This is an optimization exercise on Yosys and OpenROAD, whose aim is small area and a short achievable clock period, not a production implementation.
RTL that was checked went through simulation tests only; none was proved equivalent to the original.
Some runs may be left out. An edit can pass the tests and still lose a function that they never use.
Only the layout flow was run in runs 5 to 7; the RTL was not checked for function there.
Power is estimated from default activity; no workload was simulated.

===== flow/run.sh =====
#!/bin/bash
# synth_recipe.tcl (not shown) runs the flow's synth.tcl, then flattens the netlist and writes it again
# the make line also repeats each setting of config.mk as NAME=value (left out here)
make -C /OpenROAD-flow-scripts/flow DESIGN_CONFIG=/design/flow/config.mk WORK_HOME=/design/flow/orfs CLKGATE_MAP_FILE= SYNTH_SCRIPT=/design/flow/synth_recipe.tcl finish

===== flow/config.mk =====
export PLATFORM = sky130hd
export DESIGN_NAME = Processor
export DESIGN_NICKNAME = Processor
export VERILOG_FILES = /design/flow/design.v
export SDC_FILE = /design/flow/constraint.sdc
export NUM_CORES = 4
export LEC_CHECK = 0
export CAP_MARGIN = 20
export CORE_MARGIN = 2
export CORE_UTILIZATION = 40
export PLACE_DENSITY = 0.6
export SLEW_MARGIN = 20

===== flow/constraint.sdc =====
create_clock -name core_clock -period 6.5 [get_ports {clk}]
set_input_delay 1.3000 -clock core_clock [delete_from_list [all_inputs] [get_ports {clk}]]
set_output_delay 1.3000 -clock core_clock [all_outputs]
set_load 0.01 [all_outputs]

===== flow/design.v =====
`timescale 1ns / 1ps
module Fetch(
    input wire clk,
    input wire reset,
    input wire freeze,
    input wire update_pc,
    input wire [15:0] instruction,
    input wire [31:0] pc_new,
    output reg [15:0] data,
    output reg [31:0] pc
    );
always @(*)
begin
    data = instruction;
end
always @(posedge clk)
begin
    if (reset == 1) begin
        pc <= 0;
    end
    else begin
        if (freeze == 1) begin
            pc <= pc;
        end
        else begin
            if (update_pc == 1) begin
                pc <= pc_new;
            end
            else begin
                pc <= pc + 1;
            end
        end
    end
end
endmodule
`timescale 1ns / 1ps
module PipelineReg#(parameter bits_in = 0, parameter dep_out = 0)(
    input wire clk,
    input wire reset,
    input wire freeze,
    input wire update_pc,
    input wire [bits_in:0] data_in,
    input wire [63:0] operands_in,
    input wire [33:0] MuxData,
    output reg [63:0] operands_out,
    output reg [bits_in:0] data_out,
    output reg [dep_out:0] dependency_out,
    output reg [31:0] new_operand
    );
always @(posedge clk)
begin
    operands_out <= 0;
    if (reset == 1) begin
        case (bits_in)
            15 :
                begin
                    data_out <= {2'b00, 5'b00001, 9'b0};
                    dependency_out <= {2'b00, 5'b00001, 9'b0};
                end
            18 :
                begin
                    data_out <= {5'b00001, 14'b0};
                    dependency_out <= {5'b00001, 3'b0};
                end
            41 :
                begin
                    data_out <= 0;
                    dependency_out <= 0;
                    new_operand <= 0;
                end
        endcase
    end
    else
    case (bits_in)
        15 : 
            begin
                if (update_pc == 1) begin
                    data_out <= {2'b00, 5'b00001, 9'b0};
                    dependency_out <= {2'b00, 5'b00001, 9'b0};
                end
                else begin
                    if (freeze == 1) begin
                        dependency_out <= dependency_out;
                        data_out <= data_out;
                    end
                    else begin
                        dependency_out <= data_in;
                        data_out <= data_in;
                    end
                end
            end
        18 : 
            begin
                if (update_pc == 1) begin
                    data_out <= {5'b00001, 14'b0};
                    dependency_out <= {5'b00001, 3'b0};
                end
                else begin
                    if (freeze == 1) begin
                        data_out <= {5'b00001, 14'b0};
                        dependency_out <= {5'b00001, 3'b0};
                    end
                    else begin
                        if (MuxData[33:32] == 2'b01) begin
                            operands_out[63:32] <= MuxData[31:0];
                            operands_out[31:0] <= operands_in[31:0];
                        end
                        else if (MuxData[33:32] == 2'b10) begin
                            operands_out[31:0] <= MuxData[31:0];
                            operands_out[63:32] <= operands_in[63:32];
                        end
                        else begin
                            operands_out <= operands_in; 
                        end
                        data_out <= data_in;
                        dependency_out <= data_in[18:11];
                    end
                end
            end 
        41 :
            begin
                data_out <= data_in;
                dependency_out <= data_in[41:34];
                new_operand <= data_in[33:2];
            end
    endcase
end
endmodule
`timescale 1ns / 1ps
module Read(
    input wire [15:0] instruction,
    output reg [7:0] src,
    output reg [18:0] data
    );
reg [1:0] prefix;
reg [4:0] opcode;
reg [2:0] addr;
reg [7:0] val;
reg [2:0] cond;
always @(*)
begin
    prefix = 0;
    opcode = 0;
    addr = 0;
    cond = 0;
    val = 0;
    src = 0;
    prefix = instruction[15:14];
    case (prefix)
        2'b01:
            begin
                opcode = instruction[13:9];
                addr = instruction[8:6];
                case (opcode)
                    5'b01101, 5'b01110, 5'b01111 :
                        begin
                            src[7:6] = 2'b01;
                            src[5:3] = instruction[8:6];
                            val = {2'b0, instruction[5:0]};
                        end
                    default:
                        begin
                            src[7:6] = 2'b10;
                            src[5:3] = instruction[5:3];
                            src[2:0] = instruction[2:0];
                        end
                endcase
            end
        2'b10:
            begin
                addr = instruction[10:8];
                case (instruction[13:11])
                    3'b000:
                        begin
                            opcode = 5'b10000;
                        end
                    3'b001:
                        begin
                            src[7:6] = 2'b01;
                            src[5:3] = instruction[10:8];
                            opcode = 5'b10001;
                            val = instruction[7:0];
                        end
                    3'b010:
                        begin
                            src[7:6] = 2'b10;
                            src[5:3] = instruction[10:8];
                            src[2:0] = instruction[2:0];
                            opcode = 5'b10010;
                        end
                endcase
            end
        2'b11:
            begin
                case (instruction[13:12])
                    2'b00:
                        begin
                            src[7:6] = 2'b01;
                            src[5:3] = instruction[2:0];
                            opcode = 5'b10011;
                            val = {2'b0, instruction[5:0]};
                        end
                    2'b01 : opcode = 5'b10100;
                    2'b10:
                        begin
                            src[7:6] = 2'b10;
                            src[5:3] = instruction[8:6];
                            src[2:0] = instruction[2:0];
                            opcode = 5'b10101;
                            cond = instruction[11:9];
                        end
                    2'b11:
                        begin
                            src[7:6] = 2'b01;
                            src[5:3] = instruction[8:6];
                            opcode = 5'b10110;
                            cond = instruction[11:9];
                            val = {2'b0, instruction[5:0]};
                        end
                endcase
            end
        2'b00: 
            begin
                case(instruction[13:9])
                    5'b00001 : opcode = 5'b00001;
                    5'b00010 : opcode = 5'b00010;
                endcase
            end
    endcase
    data = {opcode, addr, cond, val};
end
endmodule
`timescale 1ns / 1ps
module Regs(
    input wire clk,
    input wire reset,
    input wire we,
    input wire [7:0] src,
    input wire [2:0] dest,
    input wire [31:0] result,
    output reg [63:0] operands
    );
reg [31:0] R[7:0];    
integer i;
always @(*)begin
    operands = 0;
    case (src[7:6])
        2'b01:
            begin
                operands[63:32] = R[src[5:3]];
                operands[31:0] = 0;
            end
        2'b10:
            begin
                operands[63:32] = R[src[5:3]];
                operands[31:0] = R[src[2:0]];
            end
    endcase
end
always @(posedge clk)
begin
    if (reset == 1) begin
        for (i = 0; i <= 7; i = i + 1) begin
            R[i] <= 0;
        end
    end
    else begin
        if (we == 1) begin
            R[dest] <= result;
        end    
    end
end
endmodule
`timescale 1ns / 1ps
module Execute(
    input wire [18:0] instruction,
    input wire [63:0] operands_in,
    output reg [9:0] addr,
    output reg update_pc,
    output reg [31:0] pc_new,
    output reg [31:0] data_out,
    output reg [41:0] exec_out,
    output reg [31:0] exec_operand_fast
    );
reg [31:0] result;
reg [7:0] val;
reg [2:0] cond;
reg [2:0] dest;
reg read_memory;
reg write_enable;
reg [4:0] opcode;
reg [31:0] operand1;
reg [31:0] operand2;
always @(*)
begin
    read_memory = 0;
    addr = 0;
    data_out = 0;
    write_enable = 0;
    update_pc = 0;
    val = instruction[7:0];
    cond = 0;
    opcode = instruction[18:14];
    result = 0;
    dest = 0;
    operand1 = operands_in[63:32];
    operand2 = operands_in[31:0];
    pc_new = 0;
    case(opcode)
        5'b00011 : 
            begin 
                result = operand1 + operand2;
                dest = instruction[13:11];
                write_enable = 1;
            end
        5'b00100 : 
            begin 
                result = operand1 + operand2;
                dest = instruction[13:11];
                write_enable = 1;
            end
        5'b00101 : 
            begin
                result = operand1 - operand2;
                dest = instruction[13:11];
                write_enable = 1;
            end
        5'b00110 : 
            begin
                result = operand1 - operand2;
                dest = instruction[13:11];
                write_enable = 1;
            end
        5'b00111 : 
            begin
                result = operand1 & operand2;
                dest = instruction[13:11];
                write_enable = 1;
            end
        5'b01000 : 
            begin
                result = operand1 | operand2;
                dest = instruction[13:11];
                write_enable = 1;
            end
        5'b01001 : 
            begin
                result = operand1 ^ operand2;
                dest = instruction[13:11];
                write_enable = 1;
            end
        5'b01010 : 
            begin
                result = ~(operand1 & operand2);
                dest = instruction[13:11];
                write_enable = 1;
            end
        5'b01011 : 
            begin
                result = ~(operand1 | operand2);
                dest = instruction[13:11];
                write_enable = 1;
            end
        5'b01100 : 
            begin
                result = ~(operand1 ^ operand2);
                dest = instruction[13:11];
                write_enable = 1;
            end
        5'b01101 : 
            begin
                result = operand1 >> val;
                dest = instruction[13:11];
                write_enable = 1;
            end
        5'b01110 : 
            begin
                result = $signed(operand1) >>> val;
                dest = instruction[13:11];
                write_enable = 1;
            end
        5'b01111 : 
            begin
                result = operand1 << val;
                dest = instruction[13:11];
                write_enable = 1;
            end
        5'b10000 : 
            begin
                dest = instruction[13:11];
                read_memory = 1;
                write_enable = 1;
            end
        5'b10001 : 
            begin
                result = {operand1[31:8],val};
                dest = instruction[13:11];
                write_enable = 1;
            end
        5'b10010 : 
            begin
                addr = operand1;
                data_out = operand2;
            end
        5'b10011 : 
            begin
                update_pc = 1;
                pc_new = operand1;
            end
        5'b10100 :
            begin
                update_pc = 1;
                pc_new = operand1 + val;
            end
        5'b10101 : 
            begin
                cond = instruction[10:8];
                case (cond)
                    3'b000 : if ($signed(operand1) < 0) begin
                                update_pc = 1;
                                pc_new = operand2;   
                             end
                    3'b001 : if ($signed(operand1) >= 0) begin
                                update_pc = 1;
                                pc_new = operand2;   
                             end
                    3'b010 : if (operand1 == 0) begin
                                update_pc = 1;
                                pc_new = operand2;   
                             end
                    3'b011 : if (operand1 != 0) begin
                                update_pc = 1;
                                pc_new = operand2;   
                             end
                endcase
            end
        5'b10110 :
            begin
                cond = instruction[10:8];
                val = instruction[5:0];
                case (cond)
                    3'b000 : if ($signed(operand1) < 0) begin
                                update_pc = 1;
                                pc_new = pc_new + val;   
                             end
                    3'b001 : if ($signed(operand1) >= 0) begin
                                update_pc = 1;
                                pc_new = pc_new + val;   
                             end
                    3'b010 : if (operand1 == 0) begin
                                update_pc = 1;
                                pc_new = pc_new + val;   
                             end
                    3'b011 : if (operand1 != 0) begin
                                update_pc = 1;
                                pc_new = pc_new + val;   
                             end
                endcase
            end
        5'b00001 : ;
        5'b00010 : ; 
    endcase
    exec_out = {opcode, dest, result, read_memory, write_enable};
    exec_operand_fast = result;
end    
endmodule
`timescale 1ns / 1ps
module WriteBack(
    input wire [31:0] data_in,
    input wire [41:0] exec_out,
    output reg we,
    output reg [2:0] dest,
    output reg [31:0] result
    );
reg read_memory;
always @(*)
begin
    read_memory = exec_out[1:1]; 
    we = exec_out[0:0];
    dest = exec_out[36:34]; 
    if (read_memory == 1) begin
        result = data_in;
    end
    else begin
        result = exec_out[34:2];
    end
end    
endmodule
`timescale 1ns / 1ps
module MUX_DataDependency(
    input wire [3:0] MuxCtrl,
    input wire [31:0] exec_operand,
    input wire [31:0] load_data,
    input wire [31:0] exec_operand_fast,
    output reg [33:0] MuxData
    );
always @(*)
begin
    case (MuxCtrl)
        4'b0101, 4'b0111 : MuxData = {2'b01,load_data};
        4'b0110, 4'b1000 : MuxData = {2'b10,load_data};
        4'b0011 : MuxData = {2'b01,exec_operand};
        4'b0100 : MuxData = {2'b10,exec_operand};
        4'b0001 : MuxData = {2'b01,exec_operand_fast};
        4'b0010 : MuxData = {2'b10,exec_operand_fast};
        default : MuxData = 0;
    endcase
end    
endmodule
`timescale 1ns / 1ps
module DataDependencyDetection(
    input wire [15:0] dataR1,
    input wire [7:0] dataR2,
    input wire [7:0] dataR3,
    input wire update_pc,
    output reg freeze,
    output reg [3:0] MuxCtrl
    );
reg marker;    
always @(*)
begin
    marker = 0;
    freeze = 0;
    MuxCtrl = 0;
    if (((dataR2[7:3] == 5'b10011) | (dataR2[7:3] == 5'b10100) | (dataR2[7:3] == 5'b10101) | (dataR2[7:3] == 5'b10110)) & (update_pc == 1)) begin
    end
    else begin
        case (dataR1[15:14])
            2'b01 :
                begin
                    case (dataR1[13:9])
                        5'b01101, 5'b01110, 5'b01111 :
                            begin 
                                if (dataR1[8:6] == dataR2[2:0]) begin
                                    if (dataR2[7:3] == 5'b10000) begin
                                        freeze = 1;
                                        MuxCtrl = 4'b0101;  
                                    end
                                    else if (dataR2[7:3] != 5'b00001) begin
                                        MuxCtrl = 4'b0001;  
                                    end
                                end
                                else if (dataR1[8:6] == dataR3[2:0]) begin
                                    if (dataR3[7:3] == 5'b10000) begin
                                        MuxCtrl = 4'b0111;  
                                    end
                                    else if (dataR2[7:3] != 5'b00001) begin
                                        MuxCtrl = 4'b0011;  
                                    end
                                end
                            end
                        default :
                            begin
                                if (dataR1[5:3] == dataR2[2:0]) begin
                                    if (dataR2[7:3] == 5'b10000) begin
                                        freeze = 1;
                                        MuxCtrl = 4'b0101;  
                                    end
                                    else if (dataR2[7:3] != 5'b00001) begin
                                        MuxCtrl = 4'b0001;  
                                    end
                                end
                                else if (dataR1[2:0] == dataR2[2:0]) begin
                                    if (dataR2[7:3] == 5'b10000) begin
                                        freeze = 1;
                                        MuxCtrl = 4'b0110;  
                                    end
                                    else if (dataR2[7:3] != 5'b00001) begin
                                        MuxCtrl = 4'b0010;  
                                    end
                                end
                                else if (dataR1[5:3] == dataR3[2:0]) begin
                                    if (dataR3[7:3] == 5'b10000) begin
                                        MuxCtrl = 4'b0111;  
                                    end
                                    else if (dataR3[7:3] != 5'b00001) begin
                                        MuxCtrl = 4'b0011;  
                                    end
                                end
                                else if (dataR1[2:0] == dataR3[2:0]) begin
                                    if (dataR3[7:3] == 5'b10000) begin
                                        MuxCtrl = 4'b1000;  
                                    end
                                    else if (dataR2[7:3] != 5'b00001) begin
                                        MuxCtrl = 4'b0100;  
                                    end
                                end
                            end
                    endcase
                end
            2'b10 :
                begin
                    case (dataR1[13:11])
                        3'b001 : 
                            begin
                                if (dataR1[10:8] == dataR2[2:0]) begin
                                    if (dataR2[7:3] == 5'b10000) begin
                                        freeze = 1;
                                        MuxCtrl = 4'b0101;  
                                    end
                                    else begin
                                        MuxCtrl = 4'b0001;  
                                    end
                                end
                                else if (dataR1[10:8] == dataR3[2:0]) begin
                                    if (dataR3[7:3] == 5'b10000) begin
                                        MuxCtrl = 4'b0111;  
                                    end
                                    else begin
                                        MuxCtrl = 4'b0011;  
                                    end
                                end
                            end
                        3'b010 : 
                            begin
                                if (dataR1[10:8] == dataR2[2:0]) begin
                                    if (dataR2[7:3] == 5'b10000) begin
                                        freeze = 1;
                                        MuxCtrl = 4'b0101;  
                                    end
                                    else begin
                                        MuxCtrl = 4'b0001;  
                                    end
                                end
                                else if (dataR1[10:8] == dataR3[2:0]) begin
                                    if (dataR3[7:3] == 5'b10000) begin
                                        MuxCtrl = 4'b0111;  
                                    end
                                    else begin
                                        MuxCtrl = 4'b0011;  
                                    end
                                end
                                else if (dataR1[2:0] == dataR2[2:0]) begin
                                    if (dataR2[7:3] == 5'b10000) begin
                                        freeze = 1;
                                        MuxCtrl = 4'b0110;  
                                    end
                                    else begin
                                        MuxCtrl = 4'b0010;  
                                    end
                                end
                                else if (dataR1[2:0] == dataR3[2:0]) begin
                                    if (dataR3[7:3] == 5'b10000) begin
                                        MuxCtrl = 4'b1000;  
                                    end
                                    else begin
                                        MuxCtrl = 4'b0100;  
                                    end
                                end
                            end
                    endcase
                end
            2'b11 :
                begin
                    case (dataR1[13:12])
                        2'b00 :
                            begin
                                if (dataR1[2:0] == dataR2[2:0]) begin
                                    if (dataR2[7:3] == 5'b10000) begin
                                        freeze = 1;
                                        MuxCtrl = 4'b0101;  
                                    end
                                    else begin
                                        MuxCtrl = 4'b0001;  
                                    end
                                end
                                else if (dataR1[2:0] == dataR3[2:0]) begin
                                    if (dataR3[7:3] == 5'b10000) begin
                                        MuxCtrl = 4'b0111;  
                                    end
                                    else begin
                                        MuxCtrl = 4'b0011;  
                                    end
                                end
                            end
                        2'b10 : 
                            begin
                                if (dataR1[8:6] == dataR2[2:0]) begin
                                    if (dataR2[7:3] == 5'b10000) begin
                                        freeze = 1;
                                        MuxCtrl = 4'b0101;  
                                    end
                                    else begin
                                        MuxCtrl = 4'b0001;  
                                    end
                                end
                                else if (dataR1[8:6] == dataR3[2:0]) begin
                                    if (dataR3[7:3] == 5'b10000) begin
                                        MuxCtrl = 4'b0111;  
                                    end
                                    else begin
                                        MuxCtrl = 4'b0011;  
                                    end
                                end
                                else if (dataR1[2:0] == dataR2[2:0]) begin
                                    if (dataR2[7:3] == 5'b10000) begin
                                        freeze = 1;
                                        MuxCtrl = 4'b0110;  
                                    end
                                    else begin
                                        MuxCtrl = 4'b0010;  
                                    end
                                end
                                else if (dataR1[2:0] == dataR3[2:0]) begin
                                    if (dataR3[7:3] == 5'b10000) begin
                                        MuxCtrl = 4'b1000;  
                                    end
                                    else begin
                                        MuxCtrl = 4'b0100;  
                                    end
                                end
                            end
                        2'b11 :
                            begin
                                if (dataR1[8:6] == dataR2[2:0]) begin
                                    if (dataR2[7:3] == 5'b10000) begin
                                        MuxCtrl = 4'b0101;  
                                        freeze = 1;
                                    end
                                    else begin
                                        MuxCtrl = 4'b0001;  
                                    end
                                end
                                else if (dataR1[8:6] == dataR3[2:0]) begin
                                    if (dataR3[7:3] == 5'b10000) begin
                                        MuxCtrl = 4'b0111;  
                                    end
                                    else begin
                                        MuxCtrl = 4'b0011;  
                                    end
                                end
                            end
                    endcase
                end
        endcase
    end
end
endmodule
`timescale 1ns / 1ps
module Processor(
    input wire clk,
    input wire reset,
    input wire [15:0] instruction,
    input wire [31:0] data_in,
    output wire [31:0] pc,
    output wire [9:0] addr,
    output wire [31:0] data_out
    );
wire freeze;
wire update_pc;
wire [31:0] pc_new;
wire [15:0] data;    
Fetch F(
    .clk(clk),
    .reset(reset),
    .freeze(freeze),
    .update_pc(update_pc),
    .instruction(instruction),
    .pc_new(pc_new),
    .data(data),
    .pc(pc)
);
wire [15:0] R1_out;
wire [15:0] R1_dep;
PipelineReg #(.bits_in(15), .dep_out(15)) R1(
    .clk(clk),
    .reset(reset),
    .freeze(freeze),
    .update_pc(update_pc),
    .data_in(data),
    .data_out(R1_out),
    .dependency_out(R1_dep)
);
wire [7:0] src;
wire [18:0] Read_out;
Read R(
    .instruction(R1_out),
    .src(src),
    .data(Read_out)
);
wire [18:0] R2_out;
wire [7:0] R2_dep;
wire [63:0] operands_in;
wire [63:0] operands_out;
wire [63:0] operands;
wire [33:0] MuxData;
wire [63:0] new_operand;
PipelineReg #(.bits_in(18), .dep_out(7)) R2(
    .clk(clk),
    .reset(reset),
    .freeze(freeze),
    .update_pc(update_pc),
    .data_in(Read_out),
    .operands_in(operands),
    .MuxData(MuxData),
    .operands_out(operands_out),
    .data_out(R2_out),
    .dependency_out(R2_dep)
);
wire [31:0] memory_data;
wire [41:0] Exec_out;
wire [31:0] exec_operand_fast;
assign data_out = memory_data;
Execute E(
    .instruction(R2_out),
    .operands_in(operands_out),
    .addr(addr),
    .update_pc(update_pc),
    .pc_new(pc_new),
    .data_out(memory_data),
    .exec_out(Exec_out),
    .exec_operand_fast(exec_operand_fast)
);
wire [7:0] R3_dep;
wire [41:0] R3_out;
PipelineReg #(.bits_in(41), .dep_out(7)) R3(
    .clk(clk),
    .reset(reset),
    .data_in(Exec_out),
    .data_out(R3_out),
    .dependency_out(R3_dep),
    .new_operand(new_operand)
);
wire we;
wire [2:0] dest;
wire [31:0] result;
WriteBack WB(
    .data_in(data_in),
    .exec_out(R3_out),
    .we(we),
    .dest(dest),
    .result(result)
);
Regs Regs(
    .clk(clk),
    .reset(reset),
    .we(we),
    .src(src),
    .dest(dest),
    .result(result),
    .operands(operands)
);
wire [3:0] MuxCtrl;
DataDependencyDetection DDD(
    .dataR1(R1_dep),
    .dataR2(R2_dep),
    .dataR3(R3_dep),
    .update_pc(update_pc),
    .freeze(freeze),
    .MuxCtrl(MuxCtrl)
);
MUX_DataDependency MUX(
    .MuxCtrl(MuxCtrl),
    .exec_operand(new_operand),
    .load_data(data_in),
    .exec_operand_fast(exec_operand_fast),
    .MuxData(MuxData)
);
endmodule

Run 1, finished layout with every layer on:
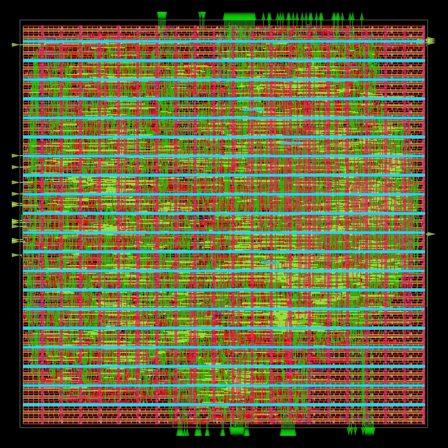
die height: 290 um
Util after Layout: 0.454

Run 1, clock distribution:
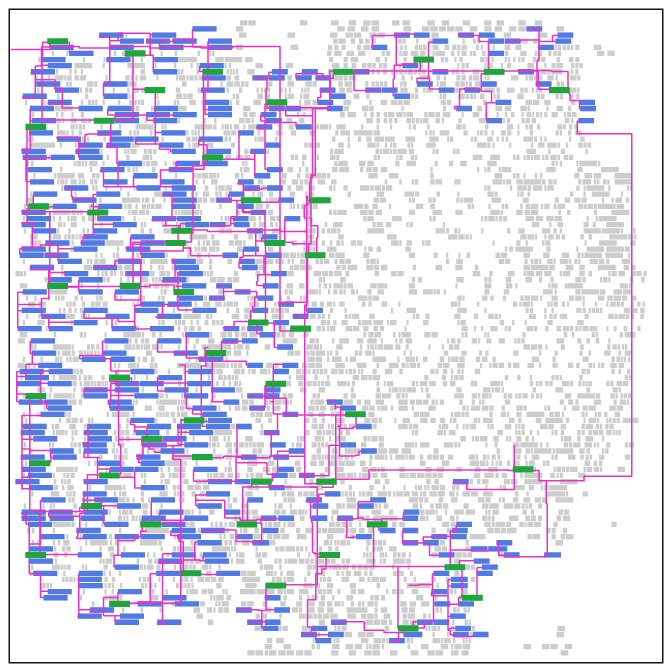
green -> clock-net drivers  # count 50
magenta -> clock wires  # length 6430 um
blue -> flip-flops  # count 429
routed clock nets = 51

Run 1, cell sizes after repair:
Scale bar: 100 um.
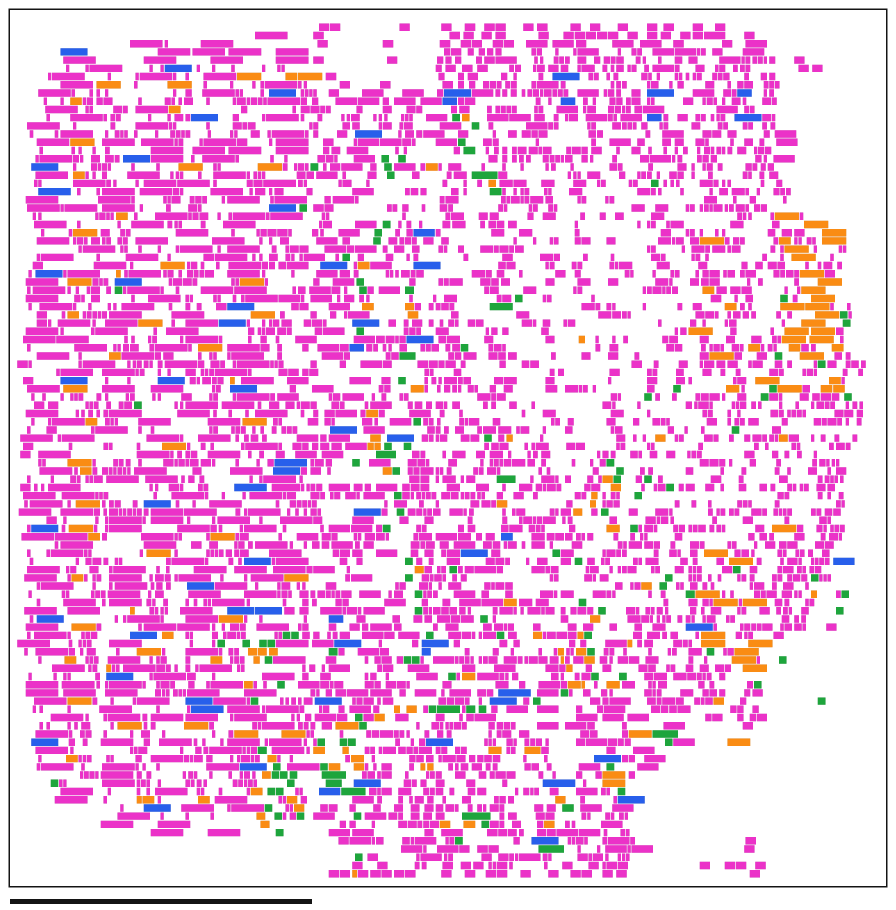
magenta -> x1 and smaller  # cells 3599
blue -> x6 and larger  # cells 68
orange -> x2  # cells 175
green -> x3 and x4  # cells 137

==> results_dict.tcl, run 1 <==
set metrics [dict create \
    coreArea_um2 80700 \
    cp_data_arrival_time_ns 5.82 \
    antenna_found_initial 4 \
    busiest_layer "met2" \
    crit_path_end_kind "flip-flop" \
    netlist_area_um2 32700 \
    layout_commonest_cell "nand2_1" \
    required_ns 6.94 \
    grt_max_degree 127 \
    die_area_um2 84100 \
    fin_skew_ns 0.0548 \
    htreeDepth 2 \
    startpoint "R2.operands_out[8]" \
    overflow 0 \
    path_max_fanout 8 \
    cts_resized 0 \
    maxCapViolCount 0 \
    hold_class "reg -> reg" \
    finalPower_mw 7.87 \
    r2r-end "R2.operands_out[27]" \
    cts-root-buf "clkbuf_16" \
    setup_violations 0 \
    synth.avg_cell_area_um2 8.23 \
    ctsHoldBuffers 0 \
    layout-drive-gt1-share 0.0955 \
    vias 33500 \
    rsz0062_at_grt "false" \
    port-buffer-count 123 \
    rr_worst_depth 18 \
    ir_drop_mv 0.218 \
    critPathLaunchType "flip-flop" \
    reg2reg_slack_ns 1.11 \
    fillers 8011 \
    start_util 0.405 \
    synth.distinct_cells 110 \
    yosys_register_bits 429 \
    gp_congestion 1.10 \
    worst_slew_pin_slew_ns 1.32 \
    cts.sinks 429 \
    postCtsSetupBuffers 0 \
    syn_inst 3974 \
    wl_per_cell_um 30.6 \
    finalSetupTns_ns 0 \
    grt_usage 0.352 \
    cts_made_buffers 50 \
    synthToLayoutAreaGrowth_pct 11.9 \
    placed_cell_area_um2 34900 \
    ys.flop_type "edfxtp_1" \
    drt-initial-drc-count 5332 \
    finalCriticalPeriod_ns 5.39 \
    crit_type "reg -> reg" \
    yosys_warnings 12 \
    drt_wl_total_mm 154 \
    num_io_pins 124 \
    max-slew-margin-rel 0.121 \
    grt_pass1_vias 30700 \
    power.density_nw_per_um2 215 \
    clk_latency_ns 0.64 \
    layout_common_cells "546 x nand2_1, 519 x nor2_1, 287 x a21oi_1" \
    r2r_start "R2.operands_out[8]" \
    avgViaCountPerCell 6.65 \
    whs_ns 0.512 \
    fin_nets 4101 \
    finalCritPeriodShare 0.829 \
    drc_errors 0 \
    drtAntennaViolNets 0 \
    status "no timing/DRC/antenna violations" \
    use_met2 0.534 \
    num_rows 104 \
    synthArstFlopShare 0 \
    grt_pass1_wl_mm 220 \
    cts_buffer_depth 3 \
    use_met1 0.473 \
    clkTransAtPathRegs_ns 0.06 \
    fin_area_um2 36600 \
    fp.dieW_um 290 \
    dp_hpwl_mm 106 \
    cts_tree "built" \
    hold_viol 0 \
    use_met3 0.0651 \
    fmax_mhz 186 \
    synth-edff-count 256 \
    p_leak_nw 12.7 \
    crit_end "R2.operands_out[27]" \
]
run 1: cells by family (layout without fill, tap and decap cells):
family,count (synthesis),in the layout,share of synthesized area
and+or+nand+nor,1610,1610,0.226
AOI/OAI and AO/OA,1087,1087,0.220
buffers and inverters,448,453,0.0576
DFF,429,429,0.341
muxes,183,183,0.0836
adders and majority gates,113,113,0.0437
xor gates and xnor gates,104,104,0.0278
other,0,2,0
run 1: how the worst min path moves through the flow:
stage | endpoint | cells after the start | slack (ns) | from
after floorplan | R2.operands_out[34] | 1 | 0.48 | R3.new_operand[2]
after global placement | R2.operands_out[34] | 1 | 0.50 | R3.new_operand[2]
after detailed placement | R2.operands_out[42] | 1 | 0.50 | R3.new_operand[10]
after CTS | R2.operands_out[33] | 1 | 0.51 | R3.new_operand[1]
after global routing | R2.operands_out[40] | 1 | 0.55 | R3.new_operand[8]
final | R2.operands_out[34] | 1 | 0.51 | R3.new_operand[2]
run 1: sequential cells by signal, indices dropped and copies added, names as in the netlist:
register and flops:
R3.dependency_out 8, Regs.R 256, R3.data_out 3, F.pc 32, R1.data_out 16, R2.operands_out 64, R3.new_operand 31, R2.dependency_out 7
R2.data_out 12
run 1: cell usage after synthesis, types with 11 or more instances:
cell type / count / area share
a31oi_1: 32 / 0.0061
o22ai_1: 57 / 0.011
nand2b_1: 44 / 0.0084
a2111oi_0: 17 / 0.0046
a222oi_1: 15 / 0.0046
buf_1: 23 / 0.0026
and3_1: 82 / 0.016
mux2_2: 31 / 0.011
o311ai_0: 12 / 0.0032
nand3_1: 108 / 0.017
buf_2: 52 / 0.0080
nand3b_1: 11 / 0.0025
inv_1: 115 / 0.013
clkbuf_1: 237 / 0.027
ha_1: 111 / 0.042
edfxtp_1: 256 / 0.24
o2111ai_1: 16 / 0.0043
nor4_1: 25 / 0.0048
a21oi_1: 287 / 0.044
and2_1: 57 / 0.011
o21ai_1: 28 / 0.0043
a311oi_1: 59 / 0.016
or3_1: 21 / 0.0040
a22oi_1: 43 / 0.0099
nor2b_1: 26 / 0.0050
o21ai_0: 210 / 0.032
o21a_1: 20 / 0.0046
a21o_1: 22 / 0.0050
a211oi_1: 39 / 0.0090
dfxtp_1: 173 / 0.11
nor3_1: 65 / 0.0099
a221oi_1: 55 / 0.015
mux4_2: 67 / 0.046
mux2i_1: 82 / 0.025
o211ai_1: 37 / 0.0085
nand2_1: 548 / 0.063
a22o_1: 14 / 0.0037
xnor2_1: 74 / 0.020
xor2_1: 30 / 0.0080
a221o_1: 18 / 0.0055
o31ai_1: 21 / 0.0048
nor2_1: 520 / 0.060
nand4_1: 29 / 0.0055
run 1: metrics by stage:
step / setup slack [ns] / cells
2_1_floorplan: 1.97 / 3974
3_3_place_gp: 1.35 / 4943
3_5_place_dp: 1.26 / 4944
4_1_cts: 1.22 / 5037
5_1_grt: 0.787 / 5039
6_report: 1.11 / 5041
run 1: routing by layer:
layer  vias to the layer above  routed length (um)
met4                         6                9710
li1                      14600                   -
met5                         -                  37
met1                     16200               61200
met2                      2306               66700
met3                       445               16700
run 1: cell type report:
| cell class | count | area (um^2) | share of cell area |
|---|---|---|---|
| repair buffers | 242 | 2150 | 0.0586 |
| clock inverters | 27 | 305 | 0.00834 |
| flip-flops and latches | 429 | 11200 | 0.305 |
| diodes | 2 | 5.00 | 0.000137 |
| multi-input cells | 3097 | 19800 | 0.541 |
| clock buffers | 66 | 1390 | 0.0381 |
| inverters | 118 | 443 | 0.0121 |
| well taps | 1060 | 1330 | 0.0362 |
run 1: power by group:
part / switching (mW) / total, mW / leakage (nW) / internal, mW
clock network: 1.24 / 2.99 / 0.827 / 1.75
logic: 1.19 / 1.80 / 7.83 / 0.616
registers: 0.111 / 3.08 / 4.05 / 2.97
total: 2.54 / 7.87 / 12.7 / 5.33
run 1: worst max-delay path: stages, from the launching register on:
cell	delay, ns
dfxtp_1	0.36
or4_1	0.60
nor3_2	0.27
nand2b_1	0.15
or2_1	0.29
or4_1	0.55
o21ai_0	0.25
xnor2_1	0.16
ha_1	0.38
a21o_1	0.24
a21o_1	0.17
a21oi_1	0.22
nor3_1	0.10
nor4_1	0.19
o311ai_0	0.17
a221o_1	0.36
a211oi_1	0.40
o221a_2	0.28
o22ai_1	0.07
## Run 2: files that changed since run 1, shown whole
==> flow/design.v <==
`timescale 1ns / 1ps
module Processor(
    input wire clk,
    input wire reset,
    input wire [15:0] instruction,
    input wire [31:0] data_in,
    output reg [31:0] pc,
    output wire [9:0] addr,
    output wire [31:0] data_out
    );
function [31:0] rev32(input [31:0] x);
    integer n;
    begin
        for (n = 0; n < 32; n = n + 1) rev32[n] = x[31-n];
    end
endfunction
reg [15:0] i1;
reg [4:0]  op2;
reg [2:0]  a2;
reg [1:0]  c2;
reg [7:0]  v2;
reg        sub2;
reg [31:0] opA, opB;
reg [31:0] res3;
reg [2:0]  d3;
reg        we3, l3, n3;
reg [31:0] R [0:7];
wire isN   = (op2 == 5'd1);
wire isL   = (op2 == 5'd16);
wire isADD = (op2 == 5'd3);
wire isAND = (op2 == 5'd7);
wire isOR  = (op2 == 5'd8);
wire isXOR = (op2 == 5'd9);
wire isNAND= (op2 == 5'd10);
wire isNOR = (op2 == 5'd11);
wire isXNOR= (op2 == 5'd12);
wire isSHR = (op2 == 5'd13);
wire isSRA = (op2 == 5'd14);
wire isSHL = (op2 == 5'd15);
wire isLDC = (op2 == 5'd17);
wire isST  = (op2 == 5'd18);
wire isJA  = (op2 == 5'd19);
wire isJ0  = (op2 == 5'd20);
wire isJC1 = (op2 == 5'd21);
wire isJC2 = (op2 == 5'd22);
wire we    = (op2 >= 5'd3) && (op2 <= 5'd17);
wire [32:0] sum33 = {opA, 1'b1} + {opB ^ {32{sub2}}, sub2};
wire [31:0] sum = sum33[32:1];
wire [31:0] lg = opA & opB;
wire [31:0] lo = opA | opB;
wire [31:0] lx = opA ^ opB;
wire fill = isSRA & opA[31];
wire [31:0] s0 = v2[0] ? {fill, opA[31:1]} : opA;
wire [31:0] s1 = v2[1] ? {{2{fill}}, s0[31:2]} : s0;
wire [31:0] s2 = v2[2] ? {{4{fill}}, s1[31:4]} : s1;
wire [31:0] s3 = v2[3] ? {{8{fill}}, s2[31:8]} : s2;
wire [31:0] s4 = v2[4] ? {{16{fill}}, s3[31:16]} : s3;
wire [31:0] sh = v2[5] ? {32{fill}} : s4;
wire nr = ~reset;
wire [31:0] ex_res =
      ({32{(isADD | sub2) & nr}} & sum)
    | ({32{isAND & nr}}  & lg)
    | ({32{isOR & nr}}   & lo)
    | ({32{isXOR & nr}}  & lx)
    | ({32{isNAND & nr}} & ~lg)
    | ({32{isNOR & nr}}  & ~lo)
    | ({32{isXNOR & nr}} & ~lx)
    | ({32{(isSHR | isSRA) & nr}} & sh)
    | ({32{isSHL & nr}}  & rev32(sh))
    | ({32{isLDC & nr}}  & {opA[31:8], v2});
reg cond_ok;
always @(*) begin
    case (c2)
        2'd0: cond_ok = opA[31];
        2'd1: cond_ok = ~opA[31];
        2'd2: cond_ok = (opA == 32'd0);
        default: cond_ok = (opA != 32'd0);
    endcase
end
wire update_pc = isJA | isJ0 | ((isJC1 | isJC2) & cond_ok);
wire [31:0] pc_new = ({32{isJA}} & opA) | ({32{isJC1}} & opB)
                   | ({32{isJC2}} & {26'd0, v2[5:0]});
assign addr     = {10{isST}} & opA[9:0];
assign data_out = {32{isST}} & opB;
wire [31:0] wb_val = l3 ? data_in : res3;
wire [1:0] cls = i1[15:14];
wire [4:0] f   = i1[13:9];
wire c_alu = (cls == 2'b01);
wire c_ls  = (cls == 2'b10);
wire c_j   = (cls == 2'b11);
wire c_np  = (cls == 2'b00);
wire shft  = (f == 5'd13) | (f == 5'd14) | (f == 5'd15);
wire [2:0] lk = i1[13:11];
wire [1:0] jk = i1[13:12];
wire T_sh   = c_alu & shft;
wire T_alu2 = c_alu & ~shft;
wire r_ldc  = c_ls & (lk == 3'd1);
wire r_st   = c_ls & (lk == 3'd2);
wire r_j0   = c_j & (jk == 2'd0);
wire r_jc1  = c_j & (jk == 2'd2);
wire r_jc2  = c_j & (jk == 2'd3);
wire T_1    = r_ldc | r_j0 | r_jc2;
wire T_2    = r_st | r_jc1;
reg [4:0] rop;
always @(*) begin
    rop = 5'd0;
    case (cls)
        2'b01:
            case (f)
                5'd3, 5'd4: rop = 5'd3;
                5'd5, 5'd6: rop = 5'd5;
                5'd1, 5'd7, 5'd8, 5'd9, 5'd10, 5'd11, 5'd12, 5'd13, 5'd14,
                5'd15, 5'd16, 5'd17, 5'd18, 5'd19, 5'd21, 5'd22: rop = f;
                5'd20: rop = 5'd19;
                default: rop = 5'd0;
            endcase
        2'b10:
            case (lk)
                3'd0: rop = 5'd16;
                3'd1: rop = 5'd17;
                3'd2: rop = 5'd18;
                default: rop = 5'd0;
            endcase
        2'b11:
            case (jk)
                2'd0: rop = 5'd19;
                2'd1: rop = 5'd20;
                2'd2: rop = i1[11] ? 5'd0 : 5'd21;
                default: rop = i1[11] ? 5'd0 : 5'd22;
            endcase
        default: rop = (f == 5'd1) ? 5'd1 : 5'd0;
    endcase
end
wire [2:0] raddr = c_alu ? i1[8:6] : c_ls ? i1[10:8] : 3'd0;
wire [1:0] rcond = c_j ? i1[10:9] : 2'd0;
wire [7:0] rval  = {c_ls ? i1[7:6] : 2'b00, T_alu2 ? 6'd0 : i1[5:0]};
wire [2:0] sA = T_alu2 ? i1[5:3] : (c_ls ? i1[10:8] : (r_j0 ? i1[2:0] : i1[8:6]));
wire [2:0] sB = i1[2:0];
wire mAe = (sA == a2);
wire mAw = (sA == d3);
wire mBe = (sB == a2);
wire mBw = (sB == d3);
wire freeze = isL & (((T_sh | T_1) & mAe) | (T_alu2 & (mAe | mBe))
                   | (T_2 & (mAe | (~mAw & mBe))));
wire fAe = ((T_sh | T_alu2) & mAe & ~isN) | ((T_1 | T_2) & mAe);
wire fBe = (T_alu2 & ~mAe & mBe & ~isN) | (T_2 & ~mAe & ~mAw & mBe);
wire fAw = (T_sh & ~mAe & mAw & (l3 | ~isN))
         | (T_alu2 & ~mAe & ~mBe & mAw & (l3 | ~n3))
         | ((T_1 | T_2) & ~mAe & mAw);
wire fBw = (T_alu2 & ~mAe & ~mBe & ~mAw & mBw & (l3 | ~isN))
         | (T_2 & ~mAe & ~mAw & ~mBe & mBw);
wire [31:0] a_src = fAe ? ex_res : (fAw ? wb_val : R[sA]);
wire [31:0] b_src = fBe ? ex_res : (fBw ? wb_val : R[sB]);
wire rshl = (rop == 5'd15);
wire kill = reset | update_pc;
always @(posedge clk) begin
    if (reset)
        pc <= 32'd0;
    else if (update_pc)
        pc <= pc_new;
    else if (!freeze)
        pc <= pc + 32'd1;
    if (kill)
        i1[15:9] <= 7'b0000001;
    else if (!freeze)
        i1[15:9] <= instruction[15:9];
    if (!freeze)
        i1[8:0] <= instruction[8:0];
    if (kill | freeze) begin
        op2  <= 5'd1;
        a2   <= 3'd0;
        sub2 <= 1'b0;
    end else begin
        op2  <= rop;
        a2   <= raddr;
        sub2 <= (rop == 5'd5);
    end
    c2  <= rcond;
    v2  <= rval;
    opA <= rshl ? rev32(a_src) : a_src;
    opB <= b_src;
    res3 <= ex_res;
    d3   <= (we & nr) ? a2 : 3'd0;
    we3  <= we & nr;
    l3   <= isL & nr;
    n3   <= isN & nr;
end
integer k;
always @(posedge clk) begin
    if (reset) begin
        for (k = 0; k < 8; k = k + 1) R[k] <= 32'd0;
    end else if (we3) begin
        R[d3] <= wb_val;
    end
end
endmodule
==> flow/config.mk <==
export PLATFORM = sky130hd
export DESIGN_NAME = Processor
export DESIGN_NICKNAME = Processor
export VERILOG_FILES = /design/flow/design.v
export SDC_FILE = /design/flow/constraint.sdc
export NUM_CORES = 4
export LEC_CHECK = 0
export CAP_MARGIN = 20
export CORE_MARGIN = 2
export CORE_UTILIZATION = 40
export PLACE_DENSITY = 0.6
export SETUP_SLACK_MARGIN = 2.5
export SLEW_MARGIN = 20
Run 2, cell sizes after repair:
Scale bar: 100 um.
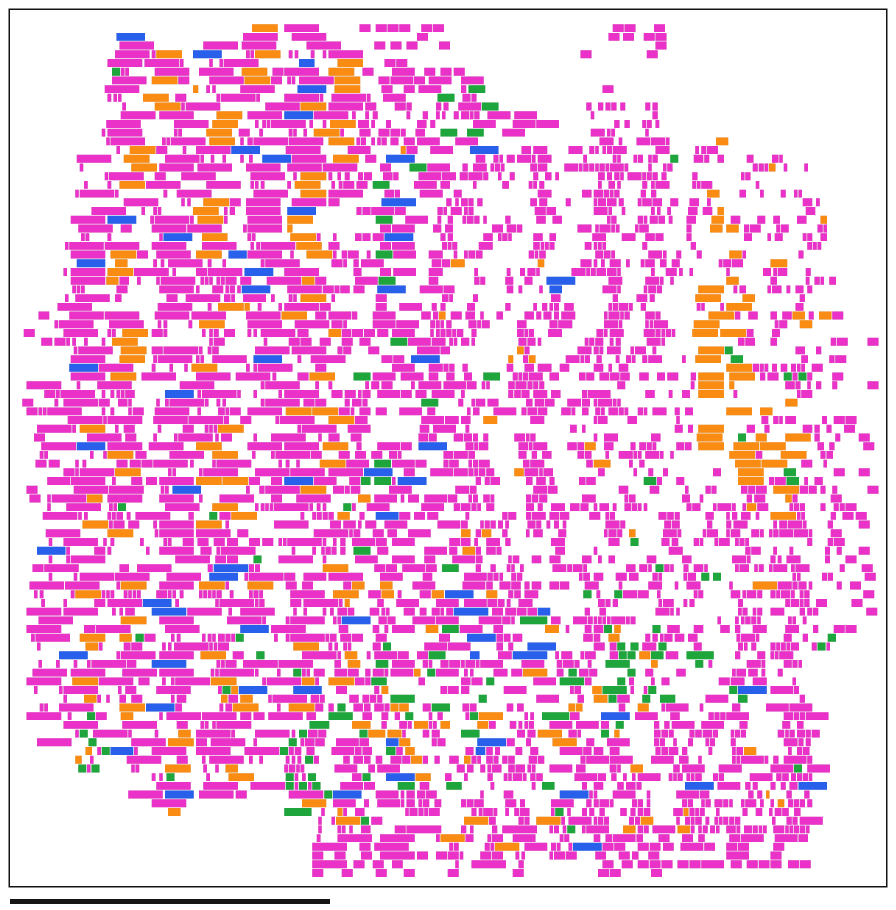
orange -> x2  # cells 231
green -> x3 and x4  # cells 116
blue -> x6 and larger  # cells 64
magenta -> x1 and smaller  # cells 2682

Run 2, wires at chosen ports, followed through buffers:
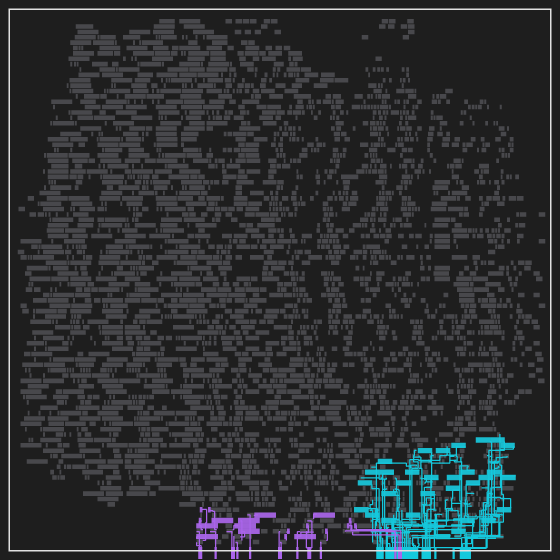
cyan -> `pc`  # bits 32, direction output, end cells 32, buffers 32, wire 2020 um
purple -> `instruction`  # bits 16, direction input, end cells 19, buffers 16, wire 344 um

Run 2, clock distribution:
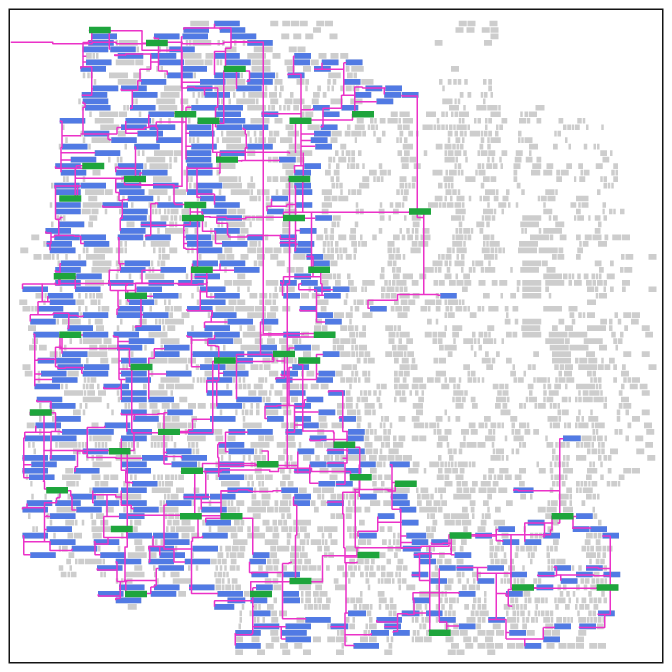
blue -> flip-flops  # count 428
magenta -> clock wires  # length 5770 um
green -> clock-net drivers  # count 47
routed clock nets = 48
Skew-Pair Late Insertion Delay: 0.61 ns
clk pwr: 2.79 mW
Max Clock Skew: 0.0428 ns

==> results_dict.tcl, run 2 <==
set metrics [dict create \
    synth_top_area_share 0.274 \
    start_util 0.405 \
    fillers 6744 \
    synth.avg_cell_area_um2 9.55 \
    layout-drive-gt1-share 0.133 \
    maxCapViolCount 0 \
    wl_per_cell_um 28.9 \
    grt_max_degree 65 \
    num_rows 98 \
    finalCritPeriodShare 0.618 \
    yosys.area.top_type "edfxtp_1" \
    synth_top_family_by_area "multiplexers" \
    avgViaCountPerCell 6.40 \
    synthSimpleGateAreaFrac 0.172 \
    synth_nets 3194 \
    yosys_register_bits 428 \
    critPathLaunchType "flip-flop" \
    setup_slack_ns 2.48 \
    synthToLayoutAreaGrowth_pct 13.2 \
    fin_nets 3206 \
    drc_errors 0 \
    largest_register "R" \
    synthArstFlopShare 0 \
    setup_violations 0 \
    dp_hpwl_mm 81.7 \
    worst_slew_pin_slew_ns 1.14 \
    grt_usage 0.303 \
    firstDrtPassIters 7 \
    dp_slack_ns 1.99 \
    use_met3 0.0527 \
    path_max_fanout 10 \
    antenna_found_initial 1 \
    yosys-top-cells-count "439 x nor2_1, 298 x nand2_1, 265 x edfxtp_1" \
    slowest_stage "a221oi_1" \
    busiest_layer "met2" \
    finalCriticalPeriod_ns 4.02 \
    fp.dieW_um 274 \
    finalSetupTns_ns 0 \
    fin_util 0.459 \
    vias 25900 \
    status "no timing/DRC/antenna violations" \
    synth-compound-area-share 0.146 \
    rsz0062_at_grt "true" \
    use_met1 0.398 \
    gp_congestion 1.06 \
    cts_tree "built" \
    clkTransAtPathRegs_ns 0.07 \
    largest_reg_flops 256 \
    hold_viol 0 \
    hold_class "reg -> reg" \
    die_area_um2 74800 \
    port-buffer-count 123 \
    chipHeight_um 274 \
    slew_violations 0 \
    layout_commonest_cell "nor2_1" \
    yosys_warnings 1 \
    cts_buffer_depth 3 \
    htreeDepth 2 \
    synth_most_common_cell "nor2_1" \
    syn_inst 3043 \
    finalPower_mw 8.86 \
    synth-edff-count 265 \
    cp_slowest_stage_delay_ns 0.88 \
    use_met2 0.486 \
    ys.flop_type "edfxtp_1" \
    grt_pass1_vias 25000 \
    synth_adder_area_share 0.0438 \
    drt-initial-drc-count 3313 \
    yosysSeqAreaShare 0.386 \
    coreArea_um2 71700 \
    required_ns 6.99 \
    synth.distinct_cells 93 \
    crit_type "reg -> reg" \
    synthMuxAreaShare 0.184 \
    drtAntennaViolNets 0 \
    cts_made_buffers 47 \
    max-slew-margin-rel 0.218 \
    overflow 0 \
    fmax_mhz 249 \
    drt_wl_total_mm 117 \
    grt_pass1_wl_mm 169 \
    ctsHoldBuffers 0 \
    cp_data_arrival_time_ns 4.51 \
    p_leak_nw 12.6 \
    ir_drop_mv 0.184 \
    cts-root-buf "clkbuf_16" \
    synthXorXnorAreaFrac 0.0198 \
    cp_num_buf_inv 1 \
    critPathTopFamily "compound AO/OA/AOI/OAI gates" \
    cts.sinks 428 \
    crit_path_end_kind "flip-flop" \
    crit_chain "inv_1 -> or3_1 -> maj3_1 -> o21ai_1 -> a31oi_1 -> or3b_2 -> a221oi_1 -> a41oi_1 -> o221a_2" \
    diodes 0 \
    netlist_area_um2 29100 \
    synth_area_leaders "edfxtp_1 27%, dfxtp_1 11%, mux4_2 9.1%" \
    num_io_pins 124 \
    layout_common_cells "434 x nor2_1, 292 x nand2_1, 265 x edfxtp_1" \
    power.density_nw_per_um2 269 \
]
## run 2: cells by family after synthesis
kind of cell / count (synthesis)
muxes: 373
DFF: 428
AOI/OAI and AO/OA: 621
adders and majority gates: 102
and+or+nand+nor: 1115
buffers and inverters: 339
xor gates and xnor gates: 65
## run 2: routing by layer
layer  vias up  part of all wire
li1      11300                 -
met1     12800              0.40
met2      1422              0.46
met3       299             0.087
met4         0             0.052
met5         -                 0
## run 2: timing repair
action / CTS / global route
setup endpoints to repair: 163 / 133
setup buffers: 0 / 0
cloned: 1 / 1
pin swaps: 0 / 1
resized for setup: 17 / 24
## run 2: per-stage QoR
step	instance area [um^2]	cells	hold slack (ns)
after floorplan	29100	3043	0.450
after global placement	31100	3951	0.519
after detailed placement	31100	3951	0.523
after CTS	32800	4039	0.541
after global routing	32900	4043	0.559
final	32900	4043	0.539
## run 2: report_power, final
part | internal, mW | switching (mW) | total, mW
Clock | 1.60 | 1.18 | 2.79
Sequential | 3.09 | 0.420 | 3.51
Combinational | 0.925 | 1.64 | 2.57
Total | 5.62 | 3.24 | 8.86
## run 2: area by class of cell
class | instances | area [um^2] | area share
inverter | 106 | 398 | 0.0121
timing repair buffer | 194 | 1790 | 0.0543
multi-input combinational | 2278 | 16700 | 0.507
clock inverter | 31 | 347 | 0.0105
sequential | 428 | 11200 | 0.342
clock buffer | 56 | 1260 | 0.0384
tap | 950 | 1190 | 0.0361
## run 2: final timing paths
path,to,slack (ns),depth (start not counted),startpoint
worst min register to register,pc[6],0.54,2,pc[6]
worst max register to register,pc[14],2.48,9,opA[31]
worst max-delay path,pc[14],2.48,9,opA[31]
worst min-delay path,pc[6],0.54,2,pc[6]
## run 2: worst min-delay path, cell delays in order (launching register included)
cell	delay [ns]
dfxtp_1	0.34
o21ai_0	0.08
a21oi_1	0.06
==> inputs of run 3 (changes only) <==
--- a/flow/config.mk
+++ b/flow/config.mk
@@ -11,3 +11,2 @@
 export PLACE_DENSITY = 0.6
-export SETUP_SLACK_MARGIN = 2.5
 export SLEW_MARGIN = 20
Run 3, cell sizes after repair:
Scale bar: 100 um.
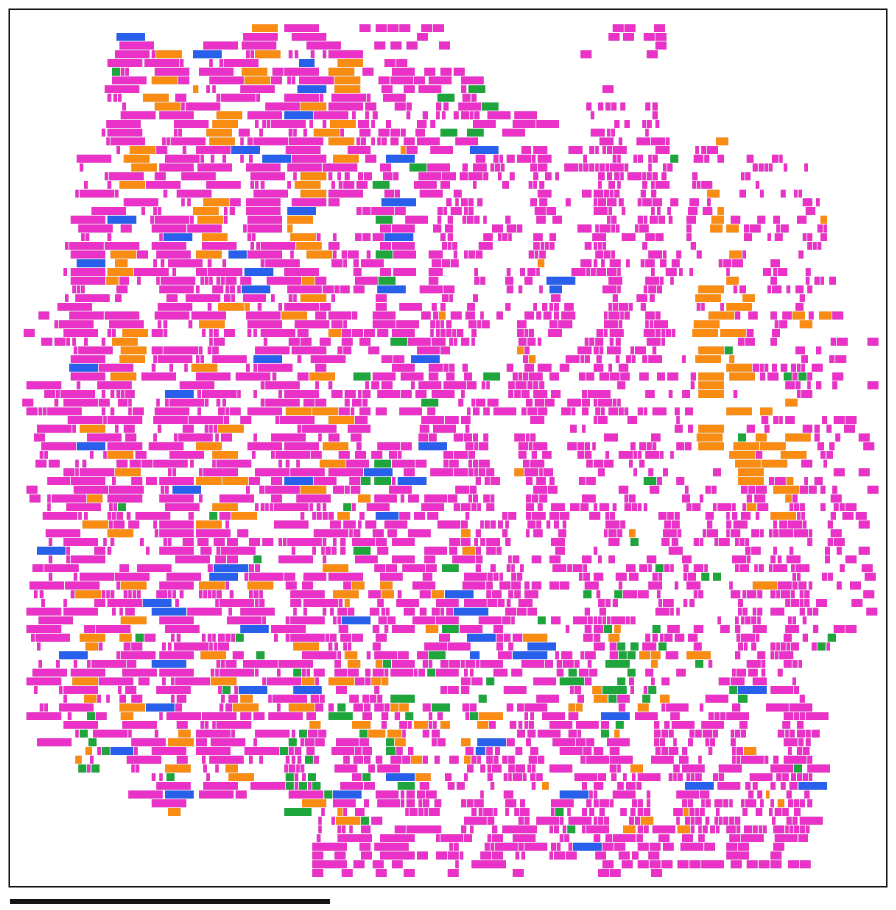
magenta -> x1 and smaller  # cells 2704
blue -> x6 and larger  # cells 62
orange -> x2  # cells 220
green -> x3 and x4  # cells 104

Run 3, wires at chosen ports, followed through buffers:
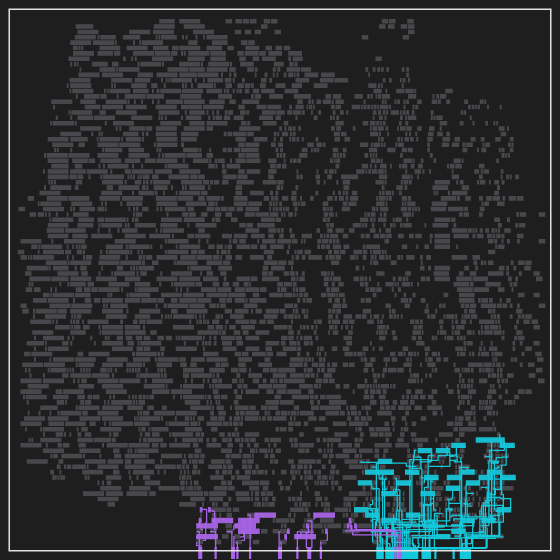
purple -> `instruction`  # bits 16, direction input, end cells 19, buffers 16, wire 345 um
cyan -> `pc`  # bits 32, direction output, end cells 32, buffers 32, wire 2030 um

Run 3, finished layout with every layer on:
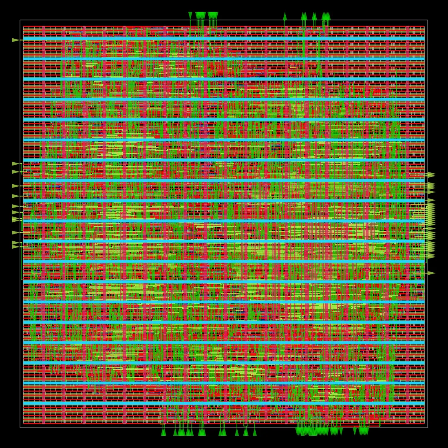
row cnt: 98
io pins: 124
Final Non-Filler Cells: 4040
Post-Route WL: 116 mm
die area: 74800 um^2

==> results_dict.tcl, run 3 <==
set metrics [dict create \
    synth_area_leaders "edfxtp_1 27%, dfxtp_1 11%, mux4_2 9.1%" \
    avgViaCountPerCell 6.38 \
    htreeDepth 2 \
    max-slew-margin-rel 0.240 \
    fillers 6755 \
    synth-edff-count 265 \
    port-buffer-count 123 \
    drt-initial-drc-count 3120 \
    finalCritPeriodShare 0.707 \
    yosysSeqAreaShare 0.386 \
    largest_register "R" \
    synth_most_common_cell "nor2_1" \
    crit_type "reg -> reg" \
    hold_class "reg -> reg" \
    layout-drive-gt1-share 0.125 \
    cts.sinks 428 \
    required_ns 7.02 \
    fmax_mhz 218 \
    p_leak_nw 12.5 \
    critPathLaunchType "flip-flop" \
    yosys_register_bits 428 \
    largest_reg_flops 256 \
    synthArstFlopShare 0 \
    yosys.area.top_type "edfxtp_1" \
    synth_top_area_share 0.274 \
    firstDrtPassIters 6 \
    synth_nets 3194 \
    cts_tree "built" \
    hold_viol 0 \
    layout_common_cells "435 x nor2_1, 295 x nand2_1, 265 x edfxtp_1" \
    fin_skew_ns 0.0385 \
    worst_slew_pin_slew_ns 1.11 \
    crit_path_end_kind "flip-flop" \
    grt_pass1_vias 25000 \
    vias 25800 \
    cp_slowest_stage_delay_ns 0.79 \
    status "no timing/DRC/antenna violations" \
    overflow 0 \
    fin_nets 3203 \
    fp.dieW_um 274 \
    ys.flop_type "edfxtp_1" \
    slew_violations 0 \
    cts_buffer_depth 3 \
    cts-root-buf "clkbuf_16" \
    syn_inst 3043 \
    antenna_found_initial 1 \
    drc_errors 0 \
    path_max_fanout 35 \
    crit_chain "nor2b_1 -> o211ai_2 -> o31ai_4 -> buf_4 -> xnor2_1 -> and2_1 -> a221oi_2 -> nand2_2 -> mux2_1 -> mux2i_1" \
    rsz0062_at_grt "false" \
    cts_resized 0 \
    finalCriticalPeriod_ns 4.60 \
    cp_data_arrival_time_ns 5.12 \
    ctsHoldBuffers 0 \
    synthToLayoutAreaGrowth_pct 12.7 \
    maxCapViolCount 0 \
    diodes 0 \
    grt_max_degree 65 \
    gp_congestion 1.06 \
    layout_commonest_cell "nor2_1" \
    coreArea_um2 71700 \
    yosys_warnings 1 \
    ir_drop_mv 0.183 \
    power.density_nw_per_um2 270 \
    setup_violations 0 \
    dp_hpwl_mm 81.7 \
    grt_usage 0.302 \
    slowest_stage "dfxtp_1" \
    whs_ns 0.536 \
    clk_latency_ns 0.61 \
    grt_pass1_wl_mm 168 \
    wl_per_cell_um 28.7 \
    finalSetupTns_ns 0 \
    cts_made_buffers 47 \
    postCtsSetupBuffers 0 \
    synth.avg_cell_area_um2 9.55 \
    synth.distinct_cells 93 \
    clkTransAtPathRegs_ns 0.07 \
    netlist_area_um2 29100 \
    start_util 0.405 \
    chipHeight_um 274 \
    drtAntennaViolNets 0 \
    yosys-top-cells-count "439 x nor2_1, 298 x nand2_1, 265 x edfxtp_1" \
]
## run 3: changes by cell type in the layout (fill, tap and decap cells not counted), sizes merged
| cell | change |
|---|---|
| buf | -1 |
| or3b | -2 |
## run 3: logic make-up (layout without fill, tap and decap cells)
logic type | Yosys count | count (layout) | synth area share
compound gates | 621 | 621 | 0.146
xor+xnor | 65 | 65 | 0.0198
fa+ha+maj | 102 | 102 | 0.0438
buf+inv | 339 | 386 | 0.0482
flops | 428 | 428 | 0.386
mux | 373 | 373 | 0.184
simple gates | 1115 | 1115 | 0.172
## run 3: worst paths after layout
check | from | end | slack, ns | depth (start not counted)
setup reg to reg | i1[14] | opB[22] | 1.90 | 10
hold / removal | a2[0] | d3[0] | 0.54 | 1
setup / recovery | i1[14] | opB[22] | 1.90 | 10
hold reg to reg | a2[0] | d3[0] | 0.54 | 1
## run 3: area by class of cell
class | count | area (um^2) | area share
multi-input cells | 2276 | 16600 | 0.505
flip-flops and latches | 428 | 11200 | 0.343
repair buffers | 193 | 1770 | 0.0542
clock buffers | 56 | 1260 | 0.0385
well taps | 950 | 1190 | 0.0363
inverters | 106 | 398 | 0.0121
clock inverters | 31 | 347 | 0.0106
## run 3: critical path, delay by kind of cell, from the launching register on
family / cells / cell delay [ns]
compound gates: 3 / 0.79
flops: 1 / 0.79
buf+inv: 1 / 0.42
simple gates: 3 / 1.53
mux: 2 / 0.79
xor+xnor: 1 / 0.17
## run 3: report_power, final
group | total, mW | leakage [nW] | switching [mW] | internal (mW)
clock network | 2.78 | 0.772 | 1.18 | 1.60
logic | 2.55 | 7.63 | 1.63 | 0.919
registers | 3.50 | 4.09 | 0.416 | 3.09
total | 8.83 | 12.5 | 3.22 | 5.61
## run 3: per-layer routing
metal	vias to the layer above	track usage	part of all wire
met2	1412	0.485	0.46
met1	12700	0.396	0.40
li1	11300	-	-
met3	302	0.0531	0.090
met4	0	0.138	0.052
met5	-	0	0
## run 3: through the flow
| stage | worst slack [ns] | area, um^2 | instances | util | power, mW |
|---|---|---|---|---|---|
| after detailed placement | 1.99 | 31100 | 3951 | 0.434 | 5.99 |
| after floorplan | 2.85 | 29100 | 3043 | - | 5.00 |
| after global routing | 1.60 | 32800 | 4040 | 0.457 | 9.15 |
| after CTS | 1.97 | 32700 | 4038 | 0.456 | 8.77 |
| after global placement | 1.73 | 31100 | 3951 | 0.434 | 5.98 |
| final | 1.90 | 32800 | 4040 | 0.457 | 8.83 |
==> inputs of run 4 (changes only) <==
--- a/flow/config.mk
+++ b/flow/config.mk
@@ -7,2 +7,3 @@
 export LEC_CHECK = 0
+export ABC_CLOCK_PERIOD_IN_PS = 3000
 export CAP_MARGIN = 20
Run 4, gate-type map:
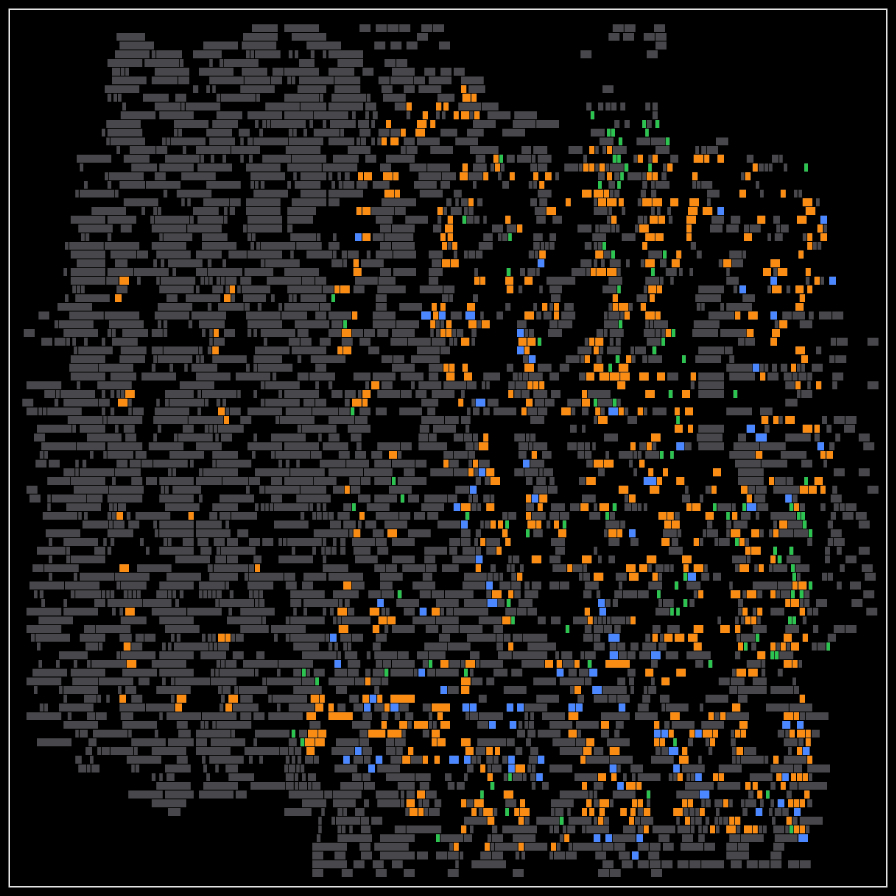
orange -> aoi and oai cells  # cells 541, most used a21oi_1
green -> inv cells  # cells 106, most used inv_1
blue -> and/or cells  # cells 92, most used and2_1

Run 4, clock distribution:
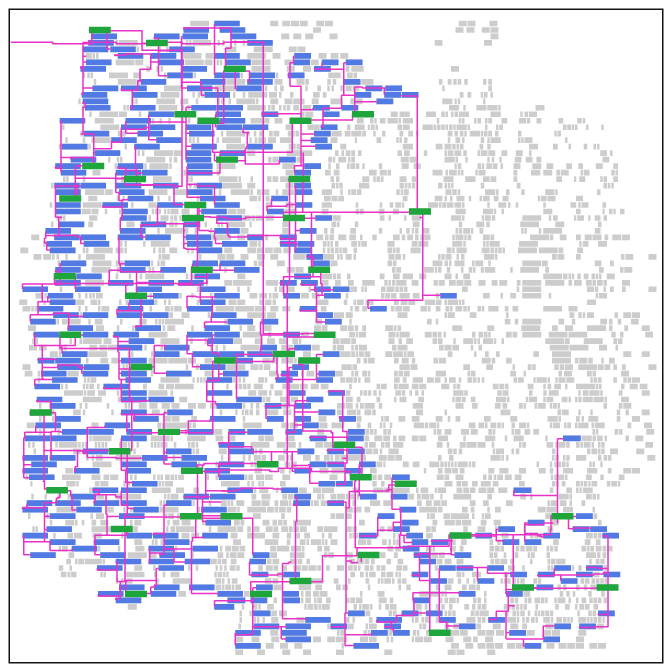
green -> clock-net drivers  # count 47
blue -> flip-flops  # count 428
magenta -> clock wires  # length 5740 um
routed clock nets = 48

==> results_dict.tcl, run 4 <==
set metrics [dict create \
    htreeDepth 2 \
    drc_errors 0 \
    start_util 0.405 \
    p_leak_nw 12.5 \
    synth_nets 3194 \
    drtAntennaViolNets 0 \
    avgViaCountPerCell 6.38 \
    critPathLaunchType "flip-flop" \
    wl_per_cell_um 28.7 \
    cts.sinks 428 \
    largest_register "R" \
    syn_inst 3043 \
    postCtsSetupBuffers 0 \
    ys.flop_type "edfxtp_1" \
    yosys_warnings 1 \
    slew_violations 0 \
    cts_tree "built" \
    cp_num_buf_inv 1 \
    crit_type "reg -> reg" \
    drt_wl_total_mm 116 \
    fin_skew_ns 0.0385 \
    antenna_found_initial 1 \
    grt_pass1_wl_mm 168 \
    setup_violations 0 \
    layout-drive-gt1-share 0.125 \
    swShare 0.365 \
    critPathTopFamily "simple AND/OR/NAND/NOR gates" \
    rsz0062_at_grt "false" \
    power.density_nw_per_um2 270 \
    synth_top_area_share 0.274 \
    final_cells 4040 \
    layout_common_cells "435 x nor2_1, 295 x nand2_1, 265 x edfxtp_1" \
    dp_hpwl_mm 81.7 \
    required_ns 7.02 \
    fmax_mhz 218 \
    max-slew-margin-rel 0.240 \
    clkPwrFrac 0.315 \
    synth.distinct_cells 93 \
    synthToLayoutAreaGrowth_pct 12.7 \
    netlist_area_um2 29100 \
    fp.dieW_um 274 \
    cts-root-buf "clkbuf_16" \
    maxCapViolCount 0 \
    grt_max_degree 65 \
    hold_class "reg -> reg" \
    chipHeight_um 274 \
    die_area_um2 74800 \
    port-buffer-count 123 \
    grt_pass1_vias 25000 \
    clk_latency_ns 0.61 \
    fin_nets 3203 \
    path_max_fanout 35 \
    worst_slew_pin_slew_ns 1.11 \
    cts_made_buffers 47 \
    vias 25800 \
    slowest_stage "dfxtp_1" \
    crit_path_end_kind "flip-flop" \
    clkTransAtPathRegs_ns 0.07 \
    overflow 0 \
    synthArstFlopShare 0 \
    synth_area_leaders "edfxtp_1 27%, dfxtp_1 11%, mux4_2 9.1%" \
    p_sw_mw 3.22 \
    synth_most_common_cell "nor2_1" \
    finalCritPeriodShare 0.707 \
    ctsHoldBuffers 0 \
    status "no timing/DRC/antenna violations" \
    synth-edff-count 265 \
    yosys-top-cells-count "439 x nor2_1, 298 x nand2_1, 265 x edfxtp_1" \
    num_rows 98 \
    synth.avg_cell_area_um2 9.55 \
    grt_usage 0.302 \
    cts_buffer_depth 3 \
    cp_slowest_stage_delay_ns 0.79 \
    diodes 0 \
    ir_drop_mv 0.183 \
    p_int_mw 5.61 \
    power_frac_seq 0.397 \
    finalPower_mw 8.83 \
    gp_congestion 1.06 \
    coreArea_um2 71700 \
    hold_viol 0 \
    whs_ns 0.536 \
    cts_resized 0 \
    cp_data_arrival_time_ns 5.12 \
    firstDrtPassIters 6 \
    num_io_pins 124 \
    finalSetupTns_ns 0 \
    crit_chain "nor2b_1 -> o211ai_2 -> o31ai_4 -> buf_4 -> xnor2_1 -> and2_1 -> a221oi_2 -> nand2_2 -> mux2_1 -> mux2i_1" \
    largest_reg_flops 256 \
    layout_commonest_cell "nor2_1" \
    yosysSeqAreaShare 0.386 \
    placedCellCount 3951 \
    yosys_register_bits 428 \
    combPwrFrac 0.288 \
    drt-initial-drc-count 3120 \
    yosys.area.top_type "edfxtp_1" \
    finalCriticalPeriod_ns 4.60 \
]
-- run 4: area by class of cell --
| cell class | count | area [um^2] |
|---|---|---|
| fill | 6755 | 39000 |
| multi-input combinational | 2276 | 16600 |
| sequential | 428 | 11200 |
| timing repair buffer | 193 | 1770 |
| clock buffer | 56 | 1260 |
| tap | 950 | 1190 |
| inverter | 106 | 398 |
| clock inverter | 31 | 347 |
-- run 4: stage by stage --
| stage | util | area [um^2] | setup slack (ns) |
|---|---|---|---|
| after floorplan | - | 29100 | 2.85 |
| after global placement | 0.434 | 31100 | 1.73 |
| after detailed placement | 0.434 | 31100 | 1.99 |
| after CTS | 0.456 | 32700 | 1.97 |
| after global routing | 0.457 | 32800 | 1.60 |
| final | 0.457 | 32800 | 1.90 |
-- run 4: cell families (layout without fill, tap and decap cells) --
family | after synthesis | in the layout | share of synthesized area
multiplexers | 373 | 373 | 0.184
AO/OA/AOI/OAI | 621 | 621 | 0.146
flip-flops | 428 | 428 | 0.386
XOR/XNOR | 65 | 65 | 0.0198
adder cells (fa/ha/maj) | 102 | 102 | 0.0438
buffers and inverters | 339 | 386 | 0.0482
AND/OR/NAND/NOR | 1115 | 1115 | 0.172
-- run 4: per-layer routing --
layer	routed length, um	vias to the layer above	track usage
met1	46200	12700	0.396
met2	53300	1412	0.485
met4	5990	0	0.138
met5	0	-	0
met3	10400	302	0.0531
li1	-	11300	-
-- run 4: final timing paths --
| kind | from | endpoint | slack, ns | cells past startpoint |
|---|---|---|---|---|
| setup / recovery | i1[14] | opB[22] | 1.90 | 10 |
| hold / removal | a2[0] | d3[0] | 0.54 | 1 |
| setup reg to reg | i1[14] | opB[22] | 1.90 | 10 |
| hold reg to reg | a2[0] | d3[0] | 0.54 | 1 |
-- run 4: power by group through the flow --
stage | sequential [mW] | clock [mW] | combinational (mW)
6_report | 3.50 | 2.78 | 2.55
5_1_grt | 3.50 | 2.93 | 2.72
3_3_place_gp | 3.53 | 0 | 2.45
4_1_cts | 3.47 | 2.82 | 2.48
3_5_place_dp | 3.53 | 0 | 2.46
2_1_floorplan | 3.29 | 0 | 1.72
## Run 5: files that changed since run 4, shown whole
==> flow/design.v <==
`timescale 1ns / 1ps
module Processor(
    input wire clk,
    input wire reset,
    input wire [15:0] instruction,
    input wire [31:0] data_in,
    output reg [31:0] pc,
    output wire [9:0] addr,
    output wire [31:0] data_out
    );
function [31:0] rev32(input [31:0] x);
    integer n;
    begin
        for (n = 0; n < 32; n = n + 1) rev32[n] = x[31-n];
    end
endfunction
reg [15:0] i1;
reg [4:0]  op2;
reg [2:0]  a2;
reg [1:0]  c2;
reg [7:0]  v2;
reg        sub2, st2;
reg [31:0] opA, opB;
reg [31:0] res3;
reg [2:0]  d3;
reg        we3, l3, n3;
reg [31:0] R [0:7];
wire isN   = (op2 == 5'd1);
wire isL   = (op2 == 5'd16);
wire isADD = (op2 == 5'd3);
wire isAND = (op2 == 5'd7);
wire isOR  = (op2 == 5'd8);
wire isXOR = (op2 == 5'd9);
wire isNAND= (op2 == 5'd10);
wire isNOR = (op2 == 5'd11);
wire isXNOR= (op2 == 5'd12);
wire isSHR = (op2 == 5'd13);
wire isSRA = (op2 == 5'd14);
wire isSHL = (op2 == 5'd15);
wire isLDC = (op2 == 5'd17);
wire isST  = (op2 == 5'd18);
wire isJA  = (op2 == 5'd19);
wire isJ0  = (op2 == 5'd20);
wire isJC1 = (op2 == 5'd21);
wire isJC2 = (op2 == 5'd22);
wire we    = (op2 >= 5'd3) && (op2 <= 5'd17);
wire [32:0] sum33 = {opA, 1'b1} + {opB ^ {32{sub2}}, sub2};
wire [31:0] sum = sum33[32:1];
wire [31:0] lg = opA & opB;
wire [31:0] lo = opA | opB;
wire [31:0] lx = opA ^ opB;
wire fill = isSRA & opA[31];
wire [31:0] s0 = v2[0] ? {fill, opA[31:1]} : opA;
wire [31:0] s1 = v2[1] ? {{2{fill}}, s0[31:2]} : s0;
wire [31:0] s2 = v2[2] ? {{4{fill}}, s1[31:4]} : s1;
wire [31:0] s3 = v2[3] ? {{8{fill}}, s2[31:8]} : s2;
wire [31:0] s4 = v2[4] ? {{16{fill}}, s3[31:16]} : s3;
wire [31:0] sh = v2[5] ? {32{fill}} : s4;
wire nr = ~reset;
wire [31:0] ex_res =
      ({32{(isADD | sub2) & nr}} & sum)
    | ({32{isAND & nr}}  & lg)
    | ({32{isOR & nr}}   & lo)
    | ({32{isXOR & nr}}  & lx)
    | ({32{isNAND & nr}} & ~lg)
    | ({32{isNOR & nr}}  & ~lo)
    | ({32{isXNOR & nr}} & ~lx)
    | ({32{(isSHR | isSRA) & nr}} & sh)
    | ({32{isSHL & nr}}  & rev32(sh))
    | ({32{isLDC & nr}}  & {opA[31:8], v2});
reg cond_ok;
always @(*) begin
    case (c2)
        2'd0: cond_ok = opA[31];
        2'd1: cond_ok = ~opA[31];
        2'd2: cond_ok = (opA == 32'd0);
        default: cond_ok = (opA != 32'd0);
    endcase
end
wire update_pc = isJA | isJ0 | ((isJC1 | isJC2) & cond_ok);
wire [31:0] pc_new = ({32{isJA}} & opA) | ({32{isJC1}} & opB)
                   | ({32{isJC2}} & {26'd0, v2[5:0]});
assign addr     = {10{st2}} & opA[9:0];
assign data_out = {32{st2}} & opB;
wire [31:0] wb_val = l3 ? data_in : res3;
wire [1:0] cls = i1[15:14];
wire [4:0] f   = i1[13:9];
wire c_alu = (cls == 2'b01);
wire c_ls  = (cls == 2'b10);
wire c_j   = (cls == 2'b11);
wire shft  = (f == 5'd13) | (f == 5'd14) | (f == 5'd15);
wire [2:0] lk = i1[13:11];
wire [1:0] jk = i1[13:12];
wire T_alu2 = c_alu & ~shft;
reg [4:0] rop;
always @(*) begin
    rop = 5'd0;
    case (cls)
        2'b01:
            case (f)
                5'd3, 5'd4: rop = 5'd3;
                5'd5, 5'd6: rop = 5'd5;
                5'd1, 5'd7, 5'd8, 5'd9, 5'd10, 5'd11, 5'd12, 5'd13, 5'd14,
                5'd15, 5'd16, 5'd17, 5'd18, 5'd19, 5'd21, 5'd22: rop = f;
                5'd20: rop = 5'd19;
                default: rop = 5'd0;
            endcase
        2'b10:
            case (lk)
                3'd0: rop = 5'd16;
                3'd1: rop = 5'd17;
                3'd2: rop = 5'd18;
                default: rop = 5'd0;
            endcase
        2'b11:
            case (jk)
                2'd0: rop = 5'd19;
                2'd1: rop = 5'd20;
                2'd2: rop = i1[11] ? 5'd0 : 5'd21;
                default: rop = i1[11] ? 5'd0 : 5'd22;
            endcase
        default: rop = (f == 5'd1) ? 5'd1 : 5'd0;
    endcase
end
wire [2:0] raddr = c_alu ? i1[8:6] : c_ls ? i1[10:8] : 3'd0;
wire [1:0] rcond = c_j ? i1[10:9] : 2'd0;
wire [7:0] rval  = {c_ls ? i1[7:6] : 2'b00, T_alu2 ? 6'd0 : i1[5:0]};
function [2:0] srcA(input [15:0] w);
    begin
        if (w[15:14] == 2'b01)
            srcA = ((w[13:9] == 5'd13) | (w[13:9] == 5'd14) | (w[13:9] == 5'd15))
                   ? w[8:6] : w[5:3];
        else if (w[15:14] == 2'b10)
            srcA = w[10:8];
        else if (w[13:12] == 2'd0)
            srcA = w[2:0];
        else
            srcA = w[8:6];
    end
endfunction
function [4:0] hazard(input [15:0] w, input [2:0] a, input n2, input l2,
                      input [2:0] d, input n3, input l3);
    reg alu, sh, t_sh, t_alu2, t_1, t_2, ls, jp;
    reg ae86, ae53, ae108, ae20, aw86, aw53, aw108, aw20;
    reg mAe, mAw, mBe, mBw;
    begin
        alu = (w[15:14] == 2'b01);
        ls  = (w[15:14] == 2'b10);
        jp  = (w[15:14] == 2'b11);
        sh  = (w[13:9] == 5'd13) | (w[13:9] == 5'd14) | (w[13:9] == 5'd15);
        t_sh   = alu & sh;
        t_alu2 = alu & ~sh;
        t_1 = (ls & (w[13:11] == 3'd1)) | (jp & (w[13:12] == 2'd0))
            | (jp & (w[13:12] == 2'd3));
        t_2 = (ls & (w[13:11] == 3'd2)) | (jp & (w[13:12] == 2'd2));
        ae86 = (w[8:6] == a);  aw86 = (w[8:6] == d);
        ae53 = (w[5:3] == a);  aw53 = (w[5:3] == d);
        ae108 = (w[10:8] == a); aw108 = (w[10:8] == d);
        ae20 = (w[2:0] == a);  aw20 = (w[2:0] == d);
        if (alu) begin
            mAe = sh ? ae86 : ae53;
            mAw = sh ? aw86 : aw53;
        end else if (ls) begin
            mAe = ae108;
            mAw = aw108;
        end else if (w[13:12] == 2'd0) begin
            mAe = ae20;
            mAw = aw20;
        end else begin
            mAe = ae86;
            mAw = aw86;
        end
        mBe = ae20;
        mBw = aw20;
        hazard[4] = l2 & (((t_sh | t_1) & mAe) | (t_alu2 & (mAe | mBe))
                        | (t_2 & (mAe | (~mAw & mBe))));
        hazard[3] = ((t_sh | t_alu2) & mAe & ~n2) | ((t_1 | t_2) & mAe);
        hazard[2] = (t_alu2 & ~mAe & mBe & ~n2) | (t_2 & ~mAe & ~mAw & mBe);
        hazard[1] = (t_sh & ~mAe & mAw & (l3 | ~n2))
                  | (t_alu2 & ~mAe & ~mBe & mAw & (l3 | ~n3))
                  | ((t_1 | t_2) & ~mAe & mAw);
        hazard[0] = (t_alu2 & ~mAe & ~mBe & ~mAw & mBw & (l3 | ~n2))
                  | (t_2 & ~mAe & ~mAw & ~mBe & mBw);
    end
endfunction
reg [2:0] sA1;
reg freeze, fAe, fBe, fAw, fBw;
wire [2:0] d3n = we ? a2 : 3'd0;
wire [4:0] hz_load = hazard(instruction, raddr, rop == 5'd1, rop == 5'd16,
                            d3n, isN, isL);
wire [4:0] hz_hold = hazard(i1, 3'd0, 1'b1, 1'b0, a2, 1'b0, 1'b1);
wire [31:0] a_src = fAe ? ex_res : (fAw ? wb_val : R[sA1]);
wire [31:0] b_src = fBe ? ex_res : (fBw ? wb_val : R[i1[2:0]]);
wire rshl = (rop == 5'd15);
wire kill = reset | update_pc;
always @(posedge clk) begin
    if (reset)
        pc <= 32'd0;
    else if (update_pc)
        pc <= pc_new;
    else if (!freeze)
        pc <= pc + 32'd1;
    if (kill)
        i1[15:9] <= 7'b0000001;
    else if (!freeze)
        i1[15:9] <= instruction[15:9];
    if (!freeze) begin
        i1[8:0] <= instruction[8:0];
        sA1 <= srcA(instruction);
    end
    if (kill)
        {freeze, fAe, fBe, fAw, fBw} <= 5'd0;
    else if (freeze)
        {freeze, fAe, fBe, fAw, fBw} <= hz_hold;
    else
        {freeze, fAe, fBe, fAw, fBw} <= hz_load;
    if (kill | freeze) begin
        op2  <= 5'd1;
        a2   <= 3'd0;
        sub2 <= 1'b0;
        st2  <= 1'b0;
    end else begin
        op2  <= rop;
        a2   <= raddr;
        sub2 <= (rop == 5'd5);
        st2  <= (rop == 5'd18);
    end
    c2  <= rcond;
    v2  <= rval;
    opA <= rshl ? rev32(a_src) : a_src;
    opB <= b_src;
    res3 <= ex_res;
    d3   <= (we & nr) ? a2 : 3'd0;
    we3  <= we & nr;
    l3   <= isL & nr;
    n3   <= isN & nr;
end
integer k;
always @(posedge clk) begin
    if (reset) begin
        for (k = 0; k < 8; k = k + 1) R[k] <= 32'd0;
    end else if (we3) begin
        R[d3] <= wb_val;
    end
end
endmodule
==> flow/config.mk <==
export PLATFORM = sky130hd
export DESIGN_NAME = Processor
export DESIGN_NICKNAME = Processor
export VERILOG_FILES = /design/flow/design.v
export SDC_FILE = /design/flow/constraint.sdc
export NUM_CORES = 4
export LEC_CHECK = 0
export CAP_MARGIN = 20
export CORE_MARGIN = 2
export CORE_UTILIZATION = 40
export PLACE_DENSITY = 0.6
export SETUP_SLACK_MARGIN = 3.0
export SLEW_MARGIN = 20
Run 5, finished layout with every layer on:
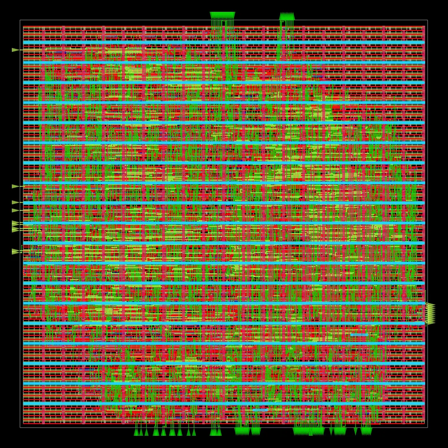
Final Non-Filler Cells: 4011
die height: 276 um
Post-Route WL: 114 mm

Run 5, cell sizes after repair:
Scale bar: 100 um.
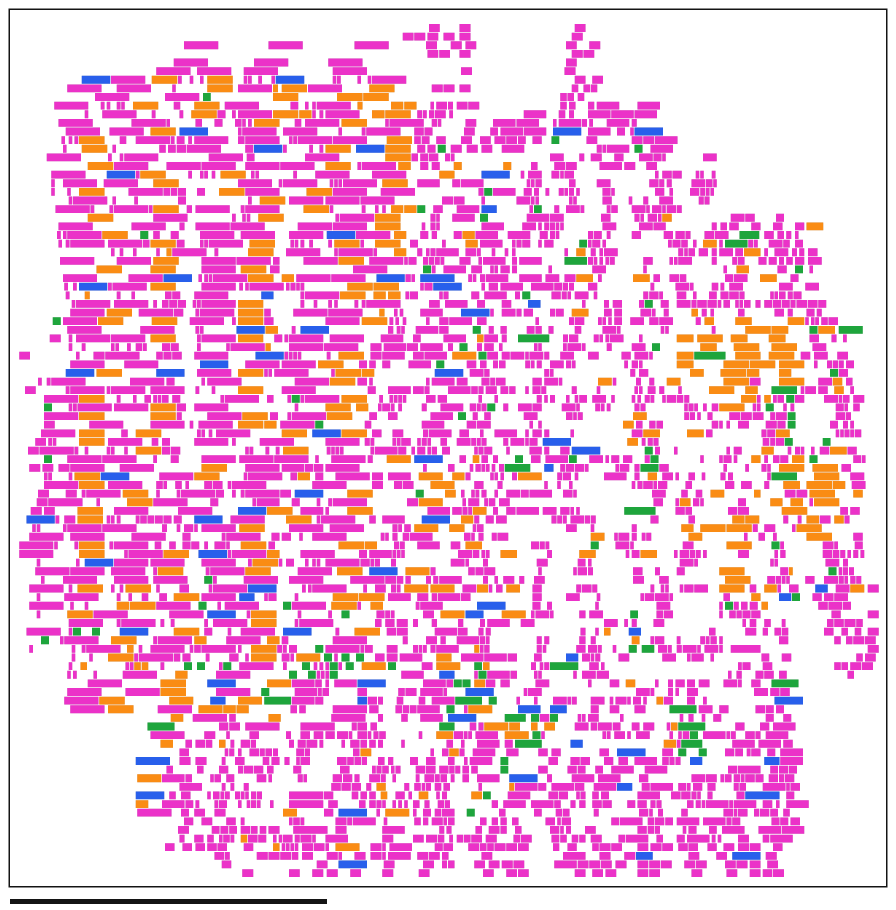
magenta -> x1 and smaller  # cells 2542
orange -> x2  # cells 328
green -> x3 and x4  # cells 108
blue -> x6 and larger  # cells 74

Run 5, wires at chosen ports, followed through buffers:
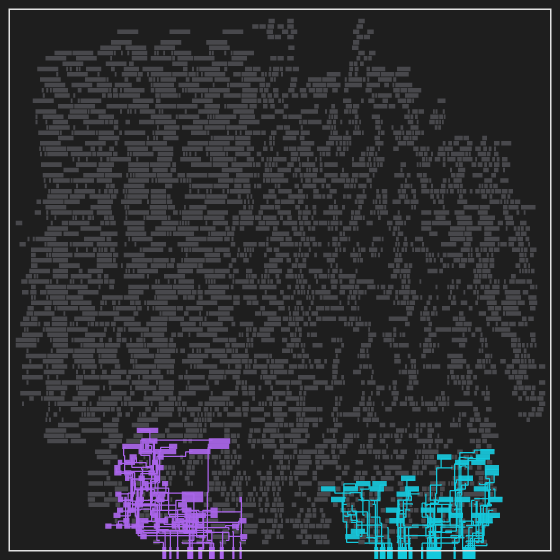
purple -> `instruction`  # bits 16, direction input, end cells 93, buffers 16, wire 1690 um
cyan -> `pc`  # bits 32, direction output, end cells 32, buffers 32, wire 1690 um

==> results_dict.tcl, run 5 <==
set metrics [dict create \
    status "no timing/DRC/antenna violations" \
    grt_pass1_vias 24900 \
    yosys.area.top_type "edfxtp_1" \
    htreeDepth 2 \
    finalSetupTns_ns 0 \
    min_path_cells 1 \
    fmax_mhz 291 \
    synthArstFlopShare 0 \
    ys.flop_type "edfxtp_1" \
    setup_violations 0 \
    vias 25700 \
    max-slew-margin-rel 0.241 \
    clkTransAtPathRegs_ns 0.06 \
    cp_data_arrival_time_ns 3.96 \
    routed.top_layer "met5" \
    die_area_um2 76400 \
    maxCapViolCount 0 \
    path_max_fanout 5 \
    slew_violations 0 \
    gp_congestion 0.988 \
    synthToLayoutAreaGrowth_pct 14.7 \
    synth.avg_cell_area_um2 9.98 \
    dr_wl_met2_mm 51.5 \
    grt_usage 0.291 \
    yosysSeqAreaShare 0.387 \
    hold_class "reg -> reg" \
    netlist_area_um2 29700 \
    port-buffer-count 123 \
    clk_latency_ns 0.60 \
    largest_reg_flops 256 \
    power.density_nw_per_um2 247 \
    fillers 6819 \
    cts-root-buf "clkbuf_16" \
    drc_errors 0 \
    dp_hpwl_mm 79.8 \
    avgViaCountPerCell 6.42 \
    yosys-top-cells-count "437 x nor2_1, 268 x edfxtp_1, 211 x nand2_1" \
    synth-edff-count 268 \
    required_ns 7.02 \
    met1Wirelength_mm 46.3 \
    finalCritPeriodShare 0.529 \
    rsz0062_at_grt "true" \
    layout_commonest_cell "nor2_1" \
    cts_made_buffers 48 \
    crit_path_end_kind "flip-flop" \
    start_util 0.405 \
    wl_per_cell_um 28.5 \
    cts_tree "built" \
    ir_drop_mv 0.209 \
    diodes 0 \
    startpoint "sub2" \
    finalPower_mw 8.40 \
    layout_common_cells "433 x nor2_1, 268 x edfxtp_1, 204 x nand2_1" \
    hold_start "sA1[2]" \
    firstDrtPassIters 6 \
    synth.distinct_cells 91 \
    grt_max_degree 65 \
    critPathLaunchType "flip-flop" \
    layout-drive-gt1-share 0.167 \
    r2r-end "opA[10]" \
    coreArea_um2 73200 \
    slowest_stage "dfxtp_4" \
    worst_slew_pin_slew_ns 1.13 \
    drtAntennaViolNets 0 \
    reg2reg_slack_ns 3.06 \
    synthSimpleGateAreaFrac 0.159 \
    synth_adder_area_share 0.0429 \
    num_rows 99 \
    cp_slowest_stage_delay_ns 0.41 \
    crit_chain "buf_6 -> xor2_1 -> ha_1 -> nand4_1 -> o211ai_1 -> o2111ai_2 -> o41ai_4 -> buf_4 -> nor2_2 -> xnor2_1 -> o211ai_1 -> o221a_2" \
    cts_buffer_depth 3 \
    antenna_found_initial 2 \
    syn_inst 2972 \
    crit_type "reg -> reg" \
    grt_pass1_wl_mm 168 \
    synth_top_family_by_area "multiplexers" \
    num_io_pins 124 \
    r2r_start "sub2" \
    synthXorXnorAreaFrac 0.0334 \
    hold_viol 0 \
    rr_worst_depth 12 \
    setup_slack_ns 3.06 \
    synth-compound-area-share 0.164 \
    cts.sinks 439 \
    fin_skew_ns 0.0393 \
    yosys_register_bits 439 \
    dp_slack_ns 1.79 \
    cpMostUsedCell "o211ai_1" \
    largest_register "R" \
    synth_top_area_share 0.271 \
    fp.dieW_um 276 \
    synthMuxAreaShare 0.169 \
    synth_area_leaders "edfxtp_1 27%, mux4_2 12%, dfxtp_1 12%" \
    p_leak_nw 12.2 \
    wl_met3_mm 10.3 \
    yosys_warnings 1 \
    overflow 0 \
    drt-initial-drc-count 2991 \
    finalCriticalPeriod_ns 3.44 \
    fin_nets 3163 \
    synth_most_common_cell "nor2_1" \
    synth_nets 3123 \
]
run 5: cell count changes after synthesis, sizes merged, moves of 39 or more:
cell / change
mux2i: -101
nand2: -87
a211oi: +83
nor3: -64
nor2b: +48
mux4: +41
a21oi: -39
run 5: final cells by class:
| class | instances | area, um^2 | share of cell area |
|---|---|---|---|
| clock inverter | 20 | 194 | 0.00570 |
| multi-input combinational | 2206 | 17400 | 0.510 |
| sequential | 439 | 11500 | 0.338 |
| timing repair buffer | 216 | 2000 | 0.0588 |
| tap | 959 | 1200 | 0.0353 |
| clock buffer | 70 | 1390 | 0.0407 |
| inverter | 101 | 383 | 0.0112 |
run 5: routing by layer:
layer  up-vias  GRT usage
met1     12900      0.392
li1      11300          -
met2      1362      0.460
met5         -          0
met3       251     0.0442
met4         4      0.144
run 5: worst max-delay path by stage:
stage	to	slack (ns)	cells after the start
detailed placement	opB[27]	1.79	9
global placement	opB[27]	1.74	8
floorplan	opA[6]	3.03	13
finish	opA[10]	3.06	12
CTS	pc[17]	2.92	8
global route	st2	2.90	9
run 5: kinds of logic (layout without fill, tap and decap cells):
logic type,count (synthesis),after routing
simple gates,1010,1010
mux,297,297
compound gates,684,684
buf+inv,327,407
flops,439,439
fa+ha+maj,102,102
xor+xnor,113,113
run 5: critical path: cells and delay by family, from the launching register on:
kind            cells  cell delay (ns)
flops               1             0.41
buf+inv             2             0.35
xor+xnor            2             0.31
fa+ha+maj           1             0.40
compound gates      5             1.61
simple gates        2             0.26
run 5: power by group:
group	internal [mW]	switching, mW	leakage [nW]	total [mW]
Clock	1.57	1.17	0.769	2.74
Sequential	3.11	0.374	4.19	3.48
Combinational	0.889	1.29	7.28	2.18
run 5: what timing repair did:
item | 4_1_cts | 5_1_grt
setup buffers | 10 | 11
resized for setup | 62 | 66
setup endpoints to repair | 270 | 71
gates cloned | 0 | 1
hold buffers | 0 | 0
pin swaps | 3 | 15
run 5: metrics by stage:
stage / instances / utilization / hold WS (ns) / instance area, um^2
6_report: 4011 / 0.465 / 0.470 / 34000
5_1_grt: 4011 / 0.465 / 0.490 / 34000
4_1_cts: 3999 / 0.460 / 0.477 / 33600
3_5_place_dp: 3899 / 0.434 / 0.469 / 31800
3_3_place_gp: 3898 / 0.434 / 0.460 / 31800
2_1_floorplan: 2972 / - / 0.449 / 29700
==> inputs of run 6 (changes only) <==
--- a/flow/config.mk
+++ b/flow/config.mk
@@ -11,3 +11,3 @@
 export PLACE_DENSITY = 0.6
-export SETUP_SLACK_MARGIN = 3.0
+export SETUP_SLACK_MARGIN = 4.0
 export SLEW_MARGIN = 20
Run 6, clock distribution:
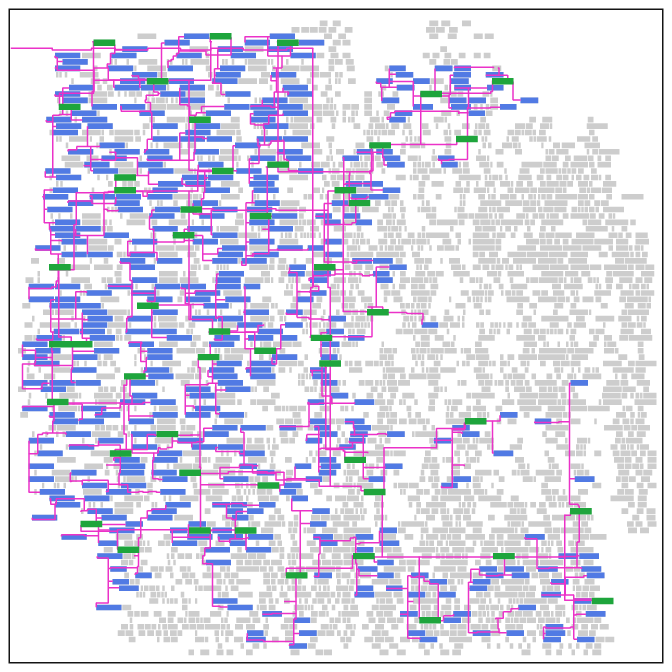
blue -> flip-flops  # count 439
magenta -> clock wires  # length 6060 um
green -> clock-net drivers  # count 49
routed clock nets = 50
Clock power frac: 0.299
Max Clock Skew: 0.0358 ns
Skew-Pair Late Insertion Delay: 0.62 ns

Run 6, gate-type map:
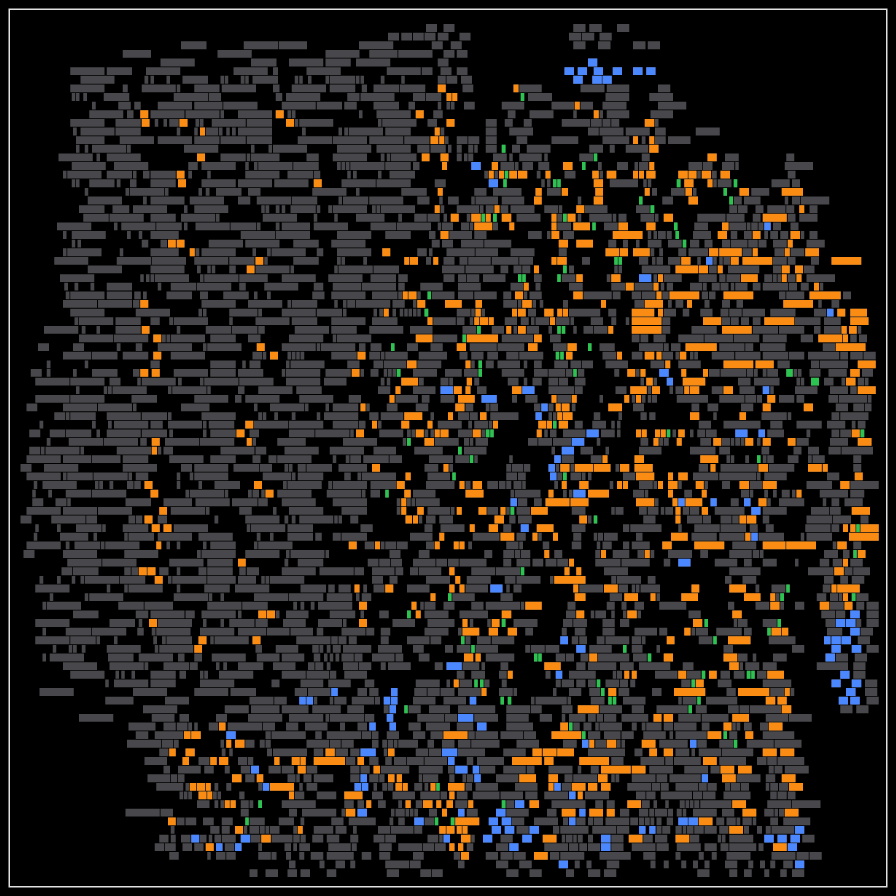
blue -> and/or cells  # cells 125, most used and2_4
orange -> aoi and oai cells  # cells 569, most used a21oi_1, where all over the die
green -> inv cells  # cells 101, most used inv_1
multi-input gate share of total cell area: 0.503
commonest non-fill, non-tap cell in the layout: nor2_1
Final Non-Filler Cells: 4224

Run 6, cell sizes after repair:
Scale bar: 100 um.
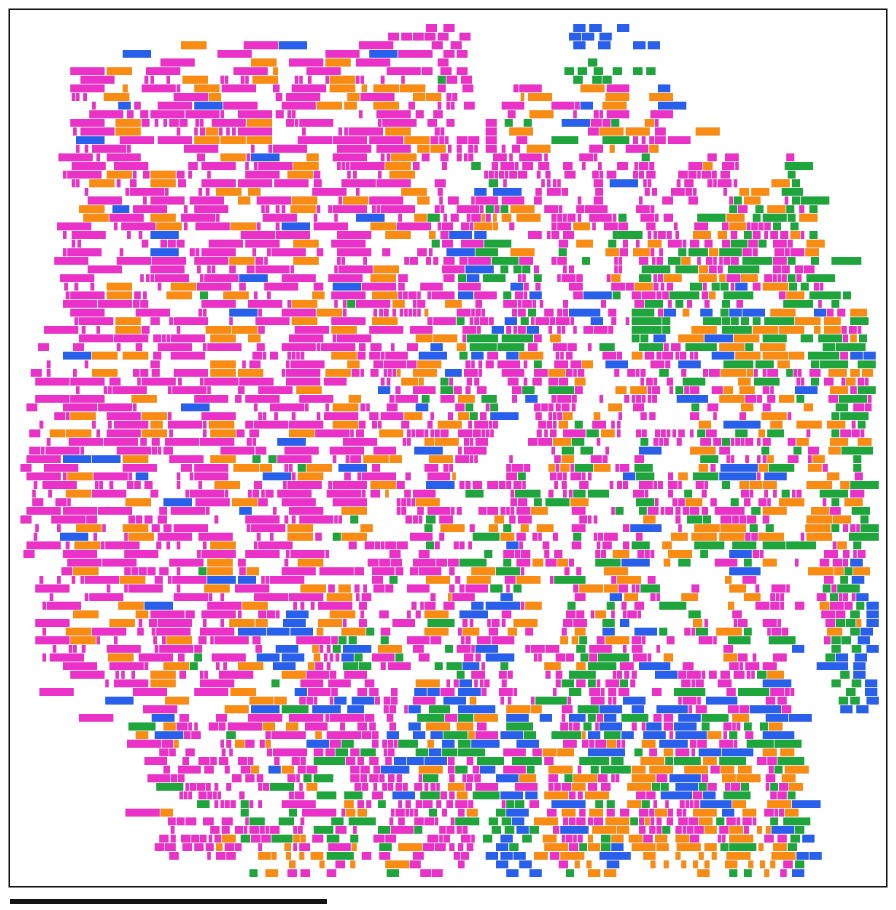
orange -> x2  # cells 524
blue -> x6 and larger  # cells 232
magenta -> x1 and smaller  # cells 2095
green -> x3 and x4  # cells 412
min setup slack post-route: 3.21 ns
Plain + repair buffers: 424

==> results_dict.tcl, run 6 <==
set metrics [dict create \
    cts_buffer_depth 3 \
    finalCriticalPeriod_ns 3.29 \
    yosys.area.top_type "edfxtp_1" \
    largest_register "R" \
    drtAntennaViolNets 0 \
    hold_class "reg -> reg" \
    syn_inst 2972 \
    maxCapViolCount 0 \
    rsz0062_at_grt "true" \
    synth.avg_cell_area_um2 9.98 \
    drc_errors 0 \
    overflow 0 \
    power_frac_seq 0.389 \
    synthToLayoutAreaGrowth_pct 31.5 \
    yosys_register_bits 439 \
    finalSetupTns_ns 0 \
    synth-edff-count 268 \
    cts_tree "built" \
    antenna_found_initial 3 \
    synth.distinct_cells 91 \
    ctsHoldBuffers 0 \
    firstDrtPassIters 8 \
    fin_util 0.533 \
    drt_wl_total_mm 129 \
    use_met2 0.504 \
    grt_usage 0.323 \
    drt-initial-drc-count 3233 \
    setup_violations 0 \
    p_leak_nw 14.4 \
    synth_area_leaders "edfxtp_1 27%, mux4_2 12%, dfxtp_1 12%" \
    htreeDepth 2 \
    dp_hpwl_mm 80.5 \
    critPathLaunchType "flip-flop" \
    synth_most_common_cell "nor2_1" \
    wl_per_cell_um 30.4 \
    chipHeight_um 276 \
    max-slew-margin-rel 0.269 \
    layout_common_cells "405 x nor2_1, 268 x edfxtp_1, 187 x nand2_1" \
    avgViaCountPerCell 6.52 \
    crit_type "reg -> reg" \
    ys.flop_type "edfxtp_1" \
    cp_data_arrival_time_ns 3.79 \
    p_sw_mw 3.19 \
    port-buffer-count 123 \
    cts_made_buffers 49 \
    path_max_fanout 6 \
    yosys-top-cells-count "437 x nor2_1, 268 x edfxtp_1, 211 x nand2_1" \
    regArea_um2 11700 \
    fp.dieW_um 276 \
    cts-root-buf "clkbuf_16" \
    grt_max_degree 65 \
    vias 27600 \
    fin_area_um2 39000 \
    status "no timing/DRC/antenna violations" \
    fin_nets 3375 \
    busiest_layer "met2" \
    num_rows 99 \
    start_util 0.405 \
    grt_pass1_wl_mm 184 \
    die_area_um2 76400 \
    ir_drop_mv 0.185 \
    dp_slack_ns 1.84 \
    placed_cell_area_um2 32000 \
    largest_reg_flops 256 \
    multi_input_area_um2 19600 \
    netlist_area_um2 29700 \
    num_io_pins 124 \
    hold_viol 0 \
    cts.sinks 439 \
    coreArea_um2 73200 \
    combPwrFrac 0.312 \
    layout-drive-gt1-share 0.358 \
    power.density_nw_per_um2 231 \
    worst_slew_pin_slew_ns 1.07 \
    finalCritPeriodShare 0.507 \
    synthArstFlopShare 0 \
    required_ns 7.00 \
    fillers 6295 \
    synth_top_area_share 0.271 \
    clkTransAtPathRegs_ns 0.07 \
    yosysSeqAreaShare 0.387 \
    use_met1 0.425 \
    use_met3 0.0616 \
    grt_pass1_vias 26400 \
    crit_path_end_kind "flip-flop" \
    swShare 0.355 \
    slew_violations 0 \
    yosys_warnings 1 \
    fmax_mhz 304 \
    gp_congestion 1.00 \
    synth_nets 3123 \
    p_int_mw 5.81 \
]
==> run 6: cell counts after synthesis <==
Identical to the previous run, type by type.
==> run 6: cell type report <==
type	count	area share
flip-flops and latches	439	0.299
clock buffers	60	0.0331
multi-input cells	2209	0.503
clock inverters	30	0.00616
well taps	959	0.0307
diodes	2	0.000128
inverters	101	0.00988
repair buffers	424	0.118
==> run 6: final timing paths <==
kind	slack, ns	endpoint	cells past startpoint	start
max	3.21	opA[0]	12	sub2
min reg2reg	0.48	flip-flop	1	sA1[1]
max reg2reg	3.21	opA[0]	12	sub2
min	0.48	flip-flop	1	sA1[1]
==> run 6: kinds of logic (layout without fill, tap and decap cells) <==
family	count (synthesis)	in the layout	share of synthesized area
mux	297	297	0.169
flops	439	439	0.387
xor+xnor	113	113	0.0334
buf+inv	327	615	0.0443
simple gates	1010	1013	0.159
compound gates	684	684	0.164
other cells	0	2	0
fa+ha+maj	102	102	0.0429
==> run 6: what timing repair did <==
action,CTS,global route
gates cloned,22,2
gates resized for setup,861,268
buffers inserted,161,55
endpoints found under the setup margin,564,309
pin swaps,131,89
==> run 6: worst max-delay path, cell delays in order (launching register included) <==
cell and delay, ns:
dfxtp_4 0.39, buf_6 0.15, xor2_1 0.14, ha_1 0.39, nand4_1 0.27, o211ai_1 0.36, o2111ai_4 0.20, o41ai_4 0.27
buf_6 0.18, nor2_4 0.06, a41oi_2 0.24, nand3_2 0.15, a221o_1 0.37
==> run 6: per-layer routing <==
metal	share of wire	vias up	routed length [um]
li1	-	11700	-
met1	0.39	13800	49700
met2	0.45	1657	57700
met3	0.099	397	12700
met4	0.066	4	8460
met5	0.00019	-	24
==> run 6: power groups by stage <==
stage	clock network [mW]	registers [mW]	logic [mW]
6_report	2.69	3.50	2.80
2_1_floorplan	0	3.29	1.46
3_3_place_gp	0	3.50	2.03
3_5_place_dp	0	3.51	2.05
4_1_cts	2.73	3.46	2.53
5_1_grt	2.83	3.50	2.94
==> run 6: metrics by stage <==
stage               hold WS (ns)  power, mW  cells
floorplan                  0.449       4.76   2972
global placement           0.461       5.53   3892
detailed placement         0.463       5.56   3892
CTS                        0.477       8.71   4165
global route               0.493       9.27   4222
finish                     0.477       9.00   4224
==> inputs of run 7 (changes only) <==
--- a/flow/design.v
+++ b/flow/design.v
@@ -40,3 +40,2 @@
 wire isLDC = (op2 == 5'd17);
-wire isST  = (op2 == 5'd18);
 wire isJA  = (op2 == 5'd19);
@@ -185,3 +184,3 @@
 endfunction
-reg [2:0] sA1;
+reg [7:0] selA, selB;   
 reg freeze, fAe, fBe, fAw, fBw;
@@ -191,4 +190,13 @@
 wire [4:0] hz_hold = hazard(i1, 3'd0, 1'b1, 1'b0, a2, 1'b0, 1'b1);
-wire [31:0] a_src = fAe ? ex_res : (fAw ? wb_val : R[sA1]);
-wire [31:0] b_src = fBe ? ex_res : (fBw ? wb_val : R[i1[2:0]]);
+reg [31:0] rfA, rfB;
+integer q;
+always @(*) begin
+    rfA = 32'd0; rfB = 32'd0;
+    for (q = 0; q < 8; q = q + 1) begin
+        rfA = rfA | ({32{selA[q]}} & R[q]);
+        rfB = rfB | ({32{selB[q]}} & R[q]);
+    end
+end
+wire [31:0] a_src = fAe ? ex_res : (fAw ? wb_val : rfA);
+wire [31:0] b_src = fBe ? ex_res : (fBw ? wb_val : rfB);
 wire rshl = (rop == 5'd15);
@@ -208,3 +216,4 @@
         i1[8:0] <= instruction[8:0];
-        sA1 <= srcA(instruction);
+        selA <= 8'd1 << srcA(instruction);
+        selB <= 8'd1 << instruction[2:0];
     end
--- a/flow/config.mk
+++ b/flow/config.mk
@@ -10,4 +10,5 @@
 export CORE_UTILIZATION = 40
+export CTS_BUF_LIST = sky130_fd_sc_hd__clkbuf_8
 export PLACE_DENSITY = 0.6
-export SETUP_SLACK_MARGIN = 4.0
+export SETUP_SLACK_MARGIN = 3.0
 export SLEW_MARGIN = 20
Run 7, cell sizes after repair:
Scale bar: 100 um.
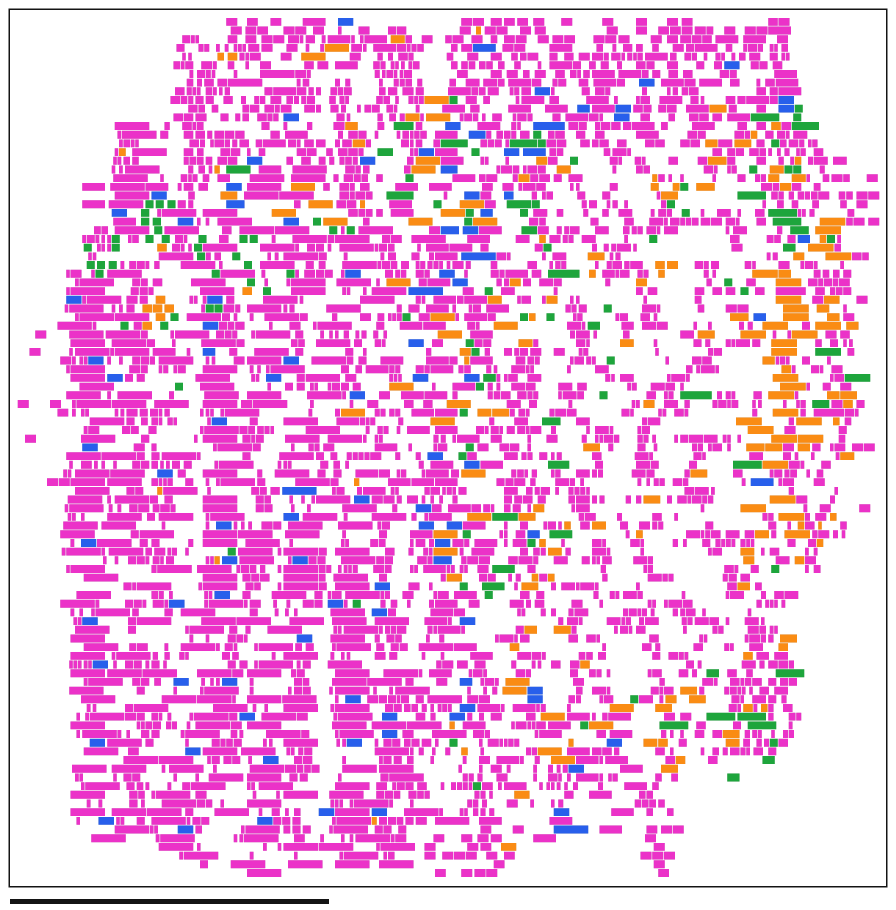
green -> x3 and x4  # cells 123
orange -> x2  # cells 188
magenta -> x1 and smaller  # cells 2876
blue -> x6 and larger  # cells 102
design area: 33400 um^2
min setup slack post-route: 2.99 ns

Run 7, finished layout with every layer on:
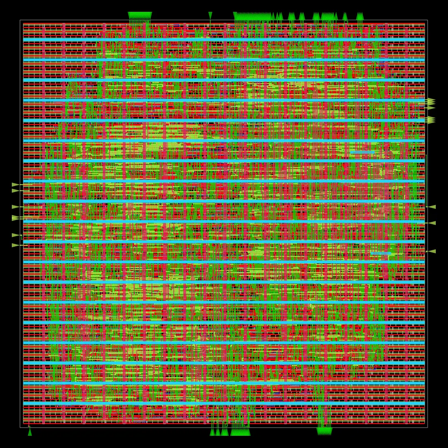
row cnt: 99
Util after Layout: 0.459
die height: 274 um
Final Non-Filler Cells: 4250

Run 7, clock distribution:
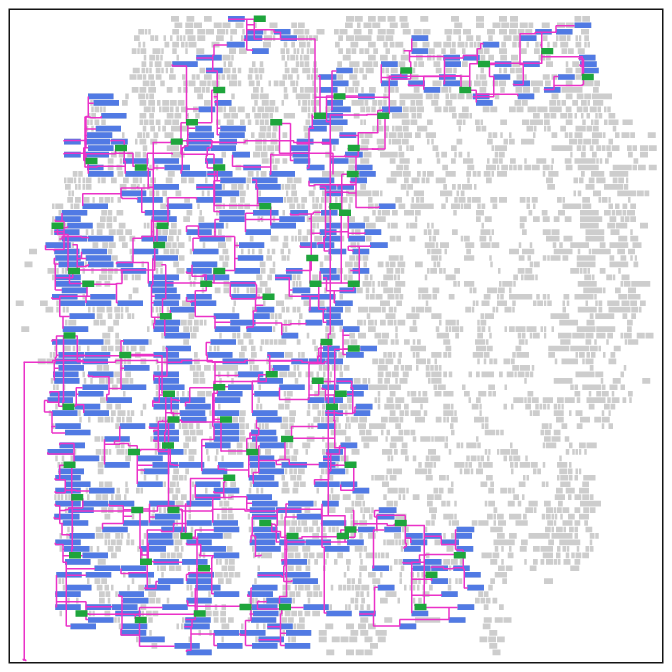
magenta -> clock wires  # length 6100 um
blue -> flip-flops  # count 446
green -> clock-net drivers  # count 74
routed clock nets = 75

==> results_dict.tcl, run 7 <==
set metrics [dict create \
    p_int_mw 5.36 \
    crit_type "reg -> reg" \
    setup_violations 0 \
    drc_errors 0 \
    fin_skew_ns 0.0694 \
    drtAntennaViolNets 0 \
    layout-drive-gt1-share 0.126 \
    drt_wl_total_mm 132 \
    gp_congestion 1.03 \
    layout_commonest_cell "nor2_1" \
    cts.sinks 446 \
    largest_register "R" \
    cts-root-buf "clkbuf_8" \
    worst_slew_pin_slew_ns 1.12 \
    fmax_mhz 285 \
    required_ns 7.04 \
    port-buffer-count 123 \
    yosysSeqAreaShare 0.402 \
    synth.distinct_cells 115 \
    placed_cell_area_um2 31200 \
    maxCapViolCount 0 \
    htreeDepth 3 \
    cp_data_arrival_time_ns 4.05 \
    antenna_found_initial 4 \
    synth_nets 3337 \
    synth-edff-count 281 \
    synthToLayoutAreaGrowth_pct 14.2 \
    status "no timing/DRC/antenna violations" \
    clkPwrFrac 0.296 \
    fillers 6995 \
    slew_violations 0 \
    swShare 0.373 \
    ir_drop_mv 0.129 \
    synth.avg_cell_area_um2 9.18 \
    clkTransAtPathRegs_ns 0.06 \
    synth_area_leaders "edfxtp_1 29%, dfxtp_1 11%, nor2_1 6.4%" \
    yosys_register_bits 446 \
    cts_made_buffers 74 \
    ys.flop_type "edfxtp_1" \
    rsz0062_at_grt "true" \
    yosys-top-cells-count "497 x nor2_1, 281 x edfxtp_1, 203 x a21oi_1, 203 x a22oi_1, 172 x clkbuf_1" \
    r2r-end "opA[5]" \
    coreArea_um2 72700 \
    wl_per_cell_um 31.0 \
    whs_ns 0.556 \
    critPathLaunchType "flip-flop" \
    ctsHoldBuffers 0 \
    fin_nets 3386 \
    dp_hpwl_mm 88.0 \
    drt-initial-drc-count 3960 \
    grt_pass1_vias 27600 \
    r2r_start "op2[4]" \
    grt_max_degree 65 \
    crit_path_end_kind "flip-flop" \
    start_util 0.402 \
    holdPathEnd "v2[3]" \
    largest_reg_flops 256 \
    vias 28500 \
    firstDrtPassIters 8 \
    dp_slack_ns 1.91 \
    syn_inst 3186 \
    p_leak_nw 12.1 \
    synthArstFlopShare 0 \
    reg2reg_slack_ns 2.99 \
    grt_pass1_wl_mm 188 \
    overflow 0 \
    synth_most_common_cell "nor2_1" \
    min_path_cells 1 \
    power_frac_seq 0.424 \
    placedCellCount 4099 \
    cts_buffer_depth 3 \
    hold_start "i1[3]" \
    max-slew-margin-rel 0.235 \
    finalPower_mw 8.56 \
    clk_latency_ns 0.68 \
    cts_tree "built" \
    fp.dieW_um 274 \
    power.density_nw_per_um2 256 \
    synth_top_area_share 0.289 \
    grt_usage 0.341 \
    path_max_fanout 17 \
    layout_common_cells "490 x nor2_1, 281 x edfxtp_1, 203 x a22oi_1" \
    yosys.area.top_type "edfxtp_1" \
    die_area_um2 75300 \
    avgViaCountPerCell 6.70 \
    rr_worst_depth 9 \
    yosys_warnings 1 \
    hold_class "reg -> reg" \
    hold_viol 0 \
    combPwrFrac 0.280 \
    netlist_area_um2 29200 \
    finalCriticalPeriod_ns 3.51 \
    p_sw_mw 3.19 \
    finalCritPeriodShare 0.541 \
    num_io_pins 124 \
    finalSetupTns_ns 0 \
]
## run 7: changes by cell type in the layout (fill, tap and decap cells not counted), moves of 61 or more
cell,change
a21oi_1,+112
mux4_2,-128
clkdlybuf4s50_1,+90
clkbuf_8,+78
buf_6,-97
a22oi_1,+191
buf_4,-94
nor2_1,+85
dfxtp_1,+61
## run 7: routing by layer
layer / track usage / part of all wire / vias up
met3: 0.0666 / 0.10 / 527
li1: - / - / 12200
met1: 0.437 / 0.38 / 13800
met2: 0.533 / 0.45 / 1988
met5: 0 / 0.00020 / -
met4: 0.209 / 0.068 / 4
## run 7: power by group through the flow
stage                     Clock (mW)  Sequential, mW  Combinational [mW]
final                           2.53            3.63                2.39
after global routing            2.68            3.62                2.52
after CTS                       2.56            3.58                2.23
after detailed placement           0            3.64                2.17
after global placement             0            3.64                2.15
after floorplan                    0            3.39                1.43
## run 7: kinds of logic after synthesis
group,Yosys count,synth area share
fa+ha+maj,102,0.0436
compound gates,936,0.232
buf+inv,364,0.0536
mux,121,0.0565
xor+xnor,106,0.0318
simple gates,1111,0.181
flops,446,0.402
## run 7: what timing repair did
action / CTS / global route
resized for setup: 75 / 67
buffers inserted: 6 / 10
gates cloned: 0 / 2
setup endpoints to repair: 132 / 76
pin swaps: 4 / 14
## run 7: layout make-up
cell class	count	area, um^2	share of cell area
multi-input cells	2377	16400	0.492
flip-flops and latches	446	11800	0.353
repair buffers	217	2020	0.0606
well taps	959	1200	0.0359
clock buffers	81	1110	0.0334
inverters	118	448	0.0134
clock inverters	49	364	0.0109
repair inverters	1	5.00	0.000150
diodes	2	5.00	0.000150
## run 7: how the worst max path moves through the flow
stage | start | end | slack [ns] | depth (start not counted)
final | op2[4] | opA[5] | 2.99 | 9
after global routing | sub2 | opA[28] | 2.90 | 12
after detailed placement | reset | opA[23] | 1.91 | 10
after floorplan | sub2 | opA[24] | 3.04 | 13
after CTS | sub2 | opA[7] | 2.99 | 12
after global placement | reset | opA[17] | 1.87 | 12
## run 7: critical path, cell delays in order (launching register included)
cell      delay, ns
dfxtp_2        0.69
nand2b_1       0.39
nor2_2         0.07
buf_4          0.24
o22ai_1        0.33
mux2i_2        0.24
a221o_1        0.53
a211oi_2       0.53
a21oi_1        0.14
a21o_1         0.20
==> inputs of run 8 (changes only) <==
--- a/flow/design.v
+++ b/flow/design.v
@@ -45,4 +45,25 @@
 wire we    = (op2 >= 5'd3) && (op2 <= 5'd17);
-wire [32:0] sum33 = {opA, 1'b1} + {opB ^ {32{sub2}}, sub2};
-wire [31:0] sum = sum33[32:1];
+wire [31:0] bb = opB ^ {32{sub2}};
+wire [31:0] ap = opA ^ bb;
+wire [31:0] ag = opA & bb;
+reg [31:0] G [0:5];
+reg [31:0] P [0:5];
+integer l, i, j;
+always @(*) begin
+    G[0] = ag;
+    P[0] = ap;
+    G[0][0] = ag[0] | (ap[0] & sub2);
+    for (l = 0; l < 5; l = l + 1) begin
+        G[l+1] = G[l];
+        P[l+1] = P[l];
+        for (i = 0; i < 32; i = i + 1) begin
+            if (i[l]) begin
+                j = ((i >> l) << l) - 1;
+                G[l+1][i] = G[l][i] | (P[l][i] & G[l][j]);
+                P[l+1][i] = P[l][i] & P[l][j];
+            end
+        end
+    end
+end
+wire [31:0] sum = ap ^ {G[5][30:0], sub2};
 wire [31:0] lg = opA & opB;
--- a/flow/config.mk
+++ b/flow/config.mk
@@ -9,5 +9,4 @@
 export CORE_MARGIN = 2
-export CORE_UTILIZATION = 40
-export CTS_BUF_LIST = sky130_fd_sc_hd__clkbuf_8
-export PLACE_DENSITY = 0.6
+export CORE_UTILIZATION = 55
+export PLACE_DENSITY = 0.75
 export SETUP_SLACK_MARGIN = 3.0
Run 8, finished layout with every layer on:
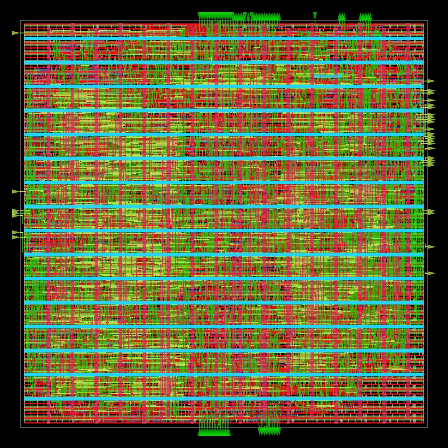
design area: 32100 um^2
Final Non-Filler Cells: 3833
Util after Layout: 0.630
die height: 231 um
row cnt: 83

Run 8, clock distribution:
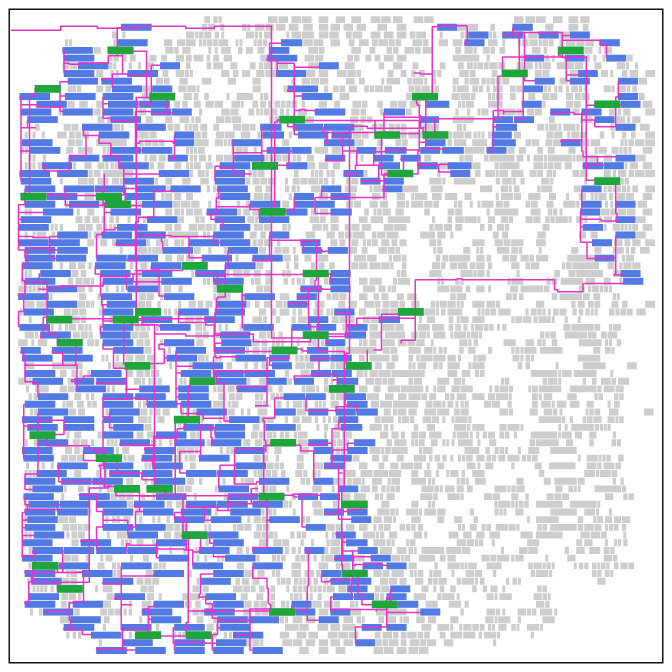
blue -> flip-flops  # count 446
green -> clock-net drivers  # count 47
magenta -> clock wires  # length 5460 um
flops lie = all over the die
routed clock nets = 48

Run 8, cell sizes after repair:
Scale bar: 50 um.
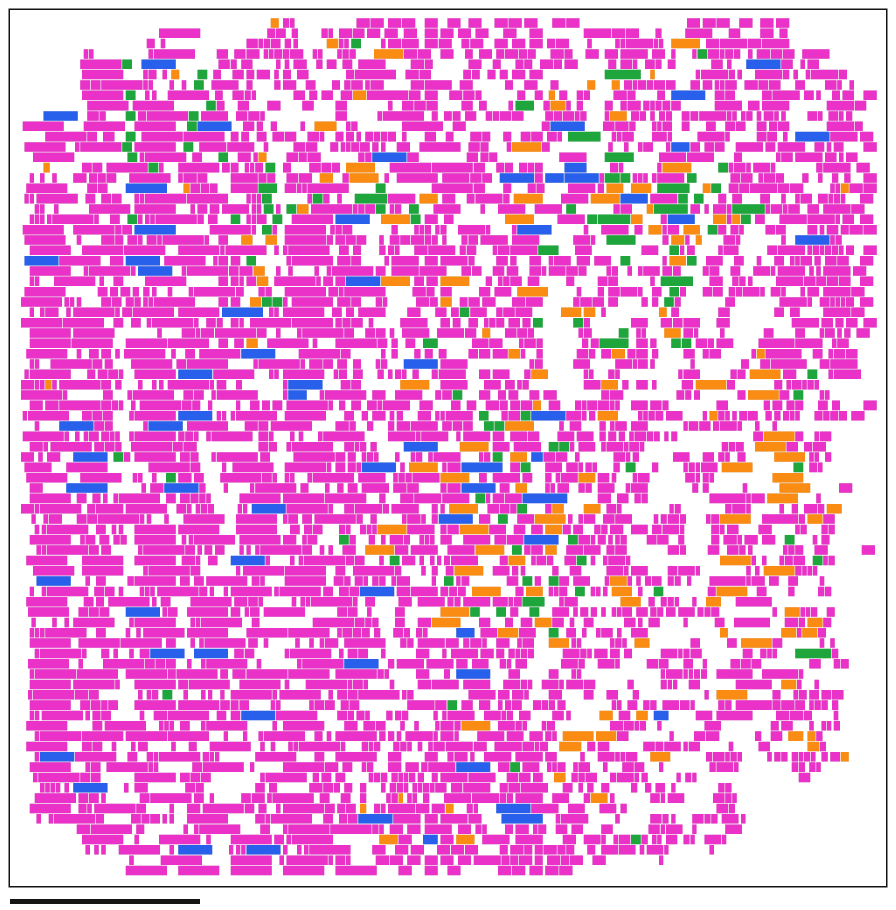
blue -> x6 and larger  # cells 66
magenta -> x1 and smaller  # cells 2840
green -> x3 and x4  # cells 109
orange -> x2  # cells 138
Area Growth Syn to Fin: 13.9%
min setup slack post-route: 2.97 ns
Plain + repair buffers: 220

==> results_dict.tcl, run 8 <==
set metrics [dict create \
    status "no timing/DRC/antenna violations" \
    port-buffer-count 123 \
    slowest_stage "dfxtp_4" \
    clkTransAtPathRegs_ns 0.06 \
    drt-initial-drc-count 4281 \
    use_met1 0.529 \
    antenna_found_initial 2 \
    synth_most_common_cell "nor2_1" \
    wl_per_cell_um 29.5 \
    finalCriticalPeriod_ns 3.53 \
    use_met2 0.636 \
    fin_skew_ns 0.0439 \
    rr_worst_depth 16 \
    cts_made_buffers 47 \
    cts_tree "built" \
    drc_errors 0 \
    yosys.area.top_type "edfxtp_1" \
    die_area_um2 53100 \
    start_util 0.553 \
    reg2reg_slack_ns 2.97 \
    min_path_cells 1 \
    slew_violations 0 \
    cp_num_buf_inv 3 \
    drtAntennaViolNets 0 \
    synth_nets 3227 \
    grt_pass1_vias 26000 \
    r2r-end "opA[17]" \
    cp_slowest_stage_delay_ns 0.38 \
    synth_top_area_share 0.299 \
    synth.distinct_cells 95 \
    gp_congestion 1.06 \
    crit_type "reg -> reg" \
    syn_inst 3078 \
    critPathLaunchType "flip-flop" \
    finalSetupTns_ns 0 \
    setup_violations 0 \
    layout-drive-gt1-share 0.0993 \
    crit_chain "buf_12 -> buf_4 -> xor2_1 -> ha_1 -> nand2_1 -> a211oi_2 -> a21oi_2 -> nor2_1 -> nor2_1 -> fa_2 -> xnor2_2 -> a2111oi_2 -> o21ai_1 -> a21oi_2 -> buf_6 -> o221ai_1" \
    ys.flop_type "edfxtp_1" \
    drt_wl_total_mm 113 \
    largest_register "R" \
    holdPathEnd "v2[5]" \
    hold_class "reg -> reg" \
    use_met3 0.0925 \
    grt_usage 0.414 \
    yosys-top-cells-count "495 x nor2_1, 281 x edfxtp_1, 241 x a22oi_1" \
    whs_ns 0.555 \
    hold_viol 0 \
    yosys_warnings 3 \
    synth-edff-count 281 \
    yosysSeqAreaShare 0.416 \
    grt_max_degree 66 \
    largest_reg_flops 256 \
    avgViaCountPerCell 7.11 \
    busiest_layer "met2" \
    overflow 0 \
    netlist_area_um2 28200 \
    coreArea_um2 51000 \
    fmax_mhz 283 \
    yosys_register_bits 446 \
    p_leak_nw 11.5 \
    layout_commonest_cell "nor2_1" \
    vias 27200 \
    synth_area_leaders "edfxtp_1 30%, dfxtp_1 12%, nor2_1 6.6%" \
    max-slew-margin-rel 0.207 \
    critPathTopFamily "compound AO/OA/AOI/OAI gates" \
    ir_drop_mv 0.285 \
    synth.avg_cell_area_um2 9.17 \
    cts_buffer_depth 3 \
    crit_path_end_kind "flip-flop" \
    rsz0062_at_grt "true" \
    finalCritPeriodShare 0.543 \
    hold_start "i1[5]" \
    diodes 0 \
    power.density_nw_per_um2 263 \
    firstDrtPassIters 10 \
    r2r_start "sub2" \
    grt_pass1_wl_mm 166 \
    fin_nets 3266 \
    synthArstFlopShare 0 \
    htreeDepth 2 \
    num_io_pins 124 \
    fp.dieW_um 231 \
    layout_common_cells "491 x nor2_1, 281 x edfxtp_1, 241 x a22oi_1" \
    dp_hpwl_mm 74.0 \
    clk_latency_ns 0.60 \
    cp_data_arrival_time_ns 3.95 \
    cts.sinks 446 \
    cts-root-buf "clkbuf_16" \
    worst_slew_pin_slew_ns 1.16 \
    path_max_fanout 8 \
    maxCapViolCount 0 \
    ctsHoldBuffers 0 \
    required_ns 6.92 \
]
[run 8: how the worst max path moves through the flow]
stage                     start       to  slack [ns]  cells past startpoint
after floorplan            sub2   opA[9]        3.00                     14
after global placement    reset   opA[9]        2.00                     10
after detailed placement  reset   opA[9]        2.02                     10
after CTS                  sub2  opA[20]        2.95                     11
after global routing       sub2  opA[17]        2.83                     16
final                      sub2  opA[17]        2.97                     16
[run 8: per-layer routing]
layer  part of all wire  vias up
li1                   -    11700
met1               0.36    12800
met2               0.44     2205
met3               0.13      556
met4              0.074        2
met5            0.00012        -
[run 8: area by class of cell]
cell class                 instances  area [um^2]
clock buffer                      65         1290
multi-input combinational       2297        15500
timing repair buffer             220         2040
sequential                       446        11800
tap                              680          851
clock inverter                    20          260
fill                            4235        18800
inverter                         105          395
[run 8: worst register-to-register path: cells and delay by family, from the launching register on]
family	cells	cell delay, ns
AND/OR/NAND/NOR	3	0.30
flip-flops	1	0.38
XOR/XNOR	2	0.30
buffers and inverters	3	0.45
adder cells (fa/ha/maj)	2	0.74
AO/OA/AOI/OAI	6	1.20
[run 8: kinds of logic (layout without fill, tap and decap cells)]
| family | count (synthesis) | count (layout) | synth area share |
|---|---|---|---|
| adders and majority gates | 100 | 100 | 0.0456 |
| and+or+nand+nor | 1084 | 1084 | 0.180 |
| muxes | 119 | 119 | 0.0573 |
| AOI/OAI and AO/OA | 883 | 883 | 0.220 |
| xor gates and xnor gates | 111 | 111 | 0.0344 |
| buffers and inverters | 335 | 410 | 0.0463 |
| DFF | 446 | 446 | 0.416 |
[run 8: repair_timing]
| action | 4_1_cts | 5_1_grt |
|---|---|---|
| buffers inserted | 9 | 15 |
| pin swaps | 6 | 13 |
| endpoints found under the setup margin | 82 | 57 |
| resized for setup | 52 | 45 |
| cloned | 1 | 1 |
[run 8: per-stage QoR]
stage / std cells / area, um^2 / total power, mW / setup slack, ns
final: 3833 / 32100 / 8.47 / 2.97
after global routing: 3833 / 32100 / 8.68 / 2.83
after CTS: 3817 / 31800 / 8.27 / 2.95
after detailed placement: 3722 / 30000 / 5.55 / 2.02
after global placement: 3722 / 30000 / 5.50 / 2.00
after floorplan: 3078 / 28200 / 4.73 / 3.00
[run 8: report_power, final]
part / total, mW / switching [mW] / internal (mW)
Combinational: 2.09 / 1.30 / 0.792
Clock: 2.76 / 1.16 / 1.60
Sequential: 3.61 / 0.429 / 3.19
Total: 8.47 / 2.89 / 5.57

==> notes/layouts.md <==
Pictures saved along the way, in no particular order.

Gate-type map.
(a)
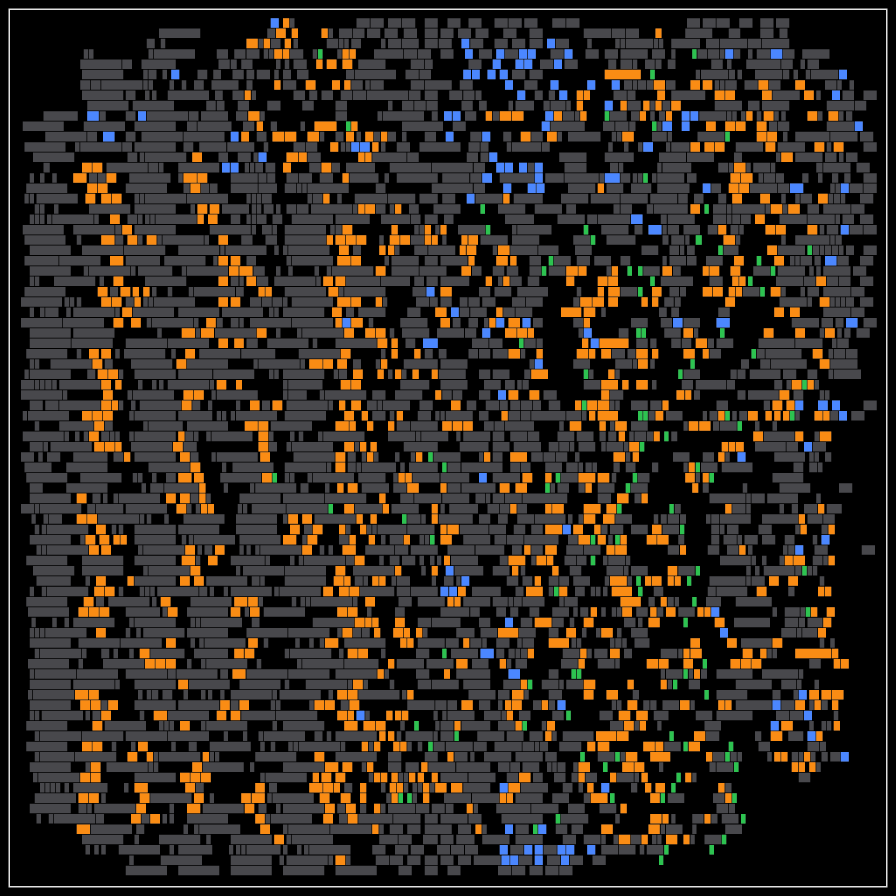
(b)
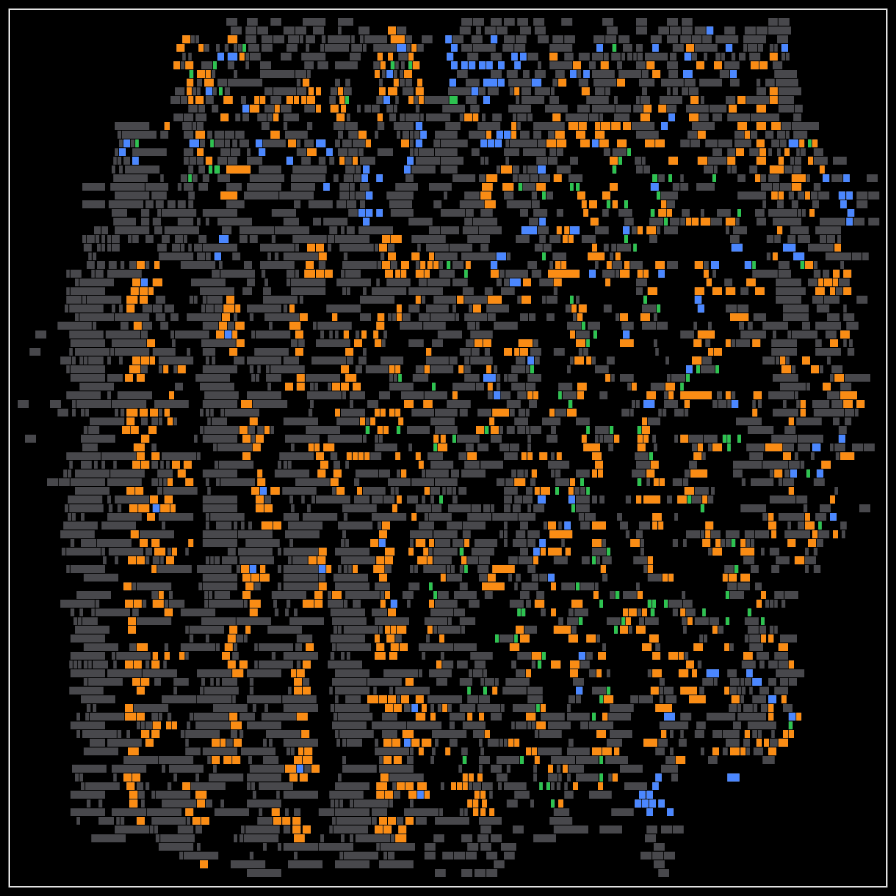
(c)
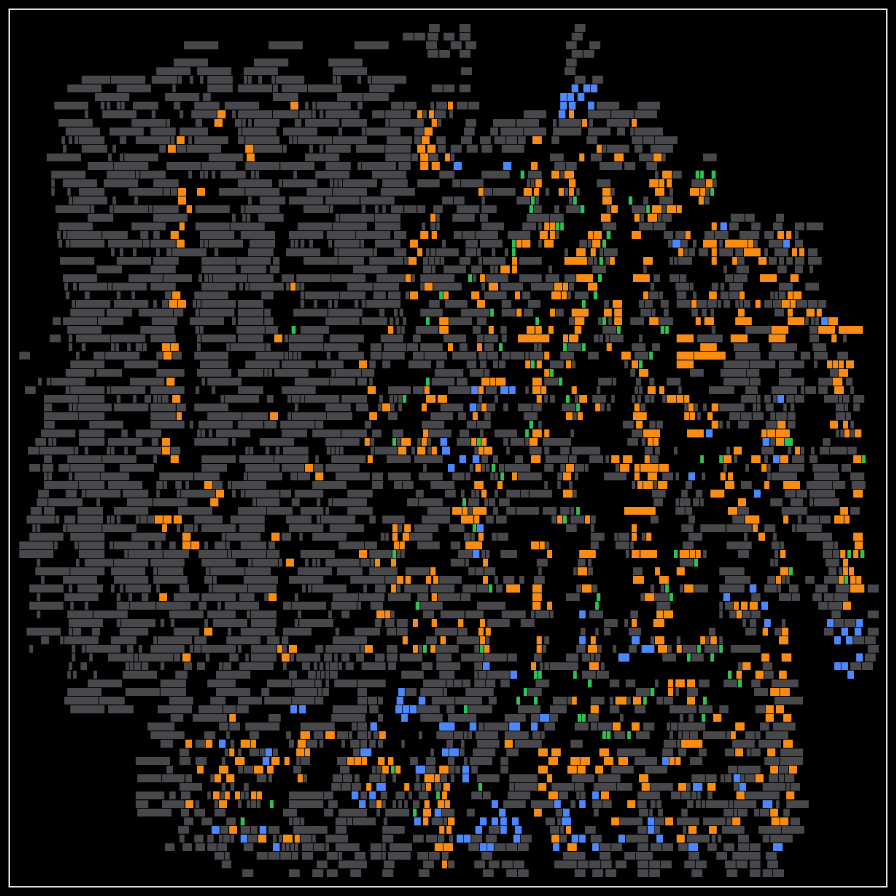
(b) comes from run 7.
(c) comes from run 5.
(a) comes from run 8.

Key to (b):
green -> inv cells  # cells 119, most used inv_1
orange -> aoi and oai cells  # cells 811, most used a22oi_1, where all over the die
blue -> and/or cells  # cells 144, most used and2_1, where all over the die

[what the ideal ports hide]
In the flow no input, the clock included, has a driving cell. The finished layouts below were timed again as built, in two steps.
Step 1, drivers: a clkbuf_16 drives clk and a buf_2 each remaining input, both assumed.
Step 2, shift: input delay + t, output delay - t, t = (earliest + latest rising clock arrival at the registers) / 2. This alone moves slack from input paths to output paths.
Three values: ideal, step 1, step 2; two values: the first two.
| run | t (ns) | slack for setup (ns) | hold WS [ns] | slew at the worst register clock pin (ns) |
|---|---|---|---|---|
| run 1 | 0.679 | 1.114 / 1.114 / 1.114 | 0.512 / 0.512 / 0.512 | 0.10 / 0.10 |
| run 2 | 0.653 | 2.481 / 2.481 / 1.934 | 0.539 / 0.539 / 0.539 | 0.07 / 0.07 |
| run 3 | 0.653 | 1.902 / 1.902 / 1.902 | 0.536 / 0.536 / 0.536 | 0.07 / 0.07 |
| run 4 | 0.653 | 1.902 / 1.902 / 1.902 | 0.536 / 0.536 / 0.536 | 0.07 / 0.07 |
| run 5 | 0.648 | 3.060 / 3.035 / 2.468 | 0.470 / 0.470 / 0.470 | 0.06 / 0.06 |
| run 6 | 0.669 | 3.206 / 3.206 / 2.818 | 0.477 / 0.477 / 0.477 | 0.07 / 0.07 |
| run 7 | 0.708 | 2.986 / 2.986 / 2.348 | 0.556 / 0.556 / 0.556 | 0.07 / 0.07 |
| run 8 | 0.643 | 2.970 / 2.970 / 2.439 | 0.555 / 0.555 / 0.555 | 0.07 / 0.07 |
After both steps setup and hold are still met in every run listed. The setup slack of run 7, which loses most, moves by 0.000 ns with the drivers and by -0.638 ns with both steps.
